From an optimization exercise on the open Yosys and OpenROAD flow, aimed at small area and a short achievable clock period; shortcuts taken in it are not production practice. Function was checked by simulation only, so behaviour that the tests miss may differ from the original. Some runs may be left out. An edit can pass the tests and still lose a function that they never use.

[design/flow/run.sh]
#!/bin/bash
# synth_recipe.tcl (not shown) runs the flow's synth.tcl, then flattens the netlist and writes it again
# the make line also repeats each setting of config.mk as NAME=value (left out here)
make -C /OpenROAD-flow-scripts/flow DESIGN_CONFIG=/design/flow/config.mk WORK_HOME=/design/flow/orfs CLKGATE_MAP_FILE= SYNTH_SCRIPT=/design/flow/synth_recipe.tcl finish
[design/flow/config.mk]
export PLATFORM = sky130hd
export DESIGN_NAME = nios_2
export DESIGN_NICKNAME = nios_2
export VERILOG_FILES = /design/flow/design.v
export SDC_FILE = /design/flow/constraint.sdc
export NUM_CORES = 4
export LEC_CHECK = 0
export CAP_MARGIN = 20
export CORE_MARGIN = 2
export CORE_UTILIZATION = 25
export PLACE_DENSITY = 0.3
export SLEW_MARGIN = 20
[design/flow/constraint.sdc]
create_clock -name core_clock -period 10.0 [get_ports {clk}]
set_input_delay 2.0000 -clock core_clock [delete_from_list [all_inputs] [get_ports {clk}]]
set_output_delay 2.0000 -clock core_clock [all_outputs]
set_load 0.01 [all_outputs]
[design/flow/design.v]
module nios_2 (
input clk,
input rst,
input enable,   
input  [31:0] inst_fetch,
output wire [7:0] prog_count_o,
output wire        data_mem_wr_o,     
output wire        data_mem_rd_o,     
output wire [31:0] data_mem_addr_o,   
output wire [31:0] data_mem_wdata_o,   
input       [31:0] data_mem_rdata_i    
);
wire  [7:0] prog_count_c;
wire  [5:0] opcode_c;   
wire [10:0] opcode_ext_c;   
wire [31:0] immi_val_c;   
wire  [4:0] rega_addr_c;  
wire  [4:0] regb_addr_c;  
wire  [4:0] regc_addr_c;  
reg   [4:0] rega_addr;  
reg   [4:0] regb_addr;  
reg   [4:0] regc_addr;  
reg   [4:0] rega_addr_mem;  
reg   [4:0] regb_addr_mem;  
reg   [4:0] regc_addr_mem;  
reg   [4:0] rega_addr_wb;  
reg   [4:0] regb_addr_wb;  
reg   [4:0] regc_addr_wb;  
reg         forwarding;    
wire [31:0] twos_comp;   
wire [31:0] alu_op_c;   
wire  [1:0] alu_opr_c;  
wire        mem_op_c;        
wire        wb_exec;       
wire [31:0] wb_data;       
wire  [4:0] wb_reg_addr;   
wire        cmp_op_c;      
wire        branch_taken;  
wire        equ_chk_c;     
wire        non_equ_c;     
wire        uncnd_jmp_inst_r_typ;  
wire        uncnd_jmp_inst_j_typ;  
wire        i_type_c;      
wire        j_type_c;      
wire        r_type_c;      
wire        i_type_wb_c;   
wire        j_type_wb_c;   
reg [31:0] reg_mem [31:0];
reg  [7:0] prog_count;
reg  [7:0] prog_count_de;  
reg  [7:0] prog_count_ex;  
reg  [5:0] opcode_ex;    
reg  [5:0] opcode_mem;   
reg [10:0] opcode_ext_ex;   
reg [10:0] opcode_ext_mem;   
reg [31:0] immi_val;     
reg [31:0] regA;         
reg [31:0] regB;         
reg [31:0] regC;         
reg [31:0] regA_mem;     
reg [31:0] regB_mem;     
reg [31:0] regC_mem;     
reg [31:0] alu_op;       
reg [31:0] alu_op_wb;    
reg        i_type;       
reg        j_type;       
reg        r_type;       
reg        i_type_mem;  
reg        j_type_mem;  
reg        r_type_mem;  
reg        i_type_wb;  
reg        j_type_wb;  
reg        r_type_wb;  
reg        data_mem_rd_d;
assign prog_count_o = prog_count;
assign prog_count_c={8{enable & !branch_taken & !uncnd_jmp_inst_r_typ & !uncnd_jmp_inst_j_typ}} & (prog_count + 8'h04)  |
                    {8{enable & !branch_taken &  uncnd_jmp_inst_r_typ}} & (regA)                |
                    {8{enable & !branch_taken &  uncnd_jmp_inst_j_typ}} & (immi_val)            |
                    {8{enable &  branch_taken &  cmp_op_c}} & (immi_val)                        |
                    {8{enable &  branch_taken }} & (alu_op_c)            | 
                    {8{~enable}} & prog_count;
assign opcode_c = inst_fetch[5:0];
assign i_type_c = ( (opcode_c == 6'h04) |
                    (opcode_c == 6'h15) |
                    (opcode_c == 6'h16) |
                    (opcode_c == 6'h17) |
                    (opcode_c == 6'h1E) |
                    (opcode_c == 6'h26));
assign j_type_c = (opcode_c == 6'h06) |
                  (opcode_c == 6'h00);
assign r_type_c = ( (opcode_c == 6'h3A) |
                    (opcode_c == 6'h31));
assign rega_addr_c = {5{(i_type_c | r_type_c)}} & inst_fetch[31:27];
assign regb_addr_c = {5{(i_type_c | r_type_c)}} & inst_fetch[26:22];
assign regc_addr_c = {5{r_type_c}} & inst_fetch[21:17] |
                     {5{(opcode_c == 6'h00)}} & 6'h1F;   
assign immi_val_c = {32{i_type_c}} & {{16{inst_fetch[21]}}, inst_fetch[21:6]} |
                    {32{j_type_c}} & {5'h00,inst_fetch[31:6]};
assign opcode_ext_c = {11{r_type_c}} & inst_fetch[16:6];
assign cmp_op_c =  (opcode_ex == 6'h16);
assign equ_chk_c =  (opcode_ex == 6'h26);   
assign non_equ_c = (opcode_ex == 6'h1E);   
assign alu_opr_c = {2{((opcode_ex == 6'h31) | 
                       (opcode_ex == 6'h04 & !immi_val[31]) | 
                       (opcode_ex == 6'h15) | 
                       (opcode_ex == 6'h1E) | 
                       (opcode_ex == 6'h26) | 
                       (opcode_ex == 6'h00) | 
                       (opcode_ex == 6'h17))}} & 2'b01 |
                   {2{(opcode_ex == 6'h04 & immi_val[31])}} & 2'b10 | 
                   {2{((opcode_ex == 6'h3A) & (opcode_ext_ex == 6'h27))}} & 2'b11;
assign branch_taken = ((cmp_op_c)  & (regB > regA))  |
                      ((non_equ_c) & (regB != regA)) |
                      ((equ_chk_c) & (regB == regA));
assign uncnd_jmp_inst_r_typ = ((opcode_ex == 6'h3A) & (opcode_ext_ex == 6'h1D));   
assign uncnd_jmp_inst_j_typ = (opcode_ex == 6'h00);   
assign twos_comp = ((~immi_val) + 1'b1);              
assign alu_op_c = {32{(alu_opr_c == 2'b01) & i_type & !branch_taken}} & (regA + immi_val) |
                  {32{(alu_opr_c == 2'b01) & i_type &  branch_taken}} & (prog_count_ex + immi_val) |
                  {32{(alu_opr_c == 2'b01) & uncnd_jmp_inst_j_typ}} & (prog_count_ex + 32'h04) |
                  {32{(alu_opr_c == 2'b01) & r_type}} & (regA + regB)     |
                  {32{(alu_opr_c == 2'b10) & i_type}} & (regA - twos_comp)  |
                  {32{(alu_opr_c == 2'b11) & i_type}} & (regA * immi_val) |
                  {32{(alu_opr_c == 2'b11) & r_type}} & (regA * regB);
assign mem_op_c         = (data_mem_rd_o | data_mem_wr_o);
assign data_mem_rd_o    = (opcode_mem == 6'h17);
assign data_mem_wr_o    = (opcode_mem == 6'h15);
assign data_mem_addr_o  = {32{mem_op_c}} & alu_op;
assign data_mem_wdata_o = {32{mem_op_c}} & regB_mem;
assign i_type_wb_c = (i_type_mem & (opcode_mem == 6'h04));
assign j_type_wb_c = (j_type_mem & (opcode_mem == 6'h00));
assign wb_exec     =  data_mem_rd_d | r_type_wb | i_type_wb | j_type_wb;
assign wb_data     = {32{data_mem_rd_d}} & data_mem_rdata_i |
                     {32{r_type_wb | i_type_wb | j_type_wb}}     & alu_op_wb;
assign wb_reg_addr = {5{data_mem_rd_d | i_type_wb}} & regb_addr_wb |
                     {5{r_type_wb | j_type_wb}}     & regc_addr_wb;
always @ (posedge clk or negedge rst)
begin
  if(!rst) 
  begin
    prog_count    <= 8'h00;
    prog_count_de <= 8'h00;
    prog_count_ex <= 8'h00;
    immi_val      <= 32'h00;
    opcode_ext_ex <= 10'h00;
    opcode_ext_mem<= 10'h00;
    regA          <= 32'h00;
    regB          <= 32'h00;
    regC          <= 32'h00;
    rega_addr     <= 'h00; 
    regb_addr     <= 'h00; 
    regc_addr     <= 'h00; 
    rega_addr_mem <= 'h00; 
    regb_addr_mem <= 'h00; 
    regc_addr_mem <= 'h00; 
    rega_addr_wb  <= 'h00; 
    regb_addr_wb  <= 'h00; 
    regc_addr_wb  <= 'h00; 
    regA_mem      <= 32'h00;
    regB_mem      <= 32'h00;
    regC_mem      <= 32'h00;
    opcode_ex     <= 'h00;
    opcode_mem    <= 'h00;
    i_type        <= 'b0;
    j_type        <= 'b0;
    r_type        <= 'b0;
    i_type_mem    <= 'b0;
    j_type_mem    <= 'b0;
    r_type_mem    <= 'b0;
    i_type_wb     <= 'b0;
    j_type_wb     <= 'b0;
    r_type_wb     <= 'b0;
    alu_op        <= 32'h0000;
    alu_op_wb     <= 32'h0000;
    data_mem_rd_d <= 'h0;
    forwarding    <= 1'b0;
  end
  else
  begin
    if((rega_addr_c == regb_addr) & (rega_addr_c != 5'b0) & (opcode_ex != 5'h15)) begin
     regA          <= alu_op_c;
     forwarding    <= 1'b1;
    end 
    else if( (rega_addr_c == regb_addr_mem) & (rega_addr_c != 5'b0)) begin
     regA          <= alu_op;
     forwarding    <= 1'b1;
    end
    else begin
     regA          <= reg_mem[rega_addr_c];
     forwarding    <= 1'b0;
    end
     regB           <= reg_mem[regb_addr_c];
     regC           <= reg_mem[regc_addr_c];
     regA_mem       <= regA;
     regB_mem       <= regB;
     regC_mem       <= regC;
     rega_addr      <= rega_addr_c;
     regb_addr      <= regb_addr_c;
     regc_addr      <= regc_addr_c;
     rega_addr_mem  <= rega_addr;
     regb_addr_mem  <= regb_addr;
     regc_addr_mem  <= regc_addr;
     rega_addr_wb   <= rega_addr_mem;
     regb_addr_wb   <= regb_addr_mem;
     regc_addr_wb   <= regc_addr_mem;
     prog_count     <= prog_count_c;
     prog_count_de  <= prog_count;
     prog_count_ex  <= prog_count_de;
     opcode_ext_ex  <= opcode_ext_c;
     opcode_ext_mem <= opcode_ext_ex;
     immi_val       <= immi_val_c;
     opcode_ex      <= opcode_c;
     opcode_mem     <= opcode_ex;
     i_type         <= i_type_c;
     j_type         <= j_type_c;
     r_type         <= r_type_c;
     i_type_mem     <= i_type;
     j_type_mem     <= j_type;
     r_type_mem     <= r_type;
     i_type_wb      <= i_type_wb_c;
     j_type_wb      <= j_type_wb_c;
     r_type_wb      <= r_type_mem;
     alu_op         <= alu_op_c;
     alu_op_wb      <= alu_op;
     data_mem_rd_d  <= data_mem_rd_o;
  end
end
genvar gi;
generate
  for (gi = 0; gi < 32; gi = gi + 1) begin : g_reg
    always @ (posedge clk or negedge rst)
    begin
      if(!rst)
        reg_mem[gi] <= (gi == 4)    ? 32'h00000004 :
                       (gi == 8'h1D) ? 32'h0000FFFF :
                       (gi == 8'h1F) ? 32'h000000A0 : 32'h00000000;
      else if (wb_exec & (wb_reg_addr == gi))
        reg_mem[gi] <= wb_data;
    end
  end
endgenerate
endmodule
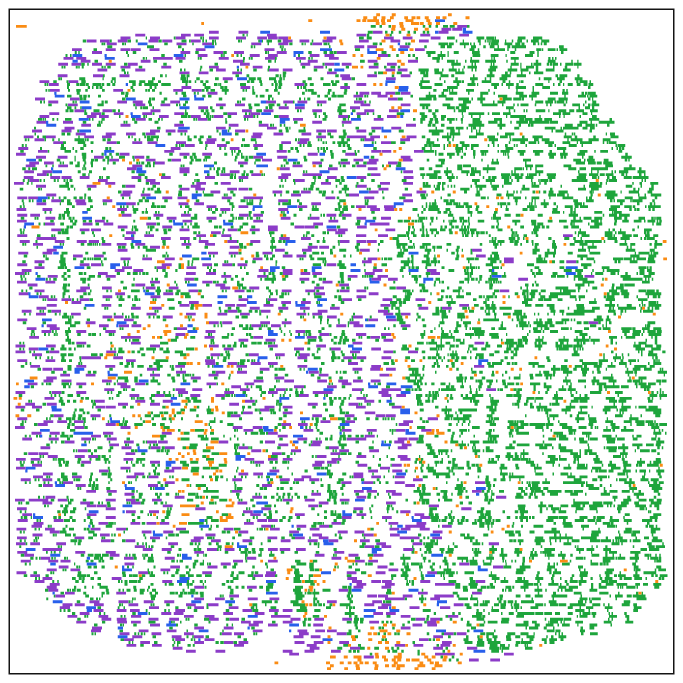
*Placed cells, one color a class, run 1*
- orange: remaining buffers and delay cells (cells 585)
- blue: clock drivers and dummy loads (cells 311)
- purple: registers (cells 1,298)
- green: remaining logic cells (cells 8,196)
Seq area share: 0.295
FP Rows: 226
cell area after layout: 110,000 sq um
Core ar.: 379,000 sq um
final design utilization: 0.291

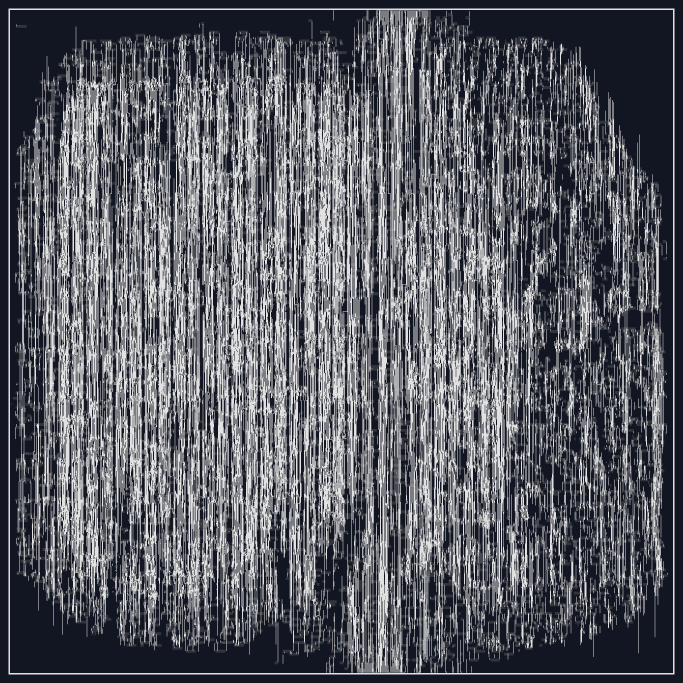
*Met2 routing, run 1*
Cells faint in the background.
- main direction: vertical
- nets with wire on the layer: 9,100
- wire length on this layer: 281 mm
- longest straight run: 242 um
- share of all routed wire: 48%
GR Util met2: 0.512
Via Count: 83,200
routed wire length: 583 mm

==> summary.txt, run 1 <==
Finish
  • Count of flip-flops and latches: 1,298
  • Syn-to-layout area delta: 15.9%
  • Max reg flops: around 1,000
  • Top class by area: multi-input combinational cells
  • Diode count: 18
  • Nets@finish: 11,500
  • # clk buffers: between 200 and 300
  • Most frequent cells in the layout: nand2_1, dfrtp_1, inv_1, fa_1, a21oi_1
  • Buffer share of cell area: 0.0471
  • Bufs w/o clock: 585
  • ClkCell Share: 0.0522
  • Top reg by flops: reg_mem
  • Inverters: around 870
  • Sequential cell area: 32,500 sq um
  • #MultiIn Comb: 7,328
  • Share of layout cells above drive strength 1: 0.0914
  • Multi-input gate area: 57,100 sq um
  • Fraction of area in multi-input gates: 0.518
  • Non-Filler Instances: 15,400
  • Filler instances: 40,000
  • Commonest non-fill, non-tap cell in the layout: nand2_1

Worst hold path
  • Type of the worst min-delay path: reg -> reg
  • Hold Path End: regc_addr_mem[4]$_DFF_PN0_
  • Hold Startpoint: regc_addr[4]$_DFF_PN0_
  • Hold Path Depth: 0

Synth
  • Commonest cells in the netlist: nand2_1, dfrtp_1, inv_1
  • Mux contribution to synthesized area: 0.00710
  • Syn_area_per_cell: around 9.2 sq um
  • Main combinational cell family by area after synthesis: adder cells
  • Yosys Warn Count: 2
  • Most common cell in the netlist: nand2_1
  • Ys async rst share: 1.00
  • Xor/xnor share of the synthesized area: 0.0243
  • Adder-cell share of the synthesized area: 0.218
  • Register area share after synthesis: 0.342
  • Area leader, netlist: dfrtp_1
  • Top cells by area, synth: dfrtp_1, fa_1, nand2_1, a22oi_1, ha_1
  • Number of synthesized register bits: 1,298
  • Post-synth top area share: 0.337
  • Synth Instances: 10,300
  • Top_reg_cell synth: dfrtp_1
  • Post-Synth Simple-Gate Area: 0.158
  • Number of flops mapped to enable cells by yosys: 0
  • Compound-Gate Fraction of Synth Area: 0.181
  • Post-Syn Nets: 11,500
  • Synth Cell Area: 95,000 sq um
  • Distinct cells, synth: 96

Run status
  • Status: complete, no violations

Worst setup path
  • CP Cell Sequence: ha_1 -> inv_1 -> fa_1 -> inv_1 -> fa_1 -> fa_1 -> inv_1 -> fa_1 -> inv_1 -> fa_1 -> fa_1 -> fa_1 -> fa_1 -> ha_1 -> or3_1 -> o21ai_0 -> a21oi_1 -> a31o_2 -> a311oi_1 -> a21oi_1 -> xnor2_1 -> o221ai_1 -> mux2_2
  • Critical Path RT: approximately 11 ns
  • Slowest-stage cell, CP: dfrtp_1
  • FF-to-FF Start: immi_val[9]$_DFF_PN0_
  • Critical path origin: immi_val[9]$_DFF_PN0_
  • Crit path depth: 23
  • Crit path max fanout: 17
  • Crit path to: regA[25]$_DFF_PN0_
  • Worst setup EP type: flip-flop
  • Delay of the slowest critical-path stage: just under 1 ns
  • Cell family with the largest share of critical-path delay: adder cells
  • Sum of buffers and inverters on the critical path: 4
  • Startpoint types: flip-flop
  • Most frequent CP cell: fa_1
  • Arrival @ worst endpoint: 9.56 ns
  • Critical path type: reg -> reg
  • Reg2Reg Depth: 23
  • R2r endpoint: regA[25]$_DFF_PN0_
  • Reg-to-reg setup timing slack: between 1 and 1.5 ns

Placement
  • Port bufs: 140
  • Dpl cell area: 104,000 sq um
  • Total placed cells including tap cells: ~15,000
  • DP HPWL: ~400 mm
  • GP Congestion: 0.905
  • Dpl ws: 1.14 ns

Timing
  • Fmax: 113 MHz
  • Final Hold Viols: 0
  • Hold WS: 0.346 ns
  • Slew at the pin closest to its max-slew limit: approximately 1.3 ns
  • Final min period: approximately 8.8 ns
  • Final setup margin: around 1.2 ns
  • Clk_skew: 0.0493 ns
  • Period utilisation layout: 0.882
  • TNS Setup: 0 ns
  • Rel. slew slack: 0.111
  • Final setup violation count: 0
  • Final Max Slew Viols: 0
  • Unrepaired setup endpoints after global routing: no

Detailed routing
  • First-pass DRT Iterations: 9
  • Uppermost routed layer: met5
  • Routed wire per std cell: 37.8 um
  • Post-route DRC violation count: 0
  • DRT iter0 DRCs: 8,346
  • Vias per std cell: 5.39
  • DRT antenna net count: 0

Run
  • Max-capacitance violation count: 0

Clocking
  • H-tree levels: 4
  • CTS clk-pin slew, worst paths: 0.06 ns
  • Clk root buf: clkbuf_16
  • Cts hold-fix bufs: 0
  • CTS buffer count: 174
  • Post-CTS sizing: 0
  • CTS tree: yes
  • CTS max path bufs: 4
  • Clock latency (worst-skew pair): 0.88 ns
  • Post-CTS Setup Bufs: 0
  • CTS sink cnt: 1,298

Global route
  • Vias in the first global route: 85,500
  • GRT overflow: 0
  • Pin count of the biggest net entering global routing: between 100 and 150
  • Global routing usage on met3: 0.0437
  • Initial antenna violation count: 49
  • Met1 usage: 0.376
  • Busiest layer in global routing: met2
  • First-pass GRT wire length: roughly 790 mm

Floorplanning
  • Tap Count: 5,016
  • Starting Density: 0.251
  • Die X: a little over 600 um
  • Ports: 141
  • Die area: 385,000 sq um
  • Die Y: 621 um
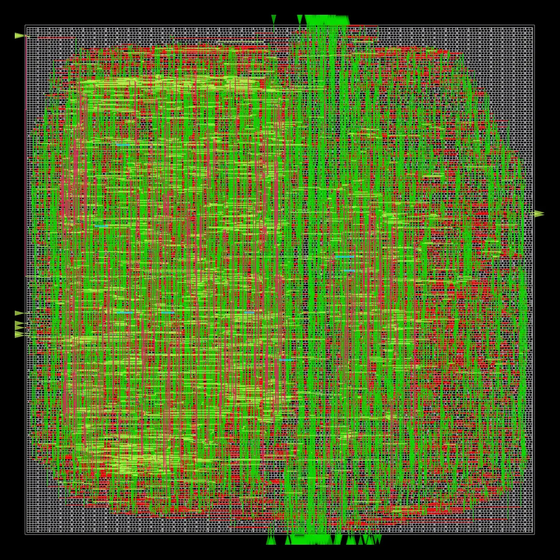
*Signal routing as the flow saved it, run 1*
met3 routed WL: 32.3 mm
DRT met1 WL: 239 mm
metal2 WL: 281 mm
GRT Total Usage: 0.301

### Signal wires on met3, run 1

The bar under the picture is 200 um long.
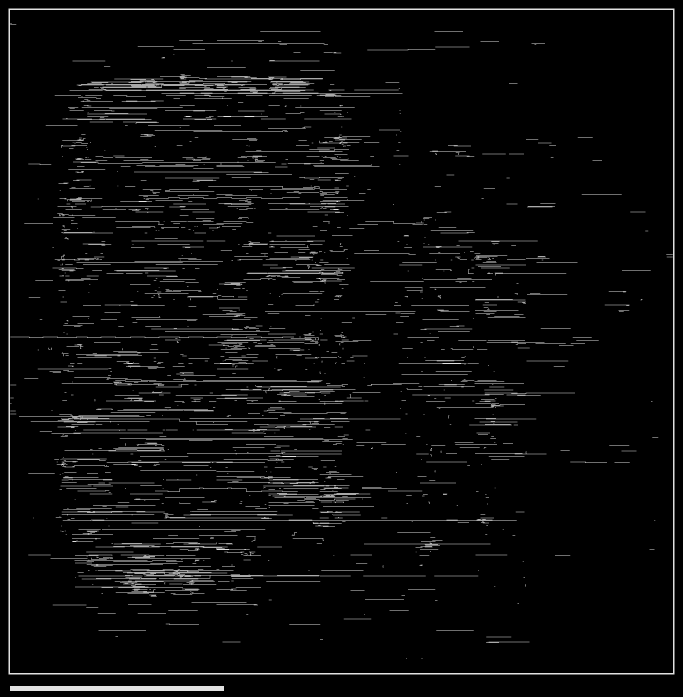

==> run 2: a larger rewrite; changed files in full <==
==> design/flow/design.v <==
module nios_2 (
input clk,
input rst,
input enable,   
input  [31:0] inst_fetch,
output wire [7:0] prog_count_o,
output wire        data_mem_wr_o,     
output wire        data_mem_rd_o,     
output wire [31:0] data_mem_addr_o,   
output wire [31:0] data_mem_wdata_o,   
input       [31:0] data_mem_rdata_i    
);
wire [5:0] op_c = inst_fetch[5:0];
wire i_type_c = (op_c == 6'h04) | (op_c == 6'h15) | (op_c == 6'h16) |
                (op_c == 6'h17) | (op_c == 6'h1E) | (op_c == 6'h26);
wire r_type_c = (op_c == 6'h3A) | (op_c == 6'h31);
wire call_c   = (op_c == 6'h00);
wire ir_c     = i_type_c | r_type_c;
wire [4:0] rega_addr_c = {5{ir_c}} & inst_fetch[31:27];
wire [4:0] regb_addr_c = {5{ir_c}} & inst_fetch[26:22];
wire       dst_b_c     = (op_c == 6'h04) | (op_c == 6'h17);
wire [4:0] dst_c       = dst_b_c  ? inst_fetch[26:22] :
                         r_type_c ? inst_fetch[21:17] : 5'h1F;
wire       ext_mul_c   = (inst_fetch[16:6] == 11'h027);
wire       ext_jmp_c   = (inst_fetch[16:6] == 11'h01D);
reg  [7:0] prog_count;
reg  [7:0] prog_count_de;
reg  [7:0] prog_count_ex;
reg [15:0] imm;           
reg [31:0] regA;
reg [31:0] regB;
reg [31:0] regB_mem;
reg [31:0] alu_op;
reg [31:0] alu_op_wb;
reg  [4:0] regb_addr;
reg  [4:0] regb_addr_mem;
reg  [4:0] dst_ex;
reg  [4:0] dst_mem;
reg  [4:0] dst_wb;
reg        e_call;        
reg        e_callwb;      
reg        e_addi;        
reg        e_wbb;         
reg        e_st;          
reg        e_ld;          
reg        e_blt;         
reg        e_bne;         
reg        e_beq;         
reg        e_add;         
reg        e_r;           
reg        e_mul;         
reg        e_jmp;         
reg        m_ld;
reg        m_st;
reg        m_wb;          
reg        w_ld;
reg        w_alu;
reg [31:0] rf [31:0];
reg [31:0] rf_rst;
wire        wb_exec = w_ld | w_alu;
wire [31:0] wb_data = w_ld ? data_mem_rdata_i : alu_op_wb;
function [31:0] rst_val(input integer k);
  rst_val = (k == 4)  ? 32'h00000004 :
            (k == 29) ? 32'h0000FFFF :
            (k == 31) ? 32'h000000A0 : 32'h00000000;
endfunction
wire [31:0] selA = 32'h1 << rega_addr_c;
wire [31:0] selB = 32'h1 << regb_addr_c;
reg  [31:0] rdA, rdB;
integer k;
always @* begin
  rdA = 32'h0;
  rdB = 32'h0;
  for (k = 0; k < 32; k = k + 1) begin
    rdA = rdA | ({32{selA[k] & ~rf_rst[k]}} & rf[k]) | ({32{selA[k] & rf_rst[k]}} & rst_val(k));
    rdB = rdB | ({32{selB[k] & ~rf_rst[k]}} & rf[k]) | ({32{selB[k] & rf_rst[k]}} & rst_val(k));
  end
end
genvar gi;
generate
  for (gi = 0; gi < 32; gi = gi + 1) begin : g_reg
    always @ (posedge clk)
      if (wb_exec & (dst_wb == gi))
        rf[gi] <= wb_data;
    always @ (posedge clk or negedge rst)
      if (!rst)
        rf_rst[gi] <= 1'b1;
      else if (wb_exec & (dst_wb == gi))
        rf_rst[gi] <= 1'b0;
  end
endgenerate
wire [31:0] simm = {{16{imm[15]}}, imm};
wire        b_gt = regB > regA;
wire        b_eq = regB == regA;
wire        branch_taken = (e_blt & b_gt) | (e_bne & ~b_eq) | (e_beq & b_eq);
wire        use_pc = e_call | ((e_bne | e_beq) & branch_taken);
wire [31:0] add_x  = use_pc ? {24'h0, prog_count_ex} : regA;
wire [31:0] add_y  = e_add ? regB : e_call ? 32'h4 : simm;
wire [31:0] sum    = add_x + add_y;
wire [31:0] prod   = regA * regB;
wire        sum_en = e_addi | e_bne | e_beq | e_call | e_add;
wire [31:0] alu_op_c = e_mul ? prod : ({32{sum_en}} & sum);
wire [7:0] prog_count_c = !enable      ? prog_count :
                          branch_taken ? (e_blt ? imm[7:0] : prog_count_ex + imm[7:0]) :
                          e_jmp        ? regA[7:0] :
                          e_call       ? imm[7:0] :
                                         prog_count + 8'h04;
wire fwd1 = (rega_addr_c == regb_addr)     & (rega_addr_c != 5'b0) & ~e_st;
wire fwd2 = (rega_addr_c == regb_addr_mem) & (rega_addr_c != 5'b0);
wire mem_op = m_ld | m_st;
assign prog_count_o     = prog_count;
assign data_mem_rd_o    = m_ld;
assign data_mem_wr_o    = m_st;
assign data_mem_addr_o  = {32{mem_op}} & alu_op;
assign data_mem_wdata_o = {32{mem_op}} & regB_mem;
always @ (posedge clk or negedge rst)
begin
  if (!rst) begin
    prog_count    <= 8'h00;
    prog_count_de <= 8'h00;
    prog_count_ex <= 8'h00;
    imm           <= 16'h0;
    regA          <= 32'h0;
    regB          <= 32'h0;
    regB_mem      <= 32'h0;
    alu_op        <= 32'h0;
    alu_op_wb     <= 32'h0;
    regb_addr     <= 5'h0;
    regb_addr_mem <= 5'h0;
    dst_ex        <= 5'h0;
    dst_mem       <= 5'h0;
    dst_wb        <= 5'h0;
    e_call        <= 1'b1;
    e_callwb      <= 1'b0;
    e_addi        <= 1'b0;
    e_wbb         <= 1'b0;
    e_st          <= 1'b0;
    e_ld          <= 1'b0;
    e_blt         <= 1'b0;
    e_bne         <= 1'b0;
    e_beq         <= 1'b0;
    e_add         <= 1'b0;
    e_r           <= 1'b0;
    e_mul         <= 1'b0;
    e_jmp         <= 1'b0;
    m_ld          <= 1'b0;
    m_st          <= 1'b0;
    m_wb          <= 1'b0;
    w_ld          <= 1'b0;
    w_alu         <= 1'b0;
  end else begin
    prog_count    <= prog_count_c;
    prog_count_de <= prog_count;
    prog_count_ex <= prog_count_de;
    imm           <= inst_fetch[21:6];
    regA          <= fwd1 ? alu_op_c : fwd2 ? alu_op : rdA;
    regB          <= rdB;
    regB_mem      <= regB;
    alu_op        <= alu_op_c;
    alu_op_wb     <= alu_op;
    regb_addr     <= regb_addr_c;
    regb_addr_mem <= regb_addr;
    dst_ex        <= dst_c;
    dst_mem       <= dst_ex;
    dst_wb        <= dst_mem;
    e_call        <= call_c;
    e_callwb      <= call_c;
    e_addi        <= (op_c == 6'h04) | (op_c == 6'h15) | (op_c == 6'h17);
    e_wbb         <= (op_c == 6'h04);
    e_st          <= (op_c == 6'h15);
    e_ld          <= (op_c == 6'h17);
    e_blt         <= (op_c == 6'h16);
    e_bne         <= (op_c == 6'h1E);
    e_beq         <= (op_c == 6'h26);
    e_add         <= (op_c == 6'h31);
    e_r           <= r_type_c;
    e_mul         <= (op_c == 6'h3A) & ext_mul_c;
    e_jmp         <= (op_c == 6'h3A) & ext_jmp_c;
    m_ld          <= e_ld;
    m_st          <= e_st;
    m_wb          <= e_wbb | e_callwb | e_r;
    w_ld          <= m_ld;
    w_alu         <= m_wb;
  end
end
endmodule
==> design/flow/config.mk <==
export PLATFORM = sky130hd
export DESIGN_NAME = nios_2
export DESIGN_NICKNAME = nios_2
export VERILOG_FILES = /design/flow/design.v
export SDC_FILE = /design/flow/constraint.sdc
export NUM_CORES = 4
export LEC_CHECK = 0
export CAP_MARGIN = 20
export CORE_MARGIN = 2
export CORE_UTILIZATION = 45
export PLACE_DENSITY = 0.55
export SLEW_MARGIN = 20
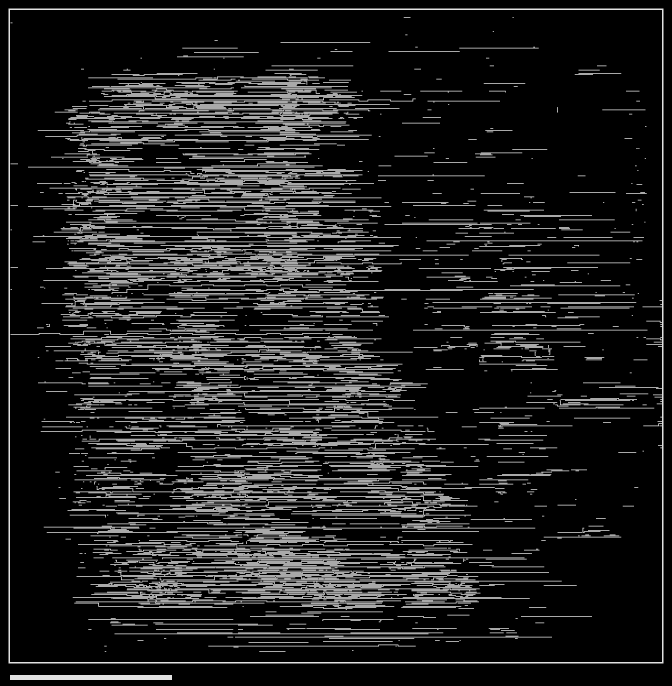
*Signal wires on met3, run 2*
The bar under the picture is 100 um long.
- longest straight run: 224 um
- main direction: horizontal
- wire length on this layer: 49.8 mm
- share of all routed wire: 14%

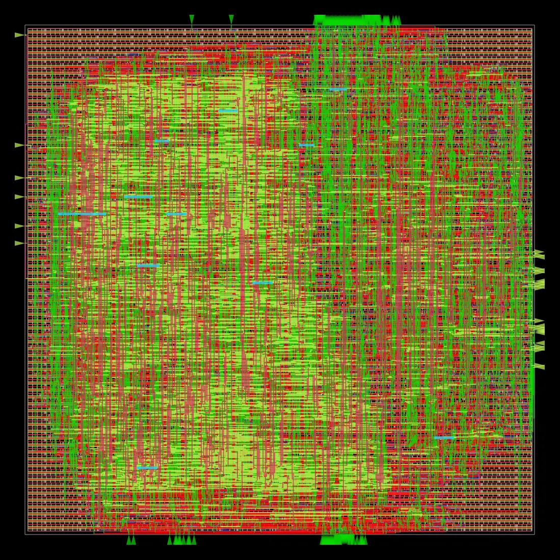
*Signal routing as the flow saved it, run 2*
DRT met1 WL: 121 mm
Via Count: 58,700
met3 routed WL: 49.8 mm

==> run 2 against run 1 <==
  * Still clean
  * Sequential cell count rose by 1
  * Cell count fell by 47%
  * Critical path depth rose by 3
  * Utilization rose by 23 points
  * Non-clock buffer count fell by 209
  * Maximum frequency rose by 6.2%
  * Synthesized cell count fell by 43%
  * First-iteration DRC count rose by 34%
  * Highest routed layer unchanged
==> summary.txt, run 2 <==
Synth
  • Yosys Warn Count: 2 (unchanged)
  • Commonest cells in the netlist: edfxtp_1, inv_1, nand2_1 (was nand2_1, dfrtp_1, inv_1)
  • Xor/xnor share of the synthesized area: 0.0160 (was 0.0243)
  • Number of flops mapped to enable cells by yosys: 1,024 (was 0)
  • Register area share after synthesis: 0.527 (was 0.342)
  • Ys async rst share: 0.212 (was 1.00)
  • Synth Instances: 5,820 (was 10,300)
  • Post-synth top area share: 0.430 (was 0.337)
  • Post-Syn Nets: 6,507 (was 11,500)
  • Top cells by area, synth: edfxtp_1, fa_1, dfrtp_1, ha_1, a22oi_1 (was dfrtp_1, fa_1, nand2_1, a22oi_1, ha_1)
  • Mux contribution to synthesized area: 0.00721 (was 0.00710)
  • Post-Synth Simple-Gate Area: 0.0980 (was 0.158)
  • Area leader, netlist: edfxtp_1 (was dfrtp_1)
  • Top_reg_cell synth: edfxtp_1 (was dfrtp_1)
  • Distinct cells, synth: 88 (was 96)
  • Number of synthesized register bits: 1,299 (was 1,298)
  • Adder-cell share of the synthesized area: 0.151 (was 0.218)
  • Syn_area_per_cell: 12.3 sq um (was 9.24 sq um)

Floorplanning
  • Die X: 403 um (was 621 um)
  • Starting Density: 0.452 (was 0.251)
  • Die Y: 403 um (was 621 um)
  • FP Rows: 146 (was 226)
  • Core ar.: 158,000 sq um (was 379,000 sq um)
  • Die area: 162,000 sq um (was 385,000 sq um)
  • Tap Count: 2,072 (was 5,016)
  • Ports: 141 (unchanged)

Timing
  • Clk_skew: 0.0464 ns (was 0.0493 ns)
  • Unrepaired setup endpoints after global routing: no (unchanged)
  • TNS Setup: 0 ns (unchanged)
  • Hold WS: 0.343 ns (was 0.346 ns)
  • Final setup margin: 1.70 ns (was 1.18 ns)
  • Final Hold Viols: 0 (unchanged)
  • Fmax: 120 MHz (was 113 MHz)
  • Slew at the pin closest to its max-slew limit: 1.33 ns (about the same)
  • Final min period: 8.30 ns (was 8.82 ns)

Clocking
  • CTS max path bufs: 3 (was 4)
  • CTS clk-pin slew, worst paths: 0.06 ns (about the same)
  • Cts hold-fix bufs: 0 (unchanged)
  • CTS tree: yes (unchanged)
  • Post-CTS Setup Bufs: 0 (unchanged)
  • Clk root buf: clkbuf_16 (unchanged)
  • H-tree levels: 4 (unchanged)
  • Post-CTS sizing: 0 (unchanged)
  • Clock latency (worst-skew pair): 0.82 ns (was 0.88 ns)
  • CTS sink cnt: 1,299 (was 1,298)

Finish
  • Count of flip-flops and latches: 1,299 (was 1,298)
  • Non-Filler Instances: 8,206 (was 15,400)
  • Diode count: 28 (was 18)
  • # clk buffers: 193 (was 269)
  • Fraction of area in multi-input gates: 0.380 (was 0.518)
  • Cell area after layout: 81,700 sq um (was 110,000 sq um)
  • Final design utilization: 0.516 (was 0.291)
  • Sequential cell area: 37,700 sq um (was 32,500 sq um)
  • Top reg by flops: rf (was reg_mem)
  • Top class by area: flip-flops and latches (was multi-input combinational cells)
  • Buffer share of cell area: 0.0393 (was 0.0471)
  • #MultiIn Comb: 3,569 (was 7,328)
  • Nets@finish: 6,676 (was 11,500)
  • Filler instances: 13,700 (was 40,000)
  • Bufs w/o clock: 376 (was 585)
  • Seq area share: 0.461 (was 0.295)
  • Most frequent cells in the layout: edfxtp_1, inv_1, nand2_1, fa_1, a22oi_1 (was nand2_1, dfrtp_1, inv_1, fa_1, a21oi_1)
  • Syn-to-layout area delta: 14.2% (was 15.9%)
  • Max reg flops: 1,024 (unchanged)

Global route
  • Met1 usage: 0.530 (was 0.376)
  • GRT overflow: 0 (unchanged)
  • Busiest layer in global routing: met2 (unchanged)
  • Vias in the first global route: 57,100 (was 85,500)
  • Initial antenna violation count: 24 (was 49)
  • Pin count of the biggest net entering global routing: 96 (was 137)
  • First-pass GRT wire length: 469 mm (was 789 mm)
  • Global routing usage on met3: 0.152 (was 0.0437)
  • GRT Total Usage: 0.422 (was 0.301)

Worst setup path
  • Crit path depth: 26 (was 23)
  • Arrival @ worst endpoint: 9.01 ns (was 9.56 ns)
  • Reg2Reg Depth: 26 (was 23)
  • Crit path to: regA[27]$_DFF_PN0_ (was regA[25]$_DFF_PN0_)
  • Reg-to-reg setup timing slack: 1.70 ns (was 1.18 ns)
  • Critical Path RT: 10.71 ns (was 10.74 ns)
  • Delay of the slowest critical-path stage: 1.12 ns (was 0.97 ns)
  • Slowest-stage cell, CP: dfrtp_1 (unchanged)
  • Critical path type: reg -> reg (unchanged)
  • Startpoint types: flip-flop (unchanged)
  • R2r endpoint: regA[27]$_DFF_PN0_ (was regA[25]$_DFF_PN0_)
  • FF-to-FF Start: regA[6]$_DFF_PN0_ (was immi_val[9]$_DFF_PN0_)
  • Crit path max fanout: 18 (was 17)
  • Worst setup EP type: flip-flop (unchanged)
  • Critical path origin: regA[6]$_DFF_PN0_ (was immi_val[9]$_DFF_PN0_)
  • Sum of buffers and inverters on the critical path: 6 (was 4)

Detailed routing
  • Vias per std cell: 7.15 (was 5.39)
  • Post-route DRC violation count: 0 (unchanged)
  • Metal2 WL: 145 mm (was 281 mm)
  • Routed wire per std cell: 42.2 um (was 37.8 um)
  • Uppermost routed layer: met5 (unchanged)
  • Routed wire length: 346 mm (was 583 mm)
  • DRT antenna net count: 0 (unchanged)
  • DRT iter0 DRCs: 11,200 (was 8,346)

Placement
  • Port bufs: 140 (unchanged)
  • GP Congestion: 0.986 (was 0.905)
  • Dpl ws: 1.53 ns (was 1.14 ns)
  • Dpl cell area: 76,800 sq um (was 104,000 sq um)
  • DP HPWL: 214 mm (was 399 mm)

Run status
  • Status: complete, no violations (unchanged)

Worst hold path
  • Hold Startpoint: prog_count_de[2]$_DFF_PN0_ (was regc_addr[4]$_DFF_PN0_)
  • Type of the worst min-delay path: reg -> reg (unchanged)
  • Hold Path End: prog_count_ex[2]$_DFF_PN0_ (was regc_addr_mem[4]$_DFF_PN0_)

Run
  • Max-capacitance violation count: 0 (unchanged)
### Zoomed window, run 2

The bar under the picture is 5 um long. Window x 91 to 111, y 91 to 111 um. Cells in gray, sequential cells in the stronger gray; small squares are vias.
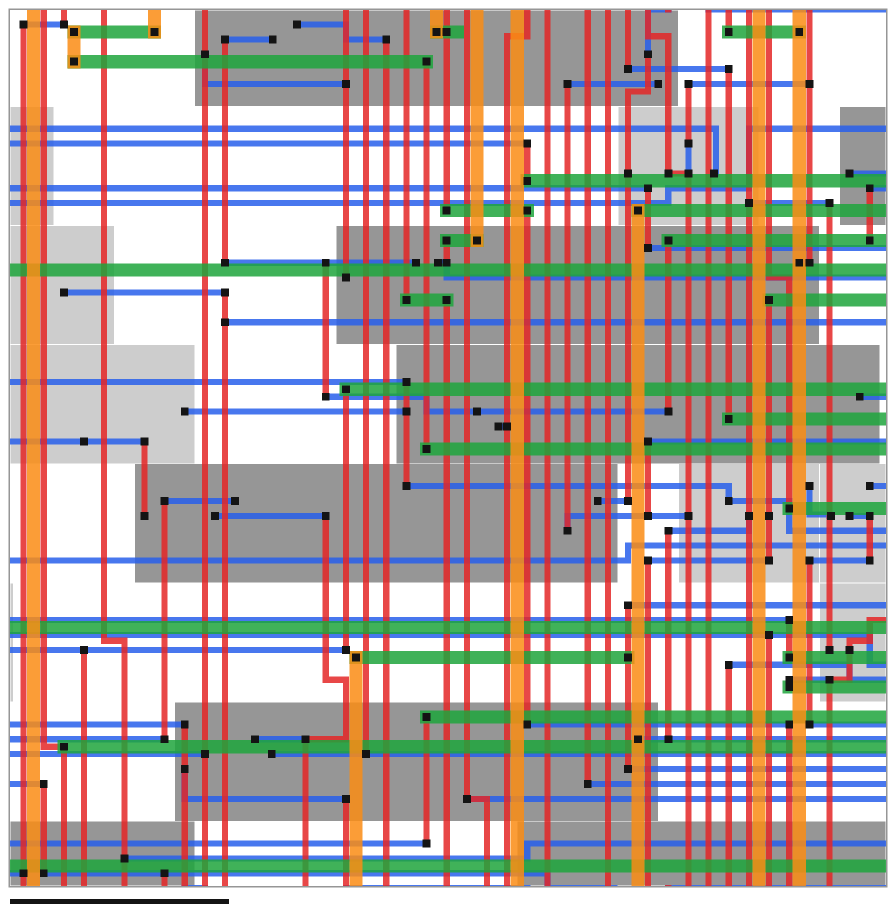

--- run 3: outline of the changes from run 2 ---
design/flow/design.v: 186 -> 929 lines; modules unchanged: 0
  nios_2: edited, 186 -> 929 lines
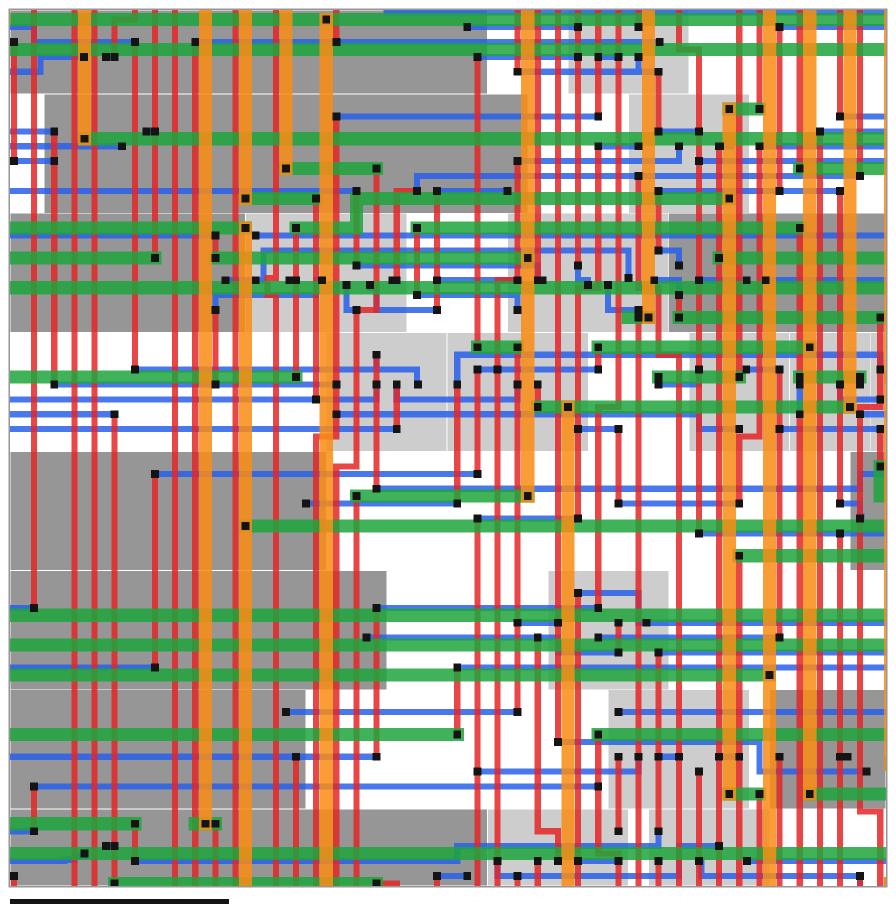
*Zoomed window, run 3*
The bar under the picture is 5 um long. Window x 88 to 108, y 88 to 108 um. Cells in gray, sequential cells in the stronger gray; small squares are vias.
- orange: M4
- red: M2
- green: M3
- blue: M1
- most frequent: edfxtp_1 (6), a22oi_1 (5)
- sequential cells in the window: 6
- cells with their middle in the window: 18

==> run 3 against run 2 <==
  * Die area down 4.5%
  * Highest routed layer unchanged
  * Clock-buffer cell count down 11
  * Sequential cell count up 31
  * Synthesized cell count down 8.1%
  * Cell area down 4.5%
  * Routed wire length down 0.63%
  * Global-route usage up 1.2 points
  * Via count down 2.6%
  * Critical path depth down 5
  * Critical path type unchanged
  * Synthesized area down 4.5%
==> summary.txt, run 3 <==
Worst hold path
  • Hold Path End: dst_wb[1]$_DFF_PN0_ (was prog_count_ex[2]$_DFF_PN0_)
  • Hold Path Depth: 0 (unchanged)
  • Type of the worst min-delay path: reg -> reg (unchanged)

Global route
  • Vias in the first global route: 54,300 (was 57,100)
  • GRT Total Usage: 0.434 (was 0.422)
  • Met1 usage: 0.536 (was 0.530)
  • GRT overflow: 0 (unchanged)
  • Busiest layer in global routing: met2 (unchanged)
  • Initial antenna violation count: 15 (was 24)
  • First-pass GRT wire length: 464 mm (was 469 mm)
  • Pin count of the biggest net entering global routing: 148 (was 96)

Placement
  • Dpl ws: 2.29 ns (was 1.53 ns)
  • Port bufs: 140 (unchanged)
  • GP Congestion: 1.02 (was 0.986)
  • Dpl cell area: 72,900 sq um (was 76,800 sq um)

Synth
  • Area leader, netlist: edfxtp_1 (unchanged)
  • Synth Cell Area: 68,300 sq um (was 71,500 sq um)
  • Post-synth top area share: 0.450 (was 0.430)
  • Ys async rst share: 0.230 (was 0.212)
  • Yosys Warn Count: 2 (unchanged)
  • Commonest cells in the netlist: edfxtp_1, a22oi_1, dfrtp_1 (was edfxtp_1, inv_1, nand2_1)
  • Number of synthesized register bits: 1,330 (was 1,299)
  • Top cells by area, synth: edfxtp_1, dfrtp_1, a22oi_1, fa_1, a22o_1 (was edfxtp_1, fa_1, dfrtp_1, ha_1, a22oi_1)
  • Mux contribution to synthesized area: 0.00916 (was 0.00721)
  • Adder-cell share of the synthesized area: 0.0738 (was 0.151)

Timing
  • Clk_skew: 0.0539 ns (was 0.0464 ns)
  • TNS Setup: 0 ns (unchanged)
  • Period utilisation layout: 0.778 (was 0.830)
  • Unrepaired setup endpoints after global routing: no (unchanged)
  • Hold WS: 0.343 ns (about the same)
  • Fmax: 129 MHz (was 120 MHz)
  • Final setup margin: 2.22 ns (was 1.70 ns)

Run
  • Max-capacitance violation count: 0 (unchanged)

Worst setup path
  • Arrival @ worst endpoint: 8.48 ns (was 9.01 ns)
  • Sum of buffers and inverters on the critical path: 0 (was 6)
  • R2r endpoint: regA[24]$_DFF_PN0_ (was regA[27]$_DFF_PN0_)
  • Reg2Reg Depth: 21 (was 26)
  • Crit path to: regA[24]$_DFF_PN0_ (was regA[27]$_DFF_PN0_)
  • Critical Path RT: 10.70 ns (was 10.71 ns)
  • Worst setup EP type: flip-flop (unchanged)
  • Slowest-stage cell, CP: o41ai_1 (was dfrtp_1)
  • Reg-to-reg setup timing slack: 2.22 ns (was 1.70 ns)
  • CP Cell Sequence: ha_1 -> nand4_1 -> nor3_1 -> nand3_1 -> a21oi_1 -> o41ai_1 -> a21boi_0 -> nand2b_1 -> mux2i_1 -> o21ai_0 -> ha_1 -> fa_1 -> a21o_1 -> a221oi_1 -> o211a_1 -> nor4_1 -> o41ai_1 -> o2111ai_1 -> a21oi_1 -> xnor2_1 -> o2bb2ai_1
  • Cell family with the largest share of critical-path delay: compound AO/OA/AOI/OAI gates (was adder cells)
  • Startpoint types: flip-flop (unchanged)
  • FF-to-FF Start: bo_neg[12]$_DFF_PN0_ (was regA[6]$_DFF_PN0_)

Detailed routing
  • Met3 routed WL: 56.2 mm (was 49.8 mm)
  • First-pass DRT Iterations: 10 (unchanged)
  • DRT iter0 DRCs: 12,500 (was 11,200)
  • Routed wire length: 344 mm (was 346 mm)
  • DRT antenna net count: 0 (unchanged)
  • Uppermost routed layer: met5 (unchanged)

Finish
  • Multi-input gate area: 27,800 sq um (was 31,100 sq um)
  • Inverters: 255 (was 602)
  • Non-Filler Instances: 7,589 (was 8,206)
  • Sequential cell area: 38,500 sq um (was 37,700 sq um)
  • Diode count: 16 (was 28)
  • Bufs w/o clock: 382 (was 376)
  • Most frequent cells in the layout: edfxtp_1, a22oi_1, dfrtp_1, inv_1, buf_4 (was edfxtp_1, inv_1, nand2_1, fa_1, a22oi_1)
  • ClkCell Share: 0.0639 (was 0.0587)

Clocking
  • Clk root buf: clkbuf_16 (unchanged)
  • CTS tree: yes (unchanged)
  • CTS clk-pin slew, worst paths: 0.06 ns (about the same)
  • Cts hold-fix bufs: 0 (unchanged)
  • Post-CTS sizing: 0 (unchanged)
  • CTS sink cnt: 1,330 (was 1,299)
  • H-tree levels: 4 (unchanged)

Floorplanning
  • Die area: 155,000 sq um (was 162,000 sq um)
  • Starting Density: 0.454 (was 0.452)
  • Die Y: 394 um (was 403 um)
  • Die X: 394 um (was 403 um)

Run status
  • Status: complete, no violations (unchanged)
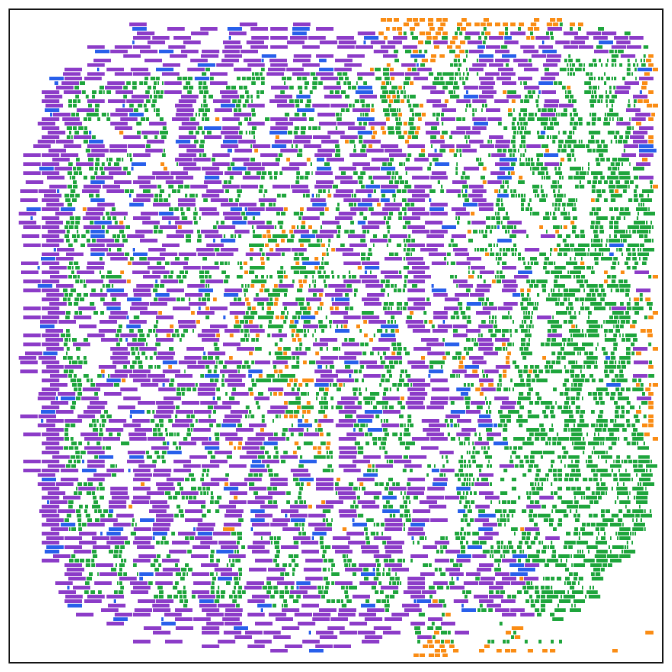
*Placed cells, one color a class, run 3*
- purple: registers (cells 1,330)
- blue: clock drivers and dummy loads (cells 268)
- orange: remaining buffers and delay cells (cells 382)
- green: remaining logic cells (cells 3,577)
Core ar.: 150,000 sq um
FP Rows: 142
Seq area share: 0.493
final design utilization: 0.519
cell area after layout: 78,000 sq um

==> run 3 -> run 4 <==
--- a/design/flow/design.v
+++ b/design/flow/design.v
@@ -855,21 +855,9 @@
   if (!rst) begin
     prog_count    <= 8'h00;
     prog_count_de <= 8'h00;
-    prog_count_ex <= 8'h00;
-    imm           <= 16'h0;
-    regA          <= 32'h0;
-    regB          <= 32'h0;
-    bo_one        <= 16'h0;
-    bo_two        <= 16'h0;
-    bo_neg        <= 16'h0;
-    regB_mem      <= 32'h0;
-    alu_op        <= 32'h0;
-    alu_op_wb     <= 32'h0;
+    imm[7:0]      <= 8'h0;
     regb_addr     <= 5'h0;
     regb_addr_mem <= 5'h0;
-    dst_ex        <= 5'h0;
-    dst_mem       <= 5'h0;
-    dst_wb        <= 5'h0;
     e_call        <= 1'b1;
     e_callwb      <= 1'b0;
     e_addi        <= 1'b0;
@@ -891,21 +879,9 @@
   end else begin
     prog_count    <= prog_count_c;
     prog_count_de <= prog_count;
-    prog_count_ex <= prog_count_de;
-    imm           <= inst_fetch[21:6];
-    regA          <= fwd1 ? alu_op_c : fwd2 ? alu_op : rdA;
-    regB          <= rdB;
-    bo_one        <= bo_one_c;
-    bo_two        <= bo_two_c;
-    bo_neg        <= bo_neg_c;
-    regB_mem      <= regB;
-    alu_op        <= alu_op_c;
-    alu_op_wb     <= alu_op;
+    imm[7:0]      <= inst_fetch[13:6];
     regb_addr     <= regb_addr_c;
     regb_addr_mem <= regb_addr;
-    dst_ex        <= dst_c;
-    dst_mem       <= dst_ex;
-    dst_wb        <= dst_mem;
     e_call        <= call_c;
     e_callwb      <= call_c;
     e_addi        <= (op_c == 6'h04) | (op_c == 6'h15) | (op_c == 6'h17);
@@ -926,4 +902,20 @@
     w_alu         <= m_wb;
   end
 end
+always @ (posedge clk)
+begin
+    imm[15:8]     <= inst_fetch[21:14];
+    prog_count_ex <= prog_count_de;
+    regA          <= fwd1 ? alu_op_c : fwd2 ? alu_op : rdA;
+    regB          <= rdB;
+    bo_one        <= bo_one_c;
+    bo_two        <= bo_two_c;
+    bo_neg        <= bo_neg_c;
+    regB_mem      <= regB;
+    alu_op        <= alu_op_c;
+    alu_op_wb     <= alu_op;
+    dst_ex        <= dst_c;
+    dst_mem       <= dst_ex;
+    dst_wb        <= dst_mem;
+end
 endmodule
--- a/design/flow/config.mk
+++ b/design/flow/config.mk
@@ -7,6 +7,8 @@
 export LEC_CHECK = 0
 export CAP_MARGIN = 20
 export CORE_MARGIN = 2
-export CORE_UTILIZATION = 45
-export PLACE_DENSITY = 0.55
+export CORE_UTILIZATION = 40
+export PLACE_DENSITY = 0.5
+export SETUP_SLACK_MARGIN = 4.0
 export SLEW_MARGIN = 20
+export TNS_END_PERCENT = 20
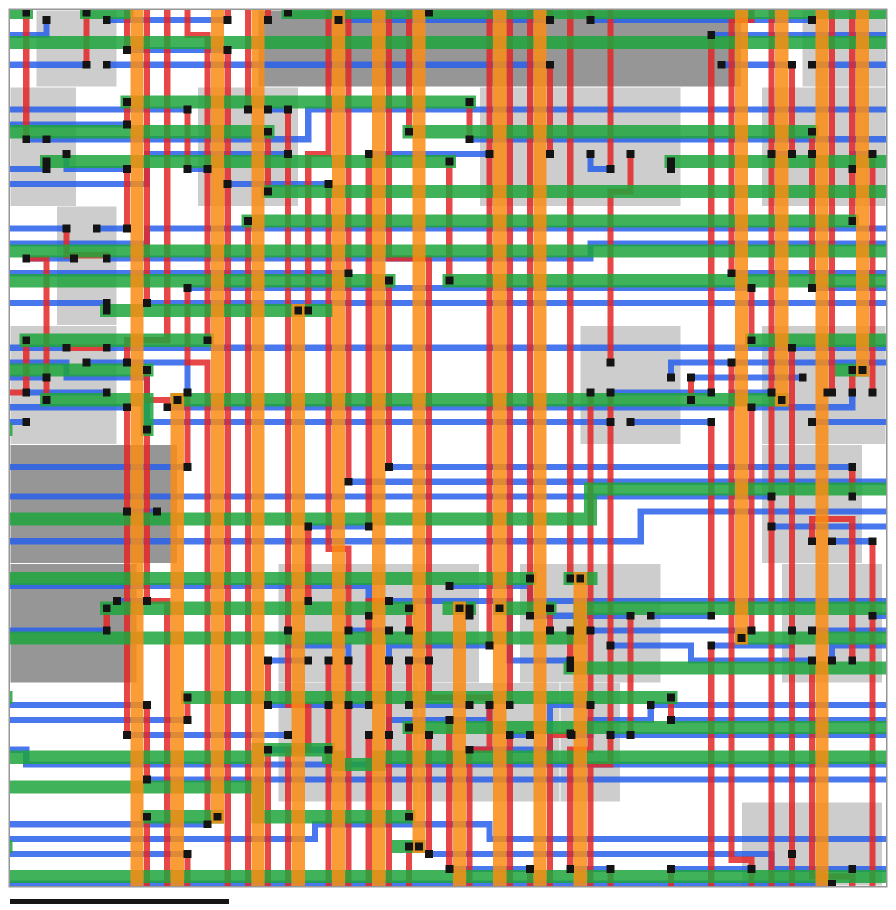
*Zoomed window, run 4*
The bar under the picture is 5 um long. Window x 96 to 116, y 96 to 116 um. Cells in gray, sequential cells in the stronger gray; small squares are vias.
- orange: M4
- red: M2
- green: M3
- blue: M1
- cells with their middle in the window: 19
- most frequent: a32oi_1 (4), nand4_1 (4), nor4_1 (2)
- sequential cells in the window: 1

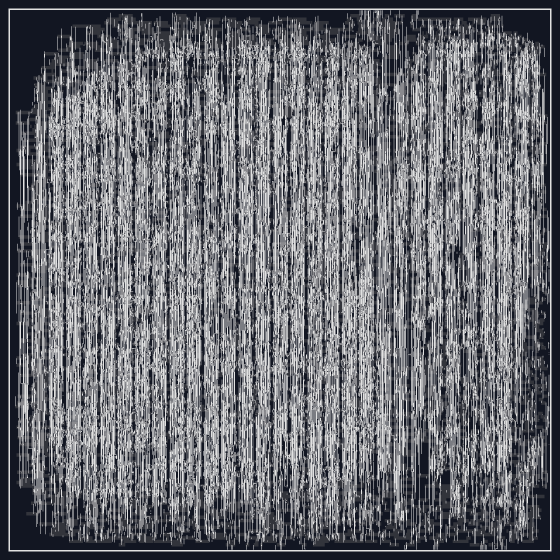
*Met2 routing, run 4*
Cells faint in the background.
- wire length on this layer: 187 mm
- share of all routed wire: 40%
Via Count: 67,200
routed wire length: 464 mm
GR Util met2: 0.695

==> run 4 against run 3 <==
  * Maximum frequency increased by 23%
  * Critical endpoint is now bo_two[14]$_DFF_P_
  * Utilization decreased by 3.9 points
  * Clock-buffer cell count increased by 11
  * Die area increased by 16%
  * Global-route usage increased by 6.7 points
  * Sequential cell count unchanged
  * Cell count increased by 15%
  * Sequential share of layout area decreased by 5.0 points
  * Still clean
==> summary.txt, run 4 <==
Finish
  • Buffer share of cell area: 0.0661 (was 0.0417)
  • Sequential cell area: 37,400 sq um (was 38,500 sq um)
  • Most frequent cells in the layout: edfxtp_1, a22oi_1, buf_4, inv_1, nand2_1 (was edfxtp_1, a22oi_1, dfrtp_1, inv_1, buf_4)
  • Count of flip-flops and latches: 1,330 (unchanged)
  • Inverters: 296 (was 255)
  • Non-Filler Instances: 8,702 (was 7,589)
  • Syn-to-layout area delta: 19.4% (was 14.2%)
  • Multi-input gate area: 32,100 sq um (was 27,800 sq um)
  • Final design utilization: 0.480 (was 0.519)
  • Commonest non-fill, non-tap cell in the layout: edfxtp_1 (unchanged)
  • Filler instances: 15,800 (was 13,000)
  • #MultiIn Comb: 3,804 (was 3,322)
  • Top class by area: flip-flops and latches (unchanged)
  • ClkCell Share: 0.0625 (was 0.0639)
  • # clk buffers: 193 (was 182)
  • Fraction of area in multi-input gates: 0.380 (was 0.356)
  • Share of layout cells above drive strength 1: 0.175 (was 0.127)
  • Seq area share: 0.443 (was 0.493)
  • Diode count: 52 (was 16)
  • Nets@finish: 6,531 (was 5,788)

Detailed routing
  • Metal2 WL: 187 mm (was 142 mm)
  • Met3 routed WL: 68.0 mm (was 56.2 mm)
  • DRT antenna net count: 0 (unchanged)
  • Post-route DRC violation count: 0 (unchanged)
  • Routed wire per std cell: 53.3 um (was 45.4 um)
  • First-pass DRT Iterations: 10 (unchanged)
  • DRT iter0 DRCs: 14,200 (was 12,500)

Timing
  • Period utilisation layout: 0.633 (was 0.778)
  • TNS Setup: 0 ns (unchanged)
  • Final min period: 6.33 ns (was 7.78 ns)
  • Final setup violation count: 0 (unchanged)
  • Final Max Slew Viols: 0 (unchanged)
  • Final Hold Viols: 0 (unchanged)
  • Slew at the pin closest to its max-slew limit: 1.32 ns (was 1.28 ns)
  • Fmax: 158 MHz (was 129 MHz)
  • Rel. slew slack: 0.110 (was 0.139)
  • Clk_skew: 0.0390 ns (was 0.0539 ns)
  • Final setup margin: 3.67 ns (was 2.22 ns)

Global route
  • GRT Total Usage: 0.500 (was 0.434)
  • Global routing usage on met3: 0.217 (was 0.191)
  • First-pass GRT wire length: 597 mm (was 464 mm)
  • Vias in the first global route: 61,700 (was 54,300)
  • Initial antenna violation count: 50 (was 15)
  • GRT overflow: 0 (unchanged)
  • Busiest layer in global routing: met2 (unchanged)

Synth
  • Syn_area_per_cell: 11.9 sq um (was 12.8 sq um)
  • Number of synthesized register bits: 1,330 (unchanged)
  • Ys async rst share: 0.0632 (was 0.230)
  • Number of flops mapped to enable cells by yosys: 1,024 (unchanged)
  • Post-synth top area share: 0.434 (was 0.450)
  • Post-Synth Simple-Gate Area: 0.0968 (was 0.0795)
  • Area leader, netlist: edfxtp_1 (unchanged)
  • Commonest cells in the netlist: edfxtp_1, a22oi_1, clkbuf_1 (was edfxtp_1, a22oi_1, dfrtp_1)
  • Main combinational cell family by area after synthesis: compound AO/OA/AOI/OAI gates (unchanged)
  • Mux contribution to synthesized area: 0.00754 (was 0.00916)
  • Yosys Warn Count: 2 (unchanged)
  • Top_reg_cell synth: edfxtp_1 (unchanged)
  • Adder-cell share of the synthesized area: 0.0712 (was 0.0738)
  • Distinct cells, synth: 97 (unchanged)
  • Xor/xnor share of the synthesized area: 0.0430 (was 0.0447)
  • Post-Syn Nets: 6,284 (was 5,700)

Clocking
  • CTS sink cnt: 1,330 (unchanged)
  • Clock latency (worst-skew pair): 0.88 ns (was 0.83 ns)
  • Post-CTS sizing: 172 (was 0)
  • Clk root buf: clkbuf_16 (unchanged)
  • H-tree levels: 4 (unchanged)
  • Cts hold-fix bufs: 0 (unchanged)
  • CTS clk-pin slew, worst paths: 0.06 ns (about the same)
  • CTS tree: yes (unchanged)
  • CTS buffer count: 151 (was 146)
  • Post-CTS Setup Bufs: 39 (was 0)

Worst setup path
  • Slowest-stage cell, CP: nand4b_1 (was o41ai_1)
  • Sum of buffers and inverters on the critical path: 4 (was 0)
  • Arrival @ worst endpoint: 7.09 ns (was 8.48 ns)
  • Delay of the slowest critical-path stage: 0.91 ns (was 0.92 ns)
  • CP Cell Sequence: clkdlybuf4s50_1 -> buf_4 -> nand2b_1 -> buf_4 -> nor3_1 -> buf_4 -> a21boi_1 -> a32o_1 -> nor4_1 -> nand4b_1 -> nand2b_1 -> o22ai_1 (was ha_1 -> nand4_1 -> nor3_1 -> nand3_1 -> a21oi_1 -> o41ai_1 -> a21boi_0 -> nand2b_1 -> mux2i_1 -> o21ai_0 -> ha_1 -> fa_1 -> a21o_1 -> a221oi_1 -> o211a_1 -> nor4_1 -> o41ai_1 -> o2111ai_1 -> a21oi_1 -> xnor2_1 -> o2bb2ai_1)
  • Crit path max fanout: 15 (was 11)
  • Reg2Reg Depth: 20 (was 21)
  • Worst setup EP type: flip-flop (unchanged)
  • Crit path depth: 12 (was 21)
  • Most frequent CP cell: buf_4
  • Startpoint types: input pin (was flip-flop)
  • FF-to-FF Start: regA[18]$_DFF_P_ (was bo_neg[12]$_DFF_PN0_)
  • Critical path origin: inst_fetch[25] (was bo_neg[12]$_DFF_PN0_)
  • Cell family with the largest share of critical-path delay: simple AND/OR/NAND/NOR gates (was compound AO/OA/AOI/OAI gates)
  • Crit path to: bo_two[14]$_DFF_P_ (was regA[24]$_DFF_PN0_)
  • Critical Path RT: 10.76 ns (was 10.70 ns)

Floorplanning
  • Die Y: 425 um (was 394 um)
  • Core ar.: 176,000 sq um (was 150,000 sq um)
  • Ports: 141 (unchanged)
  • Die X: 425 um (was 394 um)
  • Starting Density: 0.402 (was 0.454)
  • Tap Count: 2,340 (was 2,016)

Placement
  • GP Congestion: 1.07 (was 1.02)
  • Dpl cell area: 77,200 sq um (was 72,900 sq um)
  • Total placed cells including tap cells: 8,285 (was 7,304)
  • Port bufs: 140 (unchanged)
  • DP HPWL: 303 mm (was 211 mm)
  • Dpl ws: 2.37 ns (was 2.29 ns)

Run status
  • Status: complete, no violations (unchanged)

Worst hold path
  • Hold Path Depth: 0 (unchanged)
  • Type of the worst min-delay path: reg -> reg (unchanged)
==> run 4 -> run 5 <==
--- a/design/flow/design.v
+++ b/design/flow/design.v
@@ -16,13 +16,13 @@
 wire r_type_c = (op_c == 6'h3A) | (op_c == 6'h31);
 wire call_c   = (op_c == 6'h00);
 wire ir_c     = i_type_c | r_type_c;
-wire [4:0] rega_addr_c = {5{ir_c}} & inst_fetch[31:27];
 wire [4:0] regb_addr_c = {5{ir_c}} & inst_fetch[26:22];
 wire       dst_b_c     = (op_c == 6'h04) | (op_c == 6'h17);
 wire [4:0] dst_c       = dst_b_c  ? inst_fetch[26:22] :
                          r_type_c ? inst_fetch[21:17] : 5'h1F;
 wire       ext_mul_c   = (inst_fetch[16:6] == 11'h027);
 wire       ext_jmp_c   = (inst_fetch[16:6] == 11'h01D);
+wire       is_mul_c    = (op_c == 6'h3A) & ext_mul_c;
 reg  [7:0] prog_count;
 reg  [7:0] prog_count_de;
 reg  [7:0] prog_count_ex;
@@ -65,8 +65,10 @@
             (k == 29) ? 32'h0000FFFF :
             (k == 31) ? 32'h000000A0 : 32'h00000000;
 endfunction
-wire [31:0] selA = 32'h1 << rega_addr_c;
-wire [31:0] selB = 32'h1 << regb_addr_c;
+wire [31:0] decA = 32'h1 << inst_fetch[31:27];
+wire [31:0] decB = 32'h1 << inst_fetch[26:22];
+wire [31:0] selA = ir_c ? decA : 32'h1;
+wire [31:0] selB = ir_c ? decB : 32'h1;
 reg  [31:0] rdA, rdB;
 integer k;
 always @* begin
@@ -105,7 +107,7 @@
 wire        b_gt = regB > regA;
 wire        b_eq = regB == regA;
 wire        branch_taken = (e_blt & b_gt) | (e_bne & ~b_eq) | (e_beq & b_eq);
-wire        use_pc = e_call | ((e_bne | e_beq) & branch_taken);
+wire        use_pc = e_call | (e_bne & ~b_eq) | (e_beq & b_eq);
 wire [31:0] add_x  = use_pc ? {24'h0, prog_count_ex} : regA;
 wire [31:0] add_y  = e_add ? regB : e_call ? 32'h4 : simm;
 wire        sum_en = e_addi | e_bne | e_beq | e_call | e_add;
@@ -834,16 +836,17 @@
 wire fs435 = fs325 ^ fc377 ^ fs378;
 wire [31:0] mul_s = {fc434, fc432, fc430, fc428, fc426, fc424, fc422, fc420, fc418, fc416, fc414, fc412, fc410, fc408, fc406, fc404, fc402, fc400, fc398, fc396, fc394, fc392, fc390, fc388, fc386, fc384, fc382, hc380, hs379, pp0_2, ng0, pp0_0};
 wire [31:0] mul_c = {fs435, fs433, fs431, fs429, fs427, fs425, fs423, fs421, fs419, fs417, fs415, fs413, fs411, fs409, fs407, fs405, fs403, fs401, fs399, fs397, fs395, fs393, fs391, fs389, fs387, fs385, fs383, fs381, pp1_1, pp1_0, pp0_1, 1'b0};
-wire [31:0] cpa_x = e_mul ? mul_s : ({32{sum_en}} & add_x);
-wire [31:0] cpa_y = e_mul ? mul_c : ({32{sum_en}} & add_y);
+wire [31:0] cpa_x = mul_s | ({32{sum_en}} & add_x);
+wire [31:0] cpa_y = mul_c | ({32{sum_en}} & add_y);
 wire [31:0] alu_op_c = cpa_x + cpa_y;
 wire [7:0] prog_count_c = !enable      ? prog_count :
                           branch_taken ? (e_blt ? imm[7:0] : prog_count_ex + imm[7:0]) :
                           e_jmp        ? regA[7:0] :
                           e_call       ? imm[7:0] :
                                          prog_count + 8'h04;
-wire fwd1 = (rega_addr_c == regb_addr)     & (rega_addr_c != 5'b0) & ~e_st;
-wire fwd2 = (rega_addr_c == regb_addr_mem) & (rega_addr_c != 5'b0);
+wire a_nz = ir_c & (inst_fetch[31:27] != 5'b0);
+wire fwd1 = a_nz & (inst_fetch[31:27] == regb_addr)     & ~e_st;
+wire fwd2 = a_nz & (inst_fetch[31:27] == regb_addr_mem);
 wire mem_op = m_ld | m_st;
 assign prog_count_o     = prog_count;
 assign data_mem_rd_o    = m_ld;
@@ -893,7 +896,7 @@
     e_beq         <= (op_c == 6'h26);
     e_add         <= (op_c == 6'h31);
     e_r           <= r_type_c;
-    e_mul         <= (op_c == 6'h3A) & ext_mul_c;
+    e_mul         <= is_mul_c;
     e_jmp         <= (op_c == 6'h3A) & ext_jmp_c;
     m_ld          <= e_ld;
     m_st          <= e_st;
@@ -908,9 +911,9 @@
     prog_count_ex <= prog_count_de;
     regA          <= fwd1 ? alu_op_c : fwd2 ? alu_op : rdA;
     regB          <= rdB;
-    bo_one        <= bo_one_c;
-    bo_two        <= bo_two_c;
-    bo_neg        <= bo_neg_c;
+    bo_one        <= {16{is_mul_c}} & bo_one_c;
+    bo_two        <= {16{is_mul_c}} & bo_two_c;
+    bo_neg        <= {16{is_mul_c}} & bo_neg_c;
     regB_mem      <= regB;
     alu_op        <= alu_op_c;
     alu_op_wb     <= alu_op;
--- a/design/flow/config.mk
+++ b/design/flow/config.mk
@@ -9,6 +9,6 @@
 export CORE_MARGIN = 2
 export CORE_UTILIZATION = 40
 export PLACE_DENSITY = 0.5
-export SETUP_SLACK_MARGIN = 4.0
+export SETUP_SLACK_MARGIN = 5.0
 export SLEW_MARGIN = 20
 export TNS_END_PERCENT = 20
==> run 5 against run 4 <==
  * Global-route usage down 10 points
  * Sequential cell count increased by 16
  * Synthesized area fell by 5.9%
  * Sequential share of layout area grew 3.0 points
  * Critical path type is now reg -> reg
  * Setup slack gained 0.67 ns
  * Via count down 16%
  * Non-clock buffer count is 63 lower
  * Highest routed layer unchanged
==> summary.txt, run 5 <==
Floorplanning
  • Ports: 141 (unchanged)
  • Die X: 412 um (was 425 um)
  • Die area: 170,000 sq um (was 180,000 sq um)
  • Starting Density: 0.403 (was 0.402)
  • FP Rows: 149 (was 154)
  • Core ar.: 165,000 sq um (was 176,000 sq um)
  • Tap Count: 2,189 (was 2,340)
  • Die Y: 412 um (was 425 um)

Clocking
  • Clock latency (worst-skew pair): 0.81 ns (was 0.88 ns)
  • Cts hold-fix bufs: 0 (unchanged)
  • CTS clk-pin slew, worst paths: 0.06 ns (about the same)
  • CTS buffer count: 147 (was 151)
  • CTS tree: yes (unchanged)
  • CTS sink cnt: 1,346 (was 1,330)
  • Post-CTS Setup Bufs: 85 (was 39)
  • CTS max path bufs: 3 (unchanged)
  • H-tree levels: 4 (unchanged)
  • Clk root buf: clkbuf_16 (unchanged)
  • Post-CTS sizing: 276 (was 172)

Worst setup path
  • Crit path max fanout: 12 (was 15)
  • R2r endpoint: regA[31]$_DFF_P_ (was regA[14]$_DFF_P_)
  • Reg-to-reg setup timing slack: 4.34 ns (was 3.85 ns)
  • Delay of the slowest critical-path stage: 0.56 ns (was 0.91 ns)
  • Critical path type: reg -> reg (was in -> reg)
  • Critical Path RT: 10.66 ns (was 10.76 ns)
  • Startpoint types: flip-flop (was input pin)
  • Crit path to: regA[31]$_DFF_P_ (was bo_two[14]$_DFF_P_)
  • Slowest-stage cell, CP: fa_1 (was nand4b_1)
  • CP Cell Sequence: buf_12 -> buf_4 -> a22oi_2 -> xor2_1 -> fa_1 -> inv_1 -> fa_1 -> fa_1 -> fa_2 -> fa_1 -> fa_1 -> o21bai_1 -> ha_4 -> a21o_1 -> a21o_1 -> a221oi_2 -> xnor2_2 -> o21a_1 (was clkdlybuf4s50_1 -> buf_4 -> nand2b_1 -> buf_4 -> nor3_1 -> buf_4 -> a21boi_1 -> a32o_1 -> nor4_1 -> nand4b_1 -> nand2b_1 -> o22ai_1)
  • Worst setup EP type: flip-flop (unchanged)
  • Arrival @ worst endpoint: 6.32 ns (was 7.09 ns)
  • Reg2Reg Depth: 18 (was 20)
  • Cell family with the largest share of critical-path delay: adder cells (was simple AND/OR/NAND/NOR gates)
  • FF-to-FF Start: regA[7]$_DFF_P_ (was regA[18]$_DFF_P_)
  • Most frequent CP cell: fa_1 (was buf_4)
  • Sum of buffers and inverters on the critical path: 3 (was 4)
  • Critical path origin: regA[7]$_DFF_P_ (was inst_fetch[25])
  • Crit path depth: 18 (was 12)

Synth
  • Top_reg_cell synth: edfxtp_1 (unchanged)
  • Xor/xnor share of the synthesized area: 0.0460 (was 0.0430)
  • Post-synth top area share: 0.461 (was 0.434)
  • Post-Syn Nets: 5,606 (was 6,284)
  • Main combinational cell family by area after synthesis: compound AO/OA/AOI/OAI gates (unchanged)
  • Area leader, netlist: edfxtp_1 (unchanged)
  • Yosys Warn Count: 2 (unchanged)
  • Distinct cells, synth: 89 (was 97)
  • Register area share after synthesis: 0.565 (was 0.527)
  • Most common cell in the netlist: edfxtp_1 (unchanged)
  • Number of synthesized register bits: 1,346 (was 1,330)
  • Adder-cell share of the synthesized area: 0.0754 (was 0.0712)
  • Post-Synth Simple-Gate Area: 0.0838 (was 0.0968)
  • Synth Cell Area: 66,600 sq um (was 70,800 sq um)
  • Ys async rst share: 0.0617 (was 0.0632)
  • Top cells by area, synth: edfxtp_1, a22oi_1, dfxtp_1, fa_1, xor2_1 (was edfxtp_1, dfxtp_1, fa_1, a22oi_1, xor2_1)
  • Syn_area_per_cell: 12.7 sq um (was 11.9 sq um)
  • Synth Instances: 5,256 (was 5,933)
  • Compound-Gate Fraction of Synth Area: 0.182 (was 0.209)
  • Mux contribution to synthesized area: 0.00779 (was 0.00754)
  • Number of flops mapped to enable cells by yosys: 1,024 (unchanged)
  • Commonest cells in the netlist: edfxtp_1, a22oi_1, clkbuf_1 (unchanged)

Global route
  • GR Util met2: 0.591 (was 0.695)
  • Pin count of the biggest net entering global routing: 66 (was 127)
  • Busiest layer in global routing: met2 (unchanged)
  • GRT overflow: 0 (unchanged)
  • Initial antenna violation count: 15 (was 50)
  • GRT Total Usage: 0.399 (was 0.500)
  • Met1 usage: 0.491 (was 0.589)
  • Vias in the first global route: 53,400 (was 61,700)
  • First-pass GRT wire length: 463 mm (was 597 mm)

Worst hold path
  • Hold Startpoint: dst_ex[4]$_DFF_P_ (was dst_ex[3]$_DFF_P_)
  • Hold Path Depth: 0 (unchanged)
  • Hold Path End: dst_mem[4]$_DFF_P_ (was dst_mem[3]$_DFF_P_)
  • Type of the worst min-delay path: reg -> reg (unchanged)

Finish
  • Share of layout cells above drive strength 1: 0.185 (was 0.175)
  • Diode count: 12 (was 52)
  • Buffer share of cell area: 0.0704 (was 0.0661)
  • Fraction of area in multi-input gates: 0.352 (was 0.380)
  • Non-Filler Instances: 7,841 (was 8,702)
  • Top class by area: flip-flops and latches (unchanged)
  • Inverters: 241 (was 296)
  • Final design utilization: 0.485 (was 0.480)
  • ClkCell Share: 0.0592 (was 0.0625)
  • Cell area after layout: 80,000 sq um (was 84,600 sq um)
  • Bufs w/o clock: 534 (was 597)
  • Multi-input gate area: 28,200 sq um (was 32,100 sq um)
  • Nets@finish: 5,871 (was 6,531)
  • Syn-to-layout area delta: 20.1% (was 19.4%)
  • Commonest non-fill, non-tap cell in the layout: edfxtp_1 (unchanged)
  • Seq area share: 0.472 (was 0.443)
  • Sequential cell area: 37,800 sq um (was 37,400 sq um)
  • Filler instances: 14,500 (was 15,800)
  • Most frequent cells in the layout: edfxtp_1, a22oi_1, buf_4, inv_1, xor2_1 (was edfxtp_1, a22oi_1, buf_4, inv_1, nand2_1)
  • Count of flip-flops and latches: 1,346 (was 1,330)
  • # clk buffers: 181 (was 193)
  • #MultiIn Comb: 3,251 (was 3,804)

Detailed routing
  • Metal2 WL: 147 mm (was 187 mm)
  • Uppermost routed layer: met5 (unchanged)
  • Vias per std cell: 7.23 (was 7.72)
  • Routed wire per std cell: 44.5 um (was 53.3 um)
  • Met3 routed WL: 50.7 mm (was 68.0 mm)
  • DRT antenna net count: 0 (unchanged)
  • Post-route DRC violation count: 0 (unchanged)
  • First-pass DRT Iterations: 22 (was 10)
  • DRT iter0 DRCs: 11,600 (was 14,200)
  • DRT met1 WL: 119 mm (was 158 mm)

Timing
  • TNS Setup: 0 ns (unchanged)
  • Final Hold Viols: 0 (unchanged)
  • Final Max Slew Viols: 0 (unchanged)
  • Rel. slew slack: 0.186 (was 0.110)
  • Final min period: 5.66 ns (was 6.33 ns)
  • Final setup margin: 4.34 ns (was 3.67 ns)
  • Unrepaired setup endpoints after global routing: yes (unchanged)
  • Slew at the pin closest to its max-slew limit: 1.22 ns (was 1.32 ns)
  • Clk_skew: 0.0473 ns (was 0.0390 ns)
  • Final setup violation count: 0 (unchanged)
  • Hold WS: 0.318 ns (was 0.325 ns)
  • Fmax: 177 MHz (was 158 MHz)
  • Period utilisation layout: 0.566 (was 0.633)

Placement
  • DP HPWL: 205 mm (was 303 mm)
  • Dpl ws: 2.97 ns (was 2.37 ns)
  • Dpl cell area: 71,800 sq um (was 77,200 sq um)
  • GP Congestion: 0.969 (was 1.07)
  • Port bufs: 140 (unchanged)
  • Total placed cells including tap cells: 7,395 (was 8,285)

Run status
  • Status: complete, no violations (unchanged)

Run
  • Max-capacitance violation count: 0 (unchanged)
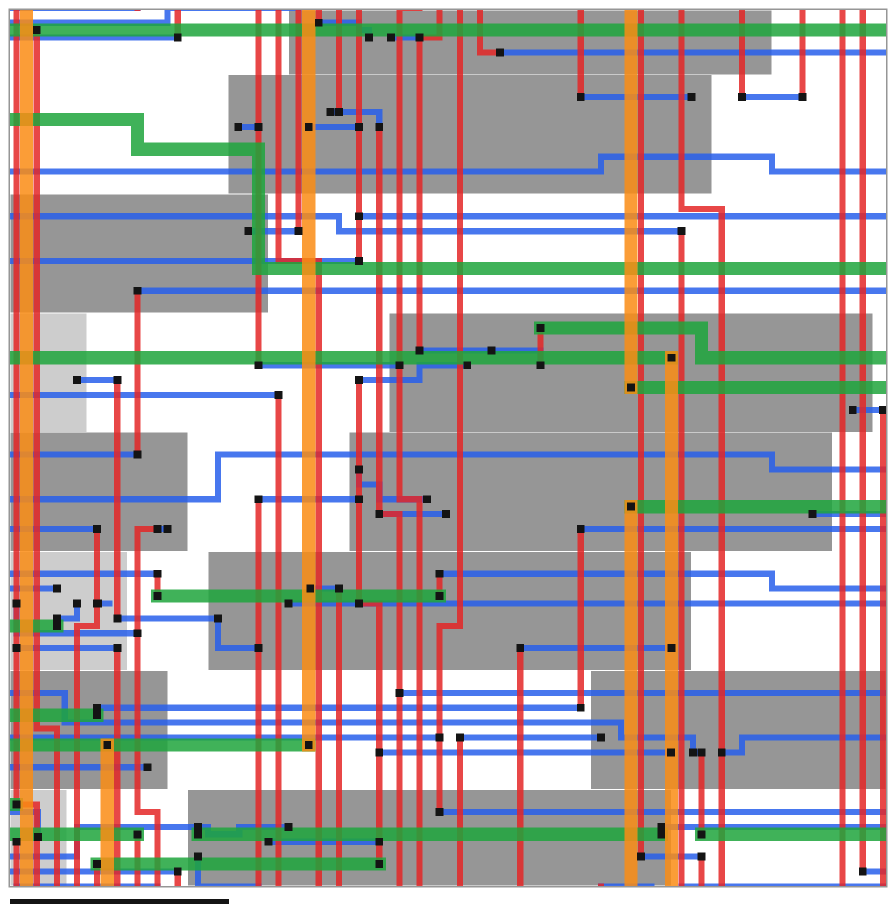
*Zoomed window, run 5*
The bar under the picture is 5 um long. Window x 93 to 113, y 93 to 113 um. Cells in gray, sequential cells in the stronger gray; small squares are vias.
- red: M2
- orange: M4
- blue: M1
- green: M3
- most frequent: edfxtp_1 (8), a22oi_1 (1)
- cells with their middle in the window: 9
- sequential cells in the window: 8

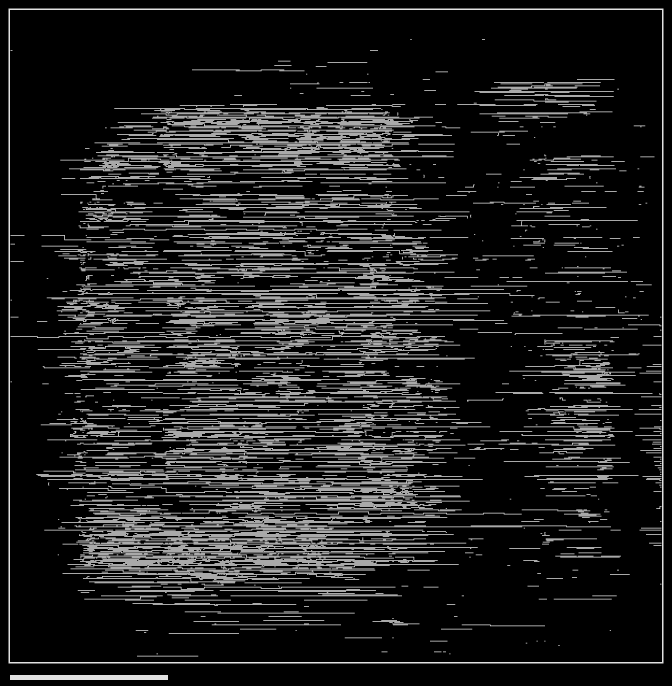
*Signal wires on met3, run 5*
The bar under the picture is 100 um long.
- share of all routed wire: 15%
- main direction: horizontal
global routing usage on met3: 0.143
Via Count: 56,700
routed wire length: 349 mm

### Signal routing as the flow saved it, run 5

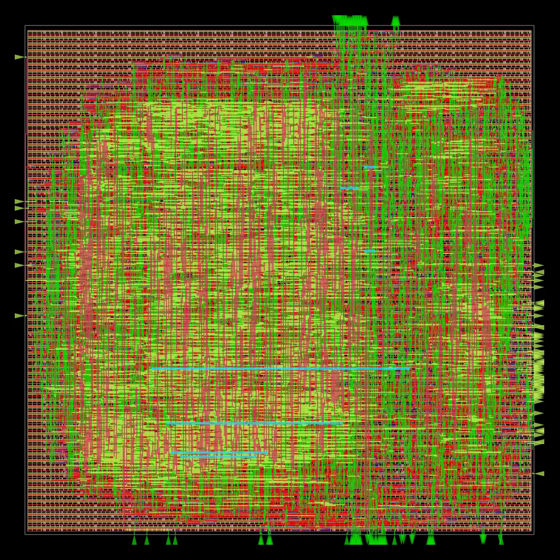

==> run 5 -> run 6 <==
--- a/design/flow/config.mk
+++ b/design/flow/config.mk
@@ -8,6 +8,8 @@
 export CAP_MARGIN = 20
 export CORE_MARGIN = 2
 export CORE_UTILIZATION = 40
+export CTS_CLUSTER_DIAMETER = 60
+export CTS_CLUSTER_SIZE = 20
 export PLACE_DENSITY = 0.5
 export SETUP_SLACK_MARGIN = 5.0
 export SLEW_MARGIN = 20
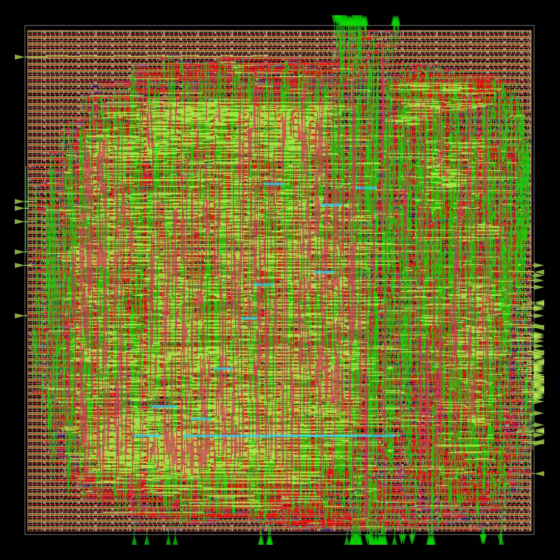
*Signal routing as the flow saved it, run 6*
GRT Total Usage: 0.401
Routed wire per std cell: 44.8 um
metal2 WL: 147 mm
routed wire length: 350 mm
Via Count: 56,600

==> run 6 against run 5 <==
  * Worst hold slack worse by 0.0070 ns
  * Synthesized cell count stayed put
  * Register-to-register slack better by 0.03 ns
  * Cell area is 0.69% lower
  * Non-clock buffer count is 22 higher
  * Critical path type unchanged
==> summary.txt, run 6 <==
Finish
  • ClkCell Share: 0.0502 (was 0.0592)
  • Nets@finish: 5,859 (was 5,871)
  • # clk buffers: 130 (was 181)
  • Final design utilization: 0.481 (was 0.485)
  • Most frequent cells in the layout: edfxtp_1, a22oi_1, buf_4, inv_1, xor2_1 (unchanged)
  • Count of flip-flops and latches: 1,346 (unchanged)
  • Sequential cell area: 37,800 sq um (about the same)
  • #MultiIn Comb: 3,252 (was 3,251)
  • Buffer share of cell area: 0.0737 (was 0.0704)
  • Bufs w/o clock: 556 (was 534)
  • Seq area share: 0.475 (was 0.472)
  • Inverters: 241 (unchanged)
  • Cell area after layout: 79,500 sq um (was 80,000 sq um)
  • Filler instances: 14,600 (was 14,500)
  • Top class by area: flip-flops and latches (unchanged)
  • Share of layout cells above drive strength 1: 0.189 (was 0.185)
  • Commonest non-fill, non-tap cell in the layout: edfxtp_1 (unchanged)
  • Fraction of area in multi-input gates: 0.355 (was 0.352)
  • Diode count: 11 (was 12)
  • Non-Filler Instances: 7,809 (was 7,841)
  • Multi-input gate area: 28,200 sq um (about the same)
  • Syn-to-layout area delta: 19.3% (was 20.1%)

Global route
  • Initial antenna violation count: 20 (was 15)
  • GRT overflow: 0 (unchanged)
  • Busiest layer in global routing: met2 (unchanged)
  • First-pass GRT wire length: 465 mm (was 463 mm)
  • Global routing usage on met3: 0.142 (was 0.143)
  • Vias in the first global route: 53,300 (was 53,400)
  • Pin count of the biggest net entering global routing: 66 (unchanged)
  • Met1 usage: 0.492 (was 0.491)

Timing
  • Final Max Slew Viols: 0 (unchanged)
  • Final setup violation count: 0 (unchanged)
  • Unrepaired setup endpoints after global routing: yes (unchanged)
  • Slew at the pin closest to its max-slew limit: 1.27 ns (was 1.22 ns)
  • Rel. slew slack: 0.154 (was 0.186)
  • Hold WS: 0.311 ns (was 0.318 ns)
  • Fmax: 178 MHz (was 177 MHz)
  • Period utilisation layout: 0.563 (was 0.566)
  • Clk_skew: 0.0708 ns (was 0.0473 ns)
  • TNS Setup: 0 ns (unchanged)
  • Final setup margin: 4.37 ns (was 4.34 ns)
  • Final min period: 5.63 ns (was 5.66 ns)

Worst setup path
  • Crit path max fanout: 14 (was 12)
  • Arrival @ worst endpoint: 6.26 ns (was 6.32 ns)
  • Crit path depth: 20 (was 18)
  • Reg-to-reg setup timing slack: 4.37 ns (was 4.34 ns)
  • Most frequent CP cell: fa_1 (unchanged)
  • Critical path type: reg -> reg (unchanged)
  • Critical Path RT: 10.63 ns (was 10.66 ns)
  • Delay of the slowest critical-path stage: 0.56 ns (about the same)
  • FF-to-FF Start: bo_two[2]$_DFF_P_ (was regA[7]$_DFF_P_)
  • Sum of buffers and inverters on the critical path: 2 (was 3)
  • CP Cell Sequence: buf_12 -> a22oi_2 -> xor2_1 -> fa_1 -> fa_1 -> inv_1 -> fa_2 -> fa_1 -> fa_1 -> o21bai_1 -> ha_1 -> nand2_2 -> o21ai_4 -> nor4_4 -> o32ai_4 -> o31ai_4 -> nand2b_1 -> a221oi_2 -> xnor2_2 -> o21a_1 (was buf_12 -> buf_4 -> a22oi_2 -> xor2_1 -> fa_1 -> inv_1 -> fa_1 -> fa_1 -> fa_2 -> fa_1 -> fa_1 -> o21bai_1 -> ha_4 -> a21o_1 -> a21o_1 -> a221oi_2 -> xnor2_2 -> o21a_1)
  • Critical path origin: bo_two[2]$_DFF_P_ (was regA[7]$_DFF_P_)
  • Slowest-stage cell, CP: fa_1 (unchanged)
  • Startpoint types: flip-flop (unchanged)
  • Cell family with the largest share of critical-path delay: adder cells (unchanged)
  • R2r endpoint: regA[31]$_DFF_P_ (unchanged)
  • Worst setup EP type: flip-flop (unchanged)
  • Reg2Reg Depth: 20 (was 18)

Clocking
  • CTS buffer count: 112 (was 147)
  • H-tree levels: 3 (was 4)
  • Post-CTS Setup Bufs: 114 (was 85)
  • Clock latency (worst-skew pair): 0.79 ns (was 0.81 ns)
  • CTS tree: yes (unchanged)
  • Clk root buf: clkbuf_16 (unchanged)
  • Cts hold-fix bufs: 0 (unchanged)
  • CTS clk-pin slew, worst paths: 0.08 ns (was 0.06 ns)
  • Post-CTS sizing: 351 (was 276)
  • CTS max path bufs: 3 (unchanged)
  • CTS sink cnt: 1,346 (unchanged)

Placement
  • DP HPWL: 205 mm (unchanged)
  • Total placed cells including tap cells: 7,395 (unchanged)
  • Dpl ws: 2.97 ns (unchanged)
  • GP Congestion: 0.969 (unchanged)
  • Dpl cell area: 71,800 sq um (unchanged)
  • Port bufs: 140 (unchanged)

Worst hold path
  • Hold Path End: dst_wb[1]$_DFF_P_ (was dst_mem[4]$_DFF_P_)
  • Hold Path Depth: 0 (unchanged)
  • Type of the worst min-delay path: reg -> reg (unchanged)
  • Hold Startpoint: dst_mem[1]$_DFF_P_ (was dst_ex[4]$_DFF_P_)

Synth
  • Commonest cells in the netlist: edfxtp_1, a22oi_1, clkbuf_1 (unchanged)
  • Main combinational cell family by area after synthesis: compound AO/OA/AOI/OAI gates (unchanged)
  • Most common cell in the netlist: edfxtp_1 (unchanged)
  • Mux contribution to synthesized area: 0.00779 (unchanged)
  • Post-synth top area share: 0.461 (unchanged)
  • Top_reg_cell synth: edfxtp_1 (unchanged)
  • Adder-cell share of the synthesized area: 0.0754 (unchanged)
  • Register area share after synthesis: 0.565 (unchanged)
  • Synth Instances: 5,256 (unchanged)
  • Area leader, netlist: edfxtp_1 (unchanged)
  • Yosys Warn Count: 2 (unchanged)
  • Xor/xnor share of the synthesized area: 0.0460 (unchanged)
  • Number of synthesized register bits: 1,346 (unchanged)
  • Synth Cell Area: 66,600 sq um (unchanged)
  • Ys async rst share: 0.0617 (unchanged)
  • Top cells by area, synth: edfxtp_1, a22oi_1, dfxtp_1, fa_1, xor2_1 (unchanged)
  • Syn_area_per_cell: 12.7 sq um (unchanged)
  • Distinct cells, synth: 89 (unchanged)
  • Number of flops mapped to enable cells by yosys: 1,024 (unchanged)
  • Compound-Gate Fraction of Synth Area: 0.182 (unchanged)

Floorplanning
  • Die X: 412 um (unchanged)
  • Starting Density: 0.403 (unchanged)
  • Ports: 141 (unchanged)
  • Die area: 170,000 sq um (unchanged)
  • Tap Count: 2,189 (unchanged)
  • Die Y: 412 um (unchanged)
  • FP Rows: 149 (unchanged)
  • Core ar.: 165,000 sq um (unchanged)

Detailed routing
  • First-pass DRT Iterations: 12 (was 22)
  • Vias per std cell: 7.25 (was 7.23)
  • Uppermost routed layer: met5 (unchanged)
  • Met3 routed WL: 50.9 mm (was 50.7 mm)
  • DRT iter0 DRCs: 11,500 (was 11,600)
  • DRT met1 WL: 119 mm (about the same)

Run
  • Max-capacitance violation count: 0 (unchanged)

Run status
  • Status: complete, no violations (unchanged)
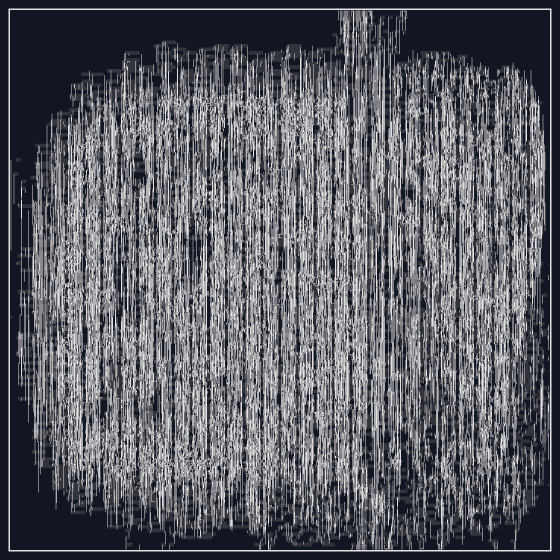
*Met2 routing, run 6*
Cells faint in the background.
- share of all routed wire: 42%
- longest straight run: 140 um
GR Util met2: 0.589

==> run 6 -> run 7 <==
--- a/design/flow/config.mk
+++ b/design/flow/config.mk
@@ -7,10 +7,10 @@
 export LEC_CHECK = 0
 export CAP_MARGIN = 20
 export CORE_MARGIN = 2
-export CORE_UTILIZATION = 40
+export CORE_UTILIZATION = 45
 export CTS_CLUSTER_DIAMETER = 60
 export CTS_CLUSTER_SIZE = 20
-export PLACE_DENSITY = 0.5
+export PLACE_DENSITY = 0.55
 export SETUP_SLACK_MARGIN = 5.0
 export SLEW_MARGIN = 20
 export TNS_END_PERCENT = 20
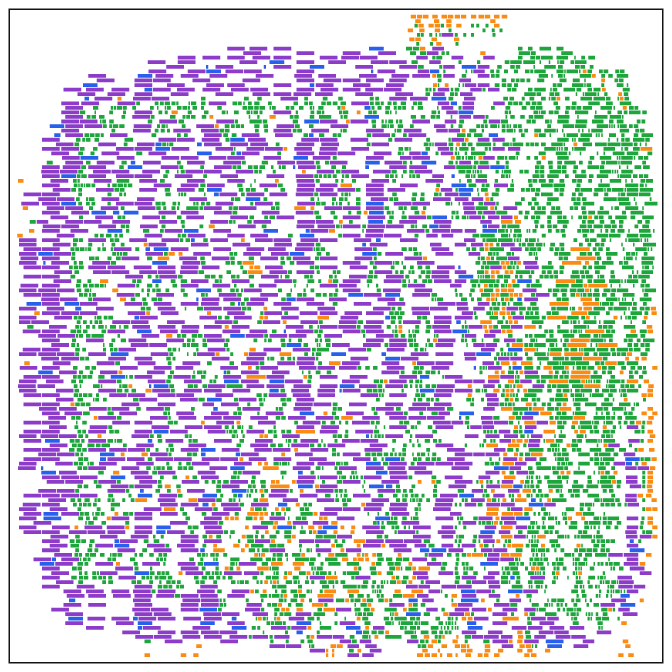
*Placed cells, one color a class, run 7*
- blue: clock drivers and dummy loads (cells 205)
- green: remaining logic cells (cells 3,491)
- purple: registers (cells 1,346)
- orange: remaining buffers and delay cells (cells 567)
final design utilization: 0.540
Seq area share: 0.475
cell area after layout: 79,500 sq um

==> run 7 against run 6 <==
  * Via count grew 0.73%
  * Maximum frequency shrank 0.53%
  * Sequential share of layout area about the same
  * Non-clock buffer count is 11 higher
  * Synthesized cell count unchanged
  * Worst hold slack improved by 0.021 ns
  * Routed wire length down 2.7%
  * Critical path depth increased by 1
  * Cell area barely moved
  * Largest cell class unchanged
==> summary.txt, run 7 <==
Run status
  • Status: complete, no violations (unchanged)

Finish
  • Filler instances: 12,300 (was 14,600)
  • Top class by area: flip-flops and latches (unchanged)
  • #MultiIn Comb: 3,250 (was 3,252)
  • Multi-input gate area: 28,400 sq um (was 28,200 sq um)
  • Bufs w/o clock: 567 (was 556)
  • Commonest non-fill, non-tap cell in the layout: edfxtp_1 (unchanged)
  • Count of flip-flops and latches: 1,346 (unchanged)
  • ClkCell Share: 0.0485 (was 0.0502)
  • Fraction of area in multi-input gates: 0.357 (was 0.355)
  • Nets@finish: 5,865 (was 5,859)
  • Most frequent cells in the layout: edfxtp_1, a22oi_1, buf_4, inv_1, xor2_1 (unchanged)
  • Diode count: 27 (was 11)
  • Non-Filler Instances: 7,566 (was 7,809)
  • Inverters: 241 (unchanged)
  • # clk buffers: 120 (was 130)
  • Syn-to-layout area delta: 19.4% (was 19.3%)

Clocking
  • CTS max path bufs: 3 (unchanged)
  • Clk root buf: clkbuf_16 (unchanged)
  • Clock latency (worst-skew pair): 0.78 ns (was 0.79 ns)
  • Post-CTS Setup Bufs: 128 (was 114)
  • Post-CTS sizing: 409 (was 351)
  • CTS buffer count: 109 (was 112)
  • CTS tree: yes (unchanged)
  • Cts hold-fix bufs: 0 (unchanged)

Placement
  • Dpl ws: 3.09 ns (was 2.97 ns)
  • GP Congestion: 0.956 (was 0.969)
  • DP HPWL: 194 mm (was 205 mm)
  • Total placed cells including tap cells: 7,121 (was 7,395)
  • Dpl cell area: 71,300 sq um (was 71,800 sq um)

Worst setup path
  • Reg2Reg Depth: 21 (was 20)
  • Critical Path RT: 10.67 ns (was 10.63 ns)
  • Sum of buffers and inverters on the critical path: 2 (unchanged)
  • Crit path to: regA[30]$_DFF_P_ (was regA[31]$_DFF_P_)
  • Critical path type: reg -> reg (unchanged)
  • Worst setup EP type: flip-flop (unchanged)
  • Cell family with the largest share of critical-path delay: adder cells (unchanged)
  • Crit path depth: 21 (was 20)
  • Reg-to-reg setup timing slack: 4.34 ns (was 4.37 ns)
  • CP Cell Sequence: buf_4 -> a22oi_2 -> xor2_1 -> fa_1 -> fa_1 -> inv_1 -> fa_2 -> fa_2 -> fa_1 -> o21bai_1 -> ha_1 -> a21o_1 -> a21o_1 -> a21oi_2 -> nor3b_2 -> a211oi_2 -> o21ai_2 -> a21oi_2 -> nand2b_1 -> o32a_1 -> o21ai_2 (was buf_12 -> a22oi_2 -> xor2_1 -> fa_1 -> fa_1 -> inv_1 -> fa_2 -> fa_1 -> fa_1 -> o21bai_1 -> ha_1 -> nand2_2 -> o21ai_4 -> nor4_4 -> o32ai_4 -> o31ai_4 -> nand2b_1 -> a221oi_2 -> xnor2_2 -> o21a_1)
  • Most frequent CP cell: fa_1 (unchanged)
  • Slowest-stage cell, CP: fa_2 (was fa_1)
  • Critical path origin: bo_one[2]$_DFF_P_ (was bo_two[2]$_DFF_P_)

Synth
  • Area leader, netlist: edfxtp_1 (unchanged)
  • Register area share after synthesis: 0.565 (unchanged)
  • Top cells by area, synth: edfxtp_1, a22oi_1, dfxtp_1, fa_1, xor2_1 (unchanged)
  • Post-Synth Simple-Gate Area: 0.0838 (unchanged)
  • Yosys Warn Count: 2 (unchanged)
  • Post-synth top area share: 0.461 (unchanged)
  • Post-Syn Nets: 5,606 (unchanged)
  • Synth Instances: 5,256 (unchanged)
  • Mux contribution to synthesized area: 0.00779 (unchanged)
  • Ys async rst share: 0.0617 (unchanged)
  • Synth Cell Area: 66,600 sq um (unchanged)
  • Number of flops mapped to enable cells by yosys: 1,024 (unchanged)
  • Adder-cell share of the synthesized area: 0.0754 (unchanged)
  • Syn_area_per_cell: 12.7 sq um (unchanged)
  • Distinct cells, synth: 89 (unchanged)
  • Commonest cells in the netlist: edfxtp_1, a22oi_1, clkbuf_1 (unchanged)
  • Main combinational cell family by area after synthesis: compound AO/OA/AOI/OAI gates (unchanged)

Timing
  • Unrepaired setup endpoints after global routing: yes (unchanged)
  • Rel. slew slack: 0.183 (was 0.154)
  • Fmax: 177 MHz (was 178 MHz)
  • Slew at the pin closest to its max-slew limit: 1.23 ns (was 1.27 ns)
  • Final min period: 5.66 ns (was 5.63 ns)
  • TNS Setup: 0 ns (unchanged)
  • Final setup margin: 4.34 ns (was 4.37 ns)
  • Final setup violation count: 0 (unchanged)
  • Clk_skew: 0.0688 ns (was 0.0708 ns)

Global route
  • Global routing usage on met3: 0.180 (was 0.142)
  • Pin count of the biggest net entering global routing: 74 (was 66)
  • Busiest layer in global routing: met2 (unchanged)
  • GRT Total Usage: 0.438 (was 0.401)

Detailed routing
  • Post-route DRC violation count: 0 (unchanged)
  • DRT met1 WL: 111 mm (was 119 mm)
  • DRT antenna net count: 0 (unchanged)
  • Routed wire per std cell: 45.0 um (was 44.8 um)
  • First-pass DRT Iterations: 16 (was 12)
  • Uppermost routed layer: met5 (unchanged)
  • DRT iter0 DRCs: 12,200 (was 11,500)
  • Vias per std cell: 7.54 (was 7.25)

Run
  • Max-capacitance violation count: 0 (unchanged)

Floorplanning
  • Starting Density: 0.452 (was 0.403)
  • Die X: 389 um (was 412 um)
  • Core ar.: 147,000 sq um (was 165,000 sq um)
  • Die area: 151,000 sq um (was 170,000 sq um)
  • Tap Count: 1,930 (was 2,189)

Worst hold path
  • Type of the worst min-delay path: reg -> reg (unchanged)
  • Hold Startpoint: dst_ex[2]$_DFF_P_ (was dst_mem[1]$_DFF_P_)
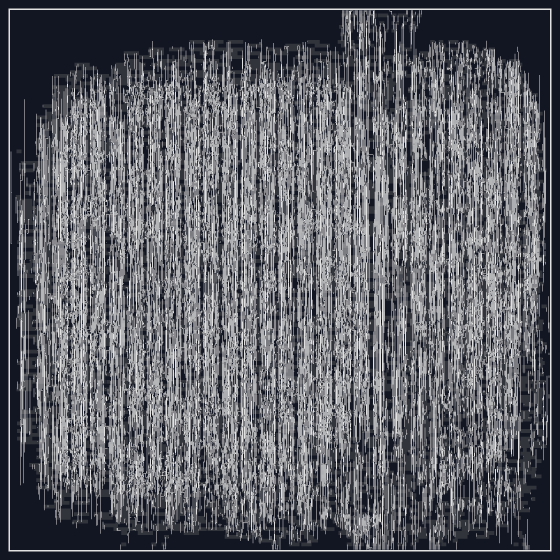
*Met2 routing, run 7*
Cells faint in the background.
- nets with wire on the layer: 5,061
- wire length on this layer: 140 mm
- main direction: vertical
- longest straight run: 189 um
- share of all routed wire: 41%
GR Util met2: 0.632
routed wire length: 340 mm
Via Count: 57,000

==> run 7 -> run 8 <==
--- a/design/flow/config.mk
+++ b/design/flow/config.mk
@@ -13,4 +13,4 @@
 export PLACE_DENSITY = 0.55
 export SETUP_SLACK_MARGIN = 5.0
 export SLEW_MARGIN = 20
-export TNS_END_PERCENT = 20
+export TNS_END_PERCENT = 0
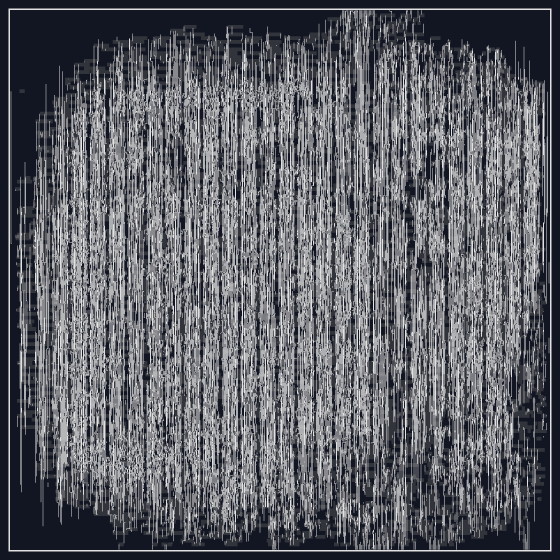
*Met2 routing, run 8*
Cells faint in the background.
- nets with wire on the layer: 4,965
- main direction: vertical
- wire length on this layer: 141 mm
- share of all routed wire: 42%

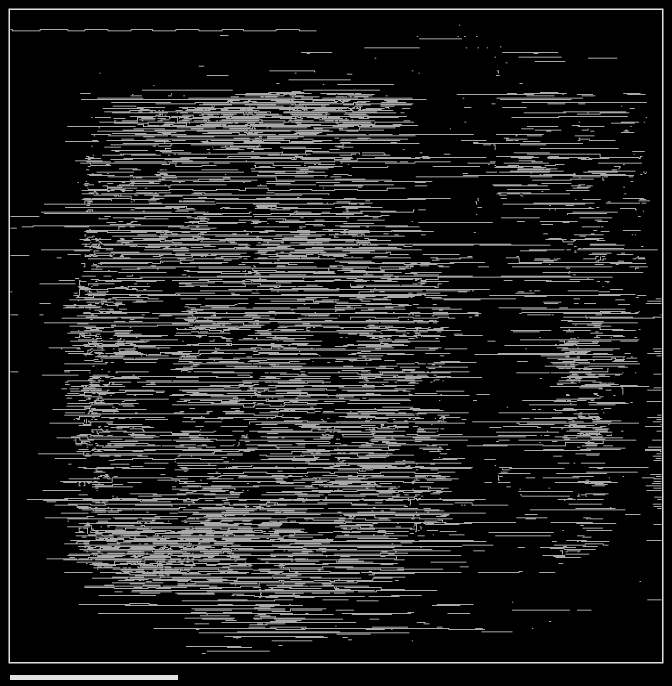
*Signal wires on met3, run 8*
The bar under the picture is 100 um long.
- wire length on this layer: 51.6 mm
- share of all routed wire: 15%
routed wire length: 338 mm
Via Count: 56,800
global routing usage on met3: 0.168

==> run 8 against run 7 <==
  * Sequential cell count unchanged
  * Cell count down 0.94%
  * Synthesized cell count unchanged
  * Critical path type is now in -> reg
==> summary.txt, run 8 <==
Run status
  • Status: complete, no violations (unchanged)

Worst setup path
  • Critical path type: in -> reg (was reg -> reg)
  • Crit path depth: 9 (was 21)
  • Startpoint types: input pin (was flip-flop)
  • Sum of buffers and inverters on the critical path: 2 (unchanged)
  • CP Cell Sequence: clkdlybuf4s50_1 -> nand2b_1 -> nor4_1 -> and2_2 -> buf_4 -> a222oi_1 -> nand3_1 -> nor4_1 -> o22ai_1 (was buf_4 -> a22oi_2 -> xor2_1 -> fa_1 -> fa_1 -> inv_1 -> fa_2 -> fa_2 -> fa_1 -> o21bai_1 -> ha_1 -> a21o_1 -> a21o_1 -> a21oi_2 -> nor3b_2 -> a211oi_2 -> o21ai_2 -> a21oi_2 -> nand2b_1 -> o32a_1 -> o21ai_2)
  • Arrival @ worst endpoint: 6.51 ns (was 6.33 ns)
  • Crit path max fanout: 16 (was 5)
  • Critical Path RT: 10.57 ns (was 10.67 ns)
  • Critical path origin: inst_fetch[28] (was bo_one[2]$_DFF_P_)
  • Cell family with the largest share of critical-path delay: simple AND/OR/NAND/NOR gates (was adder cells)
  • FF-to-FF Start: regA[24]$_DFF_P_ (was bo_one[2]$_DFF_P_)
  • R2r endpoint: regA[20]$_DFF_P_ (was regA[30]$_DFF_P_)
  • Crit path to: regA[29]$_DFF_P_ (was regA[30]$_DFF_P_)

Floorplanning
  • FP Rows: 141 (unchanged)
  • Tap Count: 1,930 (unchanged)
  • Starting Density: 0.452 (unchanged)
  • Die area: 151,000 sq um (unchanged)
  • Ports: 141 (unchanged)
  • Die Y: 389 um (unchanged)

Synth
  • Top cells by area, synth: edfxtp_1, a22oi_1, dfxtp_1, fa_1, xor2_1 (unchanged)
  • Compound-Gate Fraction of Synth Area: 0.182 (unchanged)
  • Synth Instances: 5,256 (unchanged)
  • Area leader, netlist: edfxtp_1 (unchanged)
  • Synth Cell Area: 66,600 sq um (unchanged)
  • Distinct cells, synth: 89 (unchanged)
  • Mux contribution to synthesized area: 0.00779 (unchanged)
  • Adder-cell share of the synthesized area: 0.0754 (unchanged)
  • Commonest cells in the netlist: edfxtp_1, a22oi_1, clkbuf_1 (unchanged)
  • Post-Synth Simple-Gate Area: 0.0838 (unchanged)
  • Syn_area_per_cell: 12.7 sq um (unchanged)
  • Yosys Warn Count: 2 (unchanged)
  • Post-Syn Nets: 5,606 (unchanged)
  • Main combinational cell family by area after synthesis: compound AO/OA/AOI/OAI gates (unchanged)
  • Number of flops mapped to enable cells by yosys: 1,024 (unchanged)
  • Number of synthesized register bits: 1,346 (unchanged)
  • Xor/xnor share of the synthesized area: 0.0460 (unchanged)
  • Post-synth top area share: 0.461 (unchanged)
  • Top_reg_cell synth: edfxtp_1 (unchanged)
  • Most common cell in the netlist: edfxtp_1 (unchanged)

Placement
  • GP Congestion: 0.976 (was 0.956)
  • Dpl ws: 2.35 ns (was 3.09 ns)
  • Port bufs: 140 (unchanged)
  • DP HPWL: 197 mm (was 194 mm)

Global route
  • Pin count of the biggest net entering global routing: 70 (was 74)
  • Met1 usage: 0.531 (was 0.523)
  • Initial antenna violation count: 27 (was 26)
  • GR Util met2: 0.638 (was 0.632)
  • Busiest layer in global routing: met2 (unchanged)
  • GRT overflow: 0 (unchanged)
  • Vias in the first global route: 53,500 (was 53,600)

Timing
  • Final setup margin: 4.06 ns (was 4.34 ns)
  • Final min period: 5.94 ns (was 5.66 ns)
  • Unrepaired setup endpoints after global routing: yes (unchanged)
  • Final Max Slew Viols: 0 (unchanged)
  • Fmax: 168 MHz (was 177 MHz)
  • Clk_skew: 0.0756 ns (was 0.0688 ns)
  • TNS Setup: 0 ns (unchanged)
  • Period utilisation layout: 0.594 (was 0.566)
  • Final setup violation count: 0 (unchanged)
  • Slew at the pin closest to its max-slew limit: 1.28 ns (was 1.23 ns)
  • Final Hold Viols: 0 (unchanged)
  • Rel. slew slack: 0.142 (was 0.183)

Finish
  • Commonest non-fill, non-tap cell in the layout: edfxtp_1 (unchanged)
  • Most frequent cells in the layout: edfxtp_1, a22oi_1, buf_4, inv_1, xor2_1 (unchanged)
  • Syn-to-layout area delta: 16.9% (was 19.4%)
  • Count of flip-flops and latches: 1,346 (unchanged)
  • Share of layout cells above drive strength 1: 0.163 (was 0.195)
  • Filler instances: 12,500 (was 12,300)
  • #MultiIn Comb: 3,249 (was 3,250)
  • Final design utilization: 0.529 (was 0.540)
  • Multi-input gate area: 27,700 sq um (was 28,400 sq um)
  • Non-Filler Instances: 7,495 (was 7,566)
  • Inverters: 241 (unchanged)
  • Fraction of area in multi-input gates: 0.355 (was 0.357)
  • Seq area share: 0.485 (was 0.475)
  • # clk buffers: 126 (was 120)
  • Sequential cell area: 37,800 sq um (about the same)
  • Bufs w/o clock: 504 (was 567)
  • Cell area after layout: 77,900 sq um (was 79,500 sq um)

Clocking
  • Post-CTS Setup Bufs: 123 (was 128)
  • Cts hold-fix bufs: 0 (unchanged)
  • CTS buffer count: 108 (was 109)
  • CTS sink cnt: 1,346 (unchanged)
  • CTS max path bufs: 3 (unchanged)
  • CTS clk-pin slew, worst paths: 0.08 ns (about the same)
  • H-tree levels: 3 (unchanged)
  • Clock latency (worst-skew pair): 0.80 ns (was 0.78 ns)

Worst hold path
  • Type of the worst min-delay path: reg -> reg (unchanged)
  • Hold Startpoint: dst_mem[2]$_DFF_P_ (was dst_ex[2]$_DFF_P_)
  • Hold Path End: dst_wb[2]$_DFF_P_ (was dst_mem[2]$_DFF_P_)

Detailed routing
  • Metal2 WL: 141 mm (was 140 mm)
  • Uppermost routed layer: met5 (unchanged)
  • DRT iter0 DRCs: 12,200 (about the same)
  • Vias per std cell: 7.58 (was 7.54)
  • DRT met1 WL: 114 mm (was 111 mm)
  • Met3 routed WL: 51.6 mm (was 54.1 mm)
  • Post-route DRC violation count: 0 (unchanged)
  • First-pass DRT Iterations: 10 (was 16)
==> run 8 -> run 9 <==
==> design/flow/config.mk (replaced) <==
export PLATFORM = sky130hd
export DESIGN_NAME = nios_2
export DESIGN_NICKNAME = nios_2
export VERILOG_FILES = /design/flow/design.v
export SDC_FILE = /design/flow/constraint.sdc
export NUM_CORES = 4
export LEC_CHECK = 0
export CAP_MARGIN = 20
export CORE_MARGIN = 2
export CORE_UTILIZATION = 40
export CTS_BUF_LIST = sky130_fd_sc_hd__clkbuf_8
export PLACE_DENSITY = 0.5
export SETUP_SLACK_MARGIN = 5.0
export SLEW_MARGIN = 20
export TNS_END_PERCENT = 20
==> run 9 against run 8 <==
  * Largest cell class unchanged
  * Routed wire length is 3.5% higher
  * Non-clock buffer count is 45 higher
  * Highest routed layer unchanged
  * Critical endpoint is now regA[30]$_DFF_P_
  * Critical path depth is 11 higher
  * Synthesized cell count stayed put
  * Synthesized area stayed put
  * Sequential share of layout area is 1.1 points lower
  * Still clean
==> summary.txt, run 9 <==
Run status
  • Status: complete, no violations (unchanged)

Synth
  • Mux contribution to synthesized area: 0.00779 (unchanged)
  • Compound-Gate Fraction of Synth Area: 0.182 (unchanged)
  • Commonest cells in the netlist: edfxtp_1, a22oi_1, clkbuf_1 (unchanged)
  • Adder-cell share of the synthesized area: 0.0754 (unchanged)
  • Area leader, netlist: edfxtp_1 (unchanged)
  • Register area share after synthesis: 0.565 (unchanged)
  • Number of flops mapped to enable cells by yosys: 1,024 (unchanged)
  • Post-Synth Simple-Gate Area: 0.0838 (unchanged)
  • Number of synthesized register bits: 1,346 (unchanged)
  • Top_reg_cell synth: edfxtp_1 (unchanged)
  • Distinct cells, synth: 89 (unchanged)
  • Yosys Warn Count: 2 (unchanged)
  • Synth Instances: 5,256 (unchanged)
  • Most common cell in the netlist: edfxtp_1 (unchanged)
  • Ys async rst share: 0.0617 (unchanged)
  • Post-Syn Nets: 5,606 (unchanged)

Finish
  • Inverters: 241 (unchanged)
  • Count of flip-flops and latches: 1,346 (unchanged)
  • Diode count: 13 (was 22)
  • Seq area share: 0.474 (was 0.485)
  • #MultiIn Comb: 3,252 (was 3,249)
  • Final design utilization: 0.483 (was 0.529)
  • Top class by area: flip-flops and latches (unchanged)
  • Multi-input gate area: 28,300 sq um (was 27,700 sq um)
  • Share of layout cells above drive strength 1: 0.200 (was 0.163)
  • Syn-to-layout area delta: 19.7% (was 16.9%)
  • Bufs w/o clock: 549 (was 504)
  • Commonest non-fill, non-tap cell in the layout: edfxtp_1 (unchanged)
  • ClkCell Share: 0.0544 (was 0.0488)
  • Cell area after layout: 79,800 sq um (was 77,900 sq um)

Detailed routing
  • DRT iter0 DRCs: 11,700 (was 12,200)
  • Metal2 WL: 146 mm (was 141 mm)
  • Post-route DRC violation count: 0 (unchanged)
  • Met3 routed WL: 50.9 mm (was 51.6 mm)
  • DRT met1 WL: 120 mm (was 114 mm)
  • Uppermost routed layer: met5 (unchanged)
  • Routed wire per std cell: 43.8 um (was 45.1 um)
  • First-pass DRT Iterations: 10 (unchanged)
  • DRT antenna net count: 0 (unchanged)

Clocking
  • CTS clk-pin slew, worst paths: 0.06 ns (was 0.08 ns)
  • Clock latency (worst-skew pair): 1.05 ns (was 0.80 ns)
  • CTS tree: yes (unchanged)
  • CTS buffer count: 218 (was 108)
  • H-tree levels: 4 (was 3)
  • CTS sink cnt: 1,346 (unchanged)
  • CTS max path bufs: 3 (unchanged)
  • Post-CTS sizing: 240 (was 279)
  • Cts hold-fix bufs: 0 (unchanged)

Placement
  • Total placed cells including tap cells: 7,395 (was 7,125)
  • Port bufs: 140 (unchanged)
  • DP HPWL: 205 mm (was 197 mm)

Worst setup path
  • Arrival @ worst endpoint: 6.61 ns (was 6.51 ns)
  • Delay of the slowest critical-path stage: 0.59 ns (was 1.06 ns)
  • Worst setup EP type: flip-flop (unchanged)
  • R2r endpoint: regA[30]$_DFF_P_ (was regA[20]$_DFF_P_)
  • Crit path depth: 20 (was 9)
  • FF-to-FF Start: bo_one[0]$_DFF_P_ (was regA[24]$_DFF_P_)
  • Sum of buffers and inverters on the critical path: 4 (was 2)
  • CP Cell Sequence: buf_12 -> a22oi_2 -> xnor2_1 -> fa_2 -> fa_2 -> inv_2 -> fa_2 -> inv_2 -> fa_2 -> fa_1 -> o21bai_1 -> ha_1 -> buf_6 -> a21o_1 -> a211oi_2 -> o21ai_4 -> a21oi_2 -> nand2b_1 -> o32a_1 -> o21ai_1 (was clkdlybuf4s50_1 -> nand2b_1 -> nor4_1 -> and2_2 -> buf_4 -> a222oi_1 -> nand3_1 -> nor4_1 -> o22ai_1)
  • Reg2Reg Depth: 20 (was 26)
  • Critical Path RT: 10.88 ns (was 10.57 ns)
  • Slowest-stage cell, CP: fa_2 (was nor4_1)
  • Most frequent CP cell: fa_2 (was nor4_1)
  • Critical path type: reg -> reg (was in -> reg)
  • Cell family with the largest share of critical-path delay: adder cells (was simple AND/OR/NAND/NOR gates)
  • Reg-to-reg setup timing slack: 4.27 ns (was 4.33 ns)

Timing
  • Clk_skew: 0.0956 ns (was 0.0756 ns)
  • Period utilisation layout: 0.573 (was 0.594)
  • Final Max Slew Viols: 0 (unchanged)
  • Final Hold Viols: 0 (unchanged)
  • Final setup margin: 4.27 ns (was 4.06 ns)
  • Slew at the pin closest to its max-slew limit: 1.28 ns (about the same)
  • Final setup violation count: 0 (unchanged)

Global route
  • Initial antenna violation count: 22 (was 27)
  • Met1 usage: 0.489 (was 0.531)
  • GRT overflow: 0 (unchanged)
  • Pin count of the biggest net entering global routing: 66 (was 70)
  • GR Util met2: 0.586 (was 0.638)

Run
  • Max-capacitance violation count: 0 (unchanged)

Worst hold path
  • Hold Path Depth: 0 (unchanged)

Floorplanning
  • Core ar.: 165,000 sq um (was 147,000 sq um)
  • Die Y: 412 um (was 389 um)
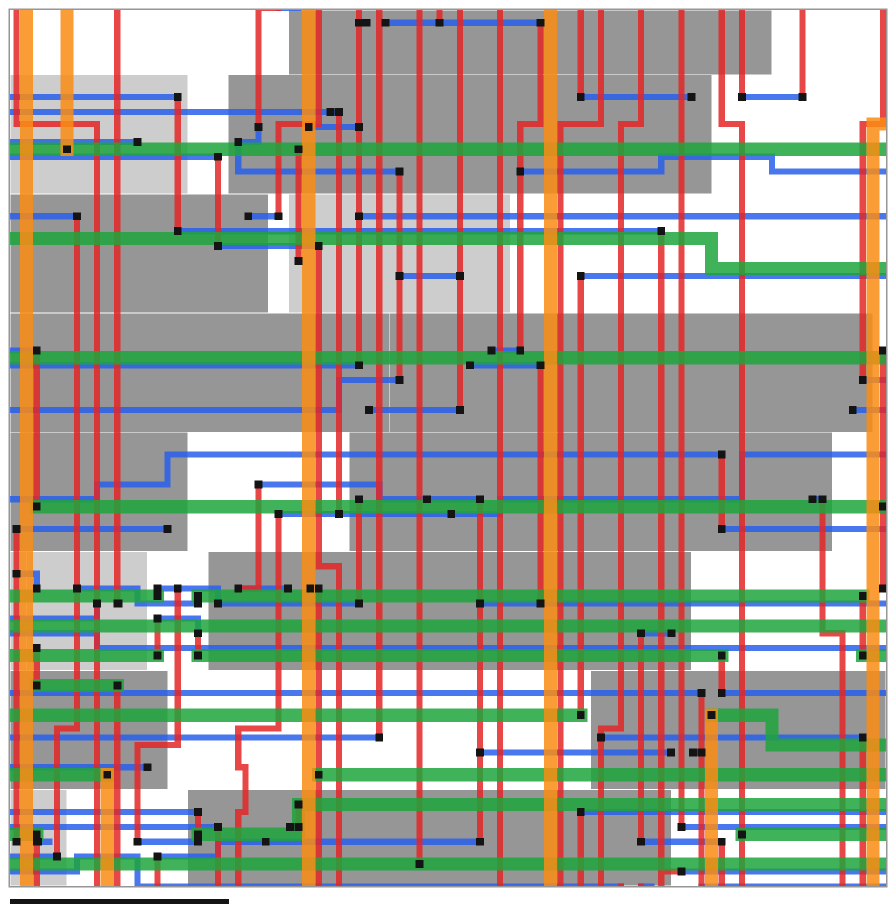
*Zoomed window, run 9*
The bar under the picture is 5 um long. Window x 93 to 113, y 93 to 113 um. Cells in gray, sequential cells in the stronger gray; small squares are vias.
- red: M2
- blue: M1
- green: M3
- orange: M4
- cells with their middle in the window: 12
- sequential cells in the window: 9
- most frequent: edfxtp_1 (9), clkbuf_8 (2), a22oi_1 (1)

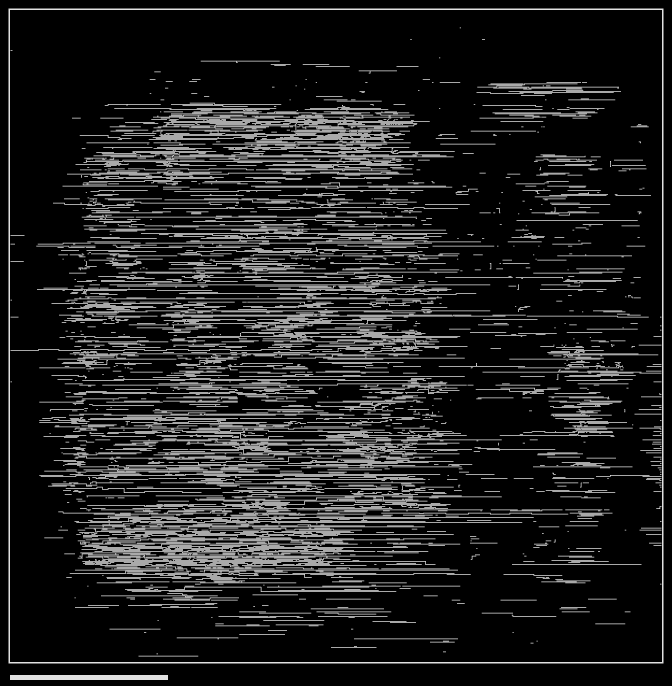
*Signal wires on met3, run 9*
The bar under the picture is 100 um long.
- longest straight run: 218 um
- share of all routed wire: 15%
- wire length on this layer: 50.9 mm
- main direction: horizontal
- nets with wire on the layer: 1,120
routed wire length: 350 mm
Via Count: 57,300
global routing usage on met3: 0.147


==> layout pictures side by side <==
Zoomed window.
Plate I
The bar under the picture is 5 um long. Window x 87 to 107, y 87 to 107 um. Cells in gray, sequential cells in the stronger gray; small squares are vias.
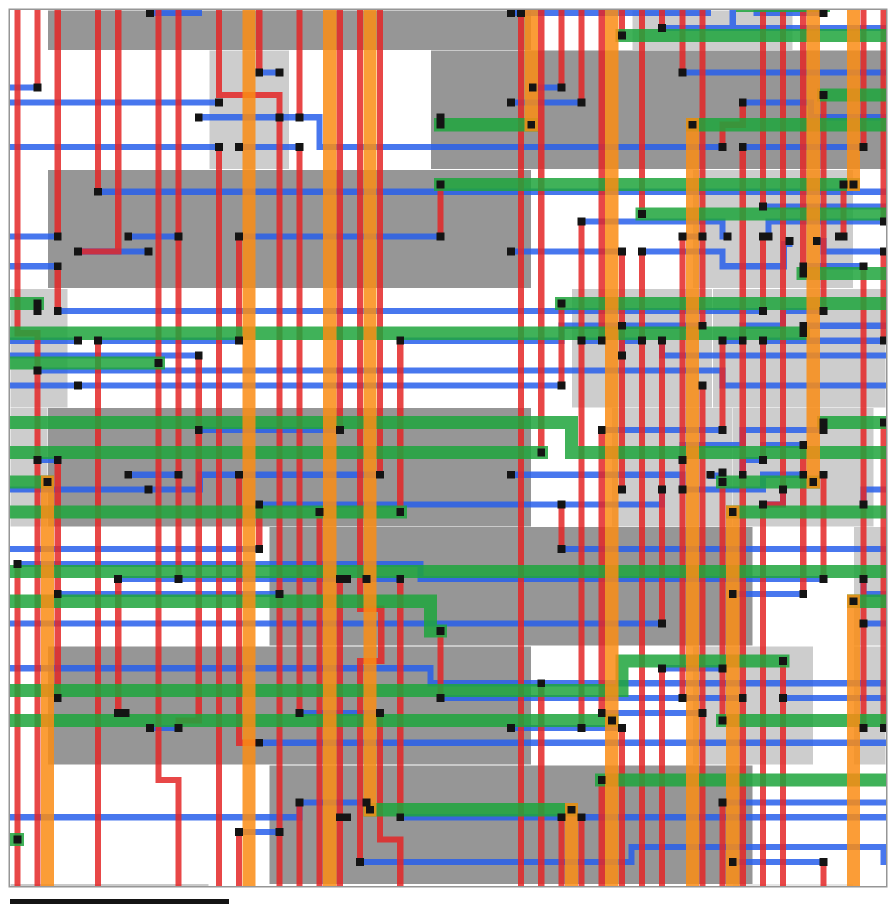
Plate II
The bar under the picture is 5 um long. Window x 145 to 165, y 145 to 165 um. Cells in gray, sequential cells in the stronger gray; small squares are vias.
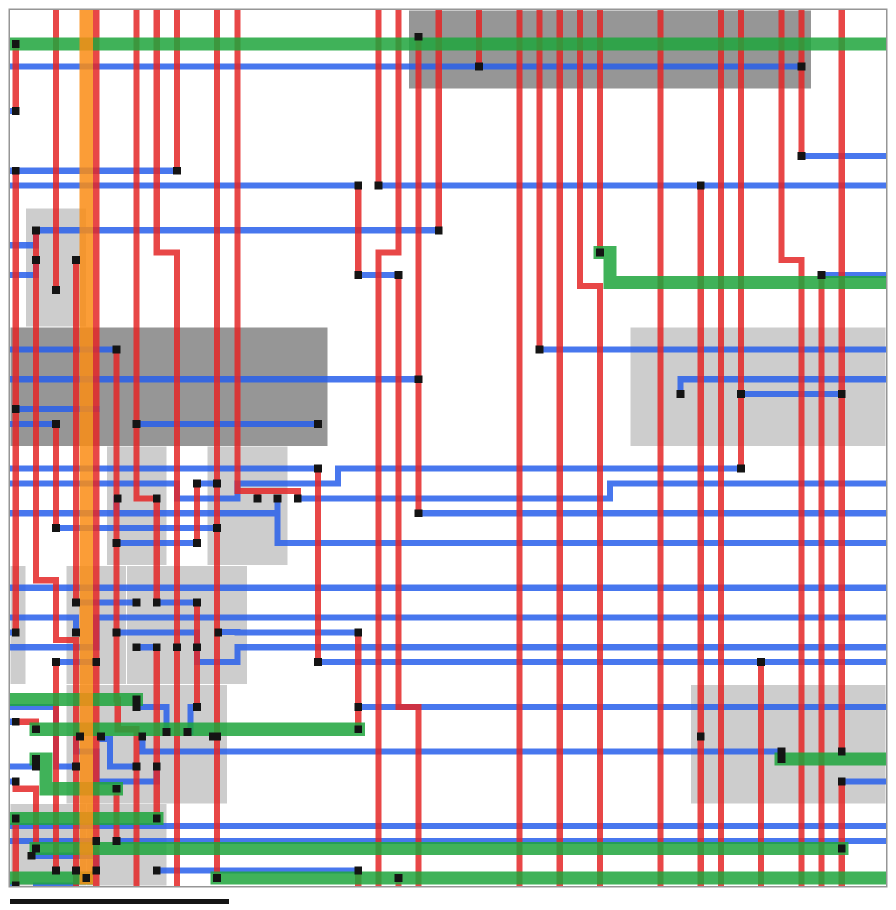
Plate III
The bar under the picture is 5 um long. Window x 87 to 107, y 87 to 107 um. Cells in gray, sequential cells in the stronger gray; small squares are vias.
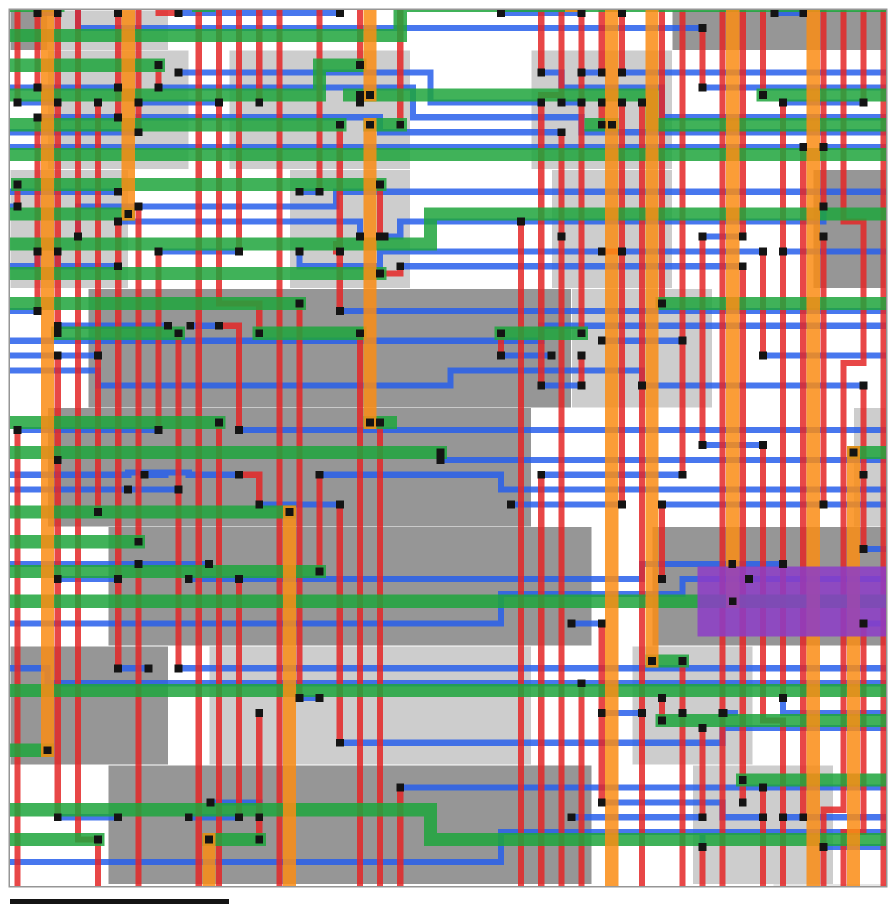
Plate IV
The bar under the picture is 5 um long. Window x 93 to 113, y 93 to 113 um. Cells in gray, sequential cells in the stronger gray; small squares are vias.
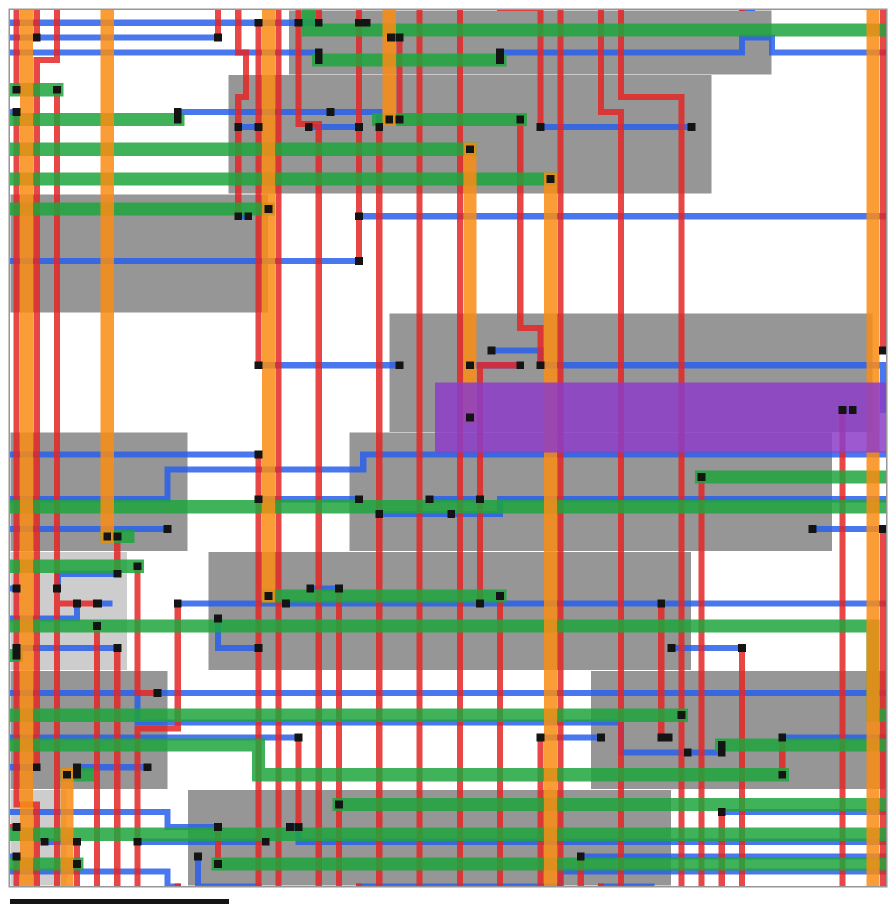
- run 8 = Plate I
- run 1 = Plate II
- run 6 = Plate IV
- run 7 = Plate III

Key to Plate III:
- green: M3
- purple: M5
- red: M2
- orange: M4
- blue: M1
- most frequent: edfxtp_1 (4), a22o_1 (3), a22oi_1 (2)
- cells with their middle in the window: 14
- sequential cells in the window: 4

## port drivers added, routing unchanged
The flow's constraints put no driver on any port. The routed layouts listed below were extracted and timed again, unchanged, in two steps. Step 1 (the two cells are an assumption about what drives the block):
set clk [get_ports {clk}]
set_driving_cell -lib_cell sky130_fd_sc_hd__clkbuf_16 $clk
set_driving_cell -lib_cell sky130_fd_sc_hd__buf_2 [delete_from_list [all_inputs] $clk]
Step 2 adds t to the input delays and takes it off the output delays; t is the mean of the earliest and latest rising clock arrival at the registers after step 1. Input paths then give back, and output paths get back, about the clock's delay inside the block. Slacks: no drivers / after step 1 / after step 2; pairs: no drivers / after step 1.
run | shift t [ns] | slack for setup (ns) | hold slack, ns | worst register clock-pin slew, ns | cell pins on the clock port's net
run 1 | 0.956 | 1.184 / 1.184 / 1.184 | 0.346 / 0.346 / 0.346 | 0.07 / 0.07 | 1
run 2 | 0.884 | 1.697 / 1.697 / 1.697 | 0.343 / 0.343 / 0.343 | 0.07 / 0.07 | 1
run 3 | 0.887 | 2.223 / 2.223 / 2.202 | 0.343 / 0.343 / 0.343 | 0.07 / 0.07 | 1
run 4 | 0.938 | 3.668 / 3.730 / 2.792 | 0.325 / 0.325 / 0.325 | 0.08 / 0.08 | 1
run 5 | 0.873 | 4.342 / 4.342 / 3.582 | 0.318 / 0.318 / 0.318 | 0.07 / 0.07 | 1
run 6 | 0.834 | 4.372 / 4.372 / 3.752 | 0.311 / 0.311 / 0.311 | 0.09 / 0.09 | 1
run 7 | 0.832 | 4.342 / 4.342 / 3.874 | 0.331 / 0.331 / 0.331 | 0.09 / 0.09 | 1
run 8 | 0.840 | 4.055 / 4.110 / 3.270 | 0.327 / 0.327 / 0.327 | 0.09 / 0.09 | 1
run 9 | 1.083 | 4.273 / 4.273 / 3.512 | 0.321 / 0.321 / 0.321 | 0.09 / 0.09 | 1
After both steps every run listed still meets setup and hold. The setup slack of run 4, which loses most, moves by +0.062 ns with the drivers and by -0.876 ns with both steps.
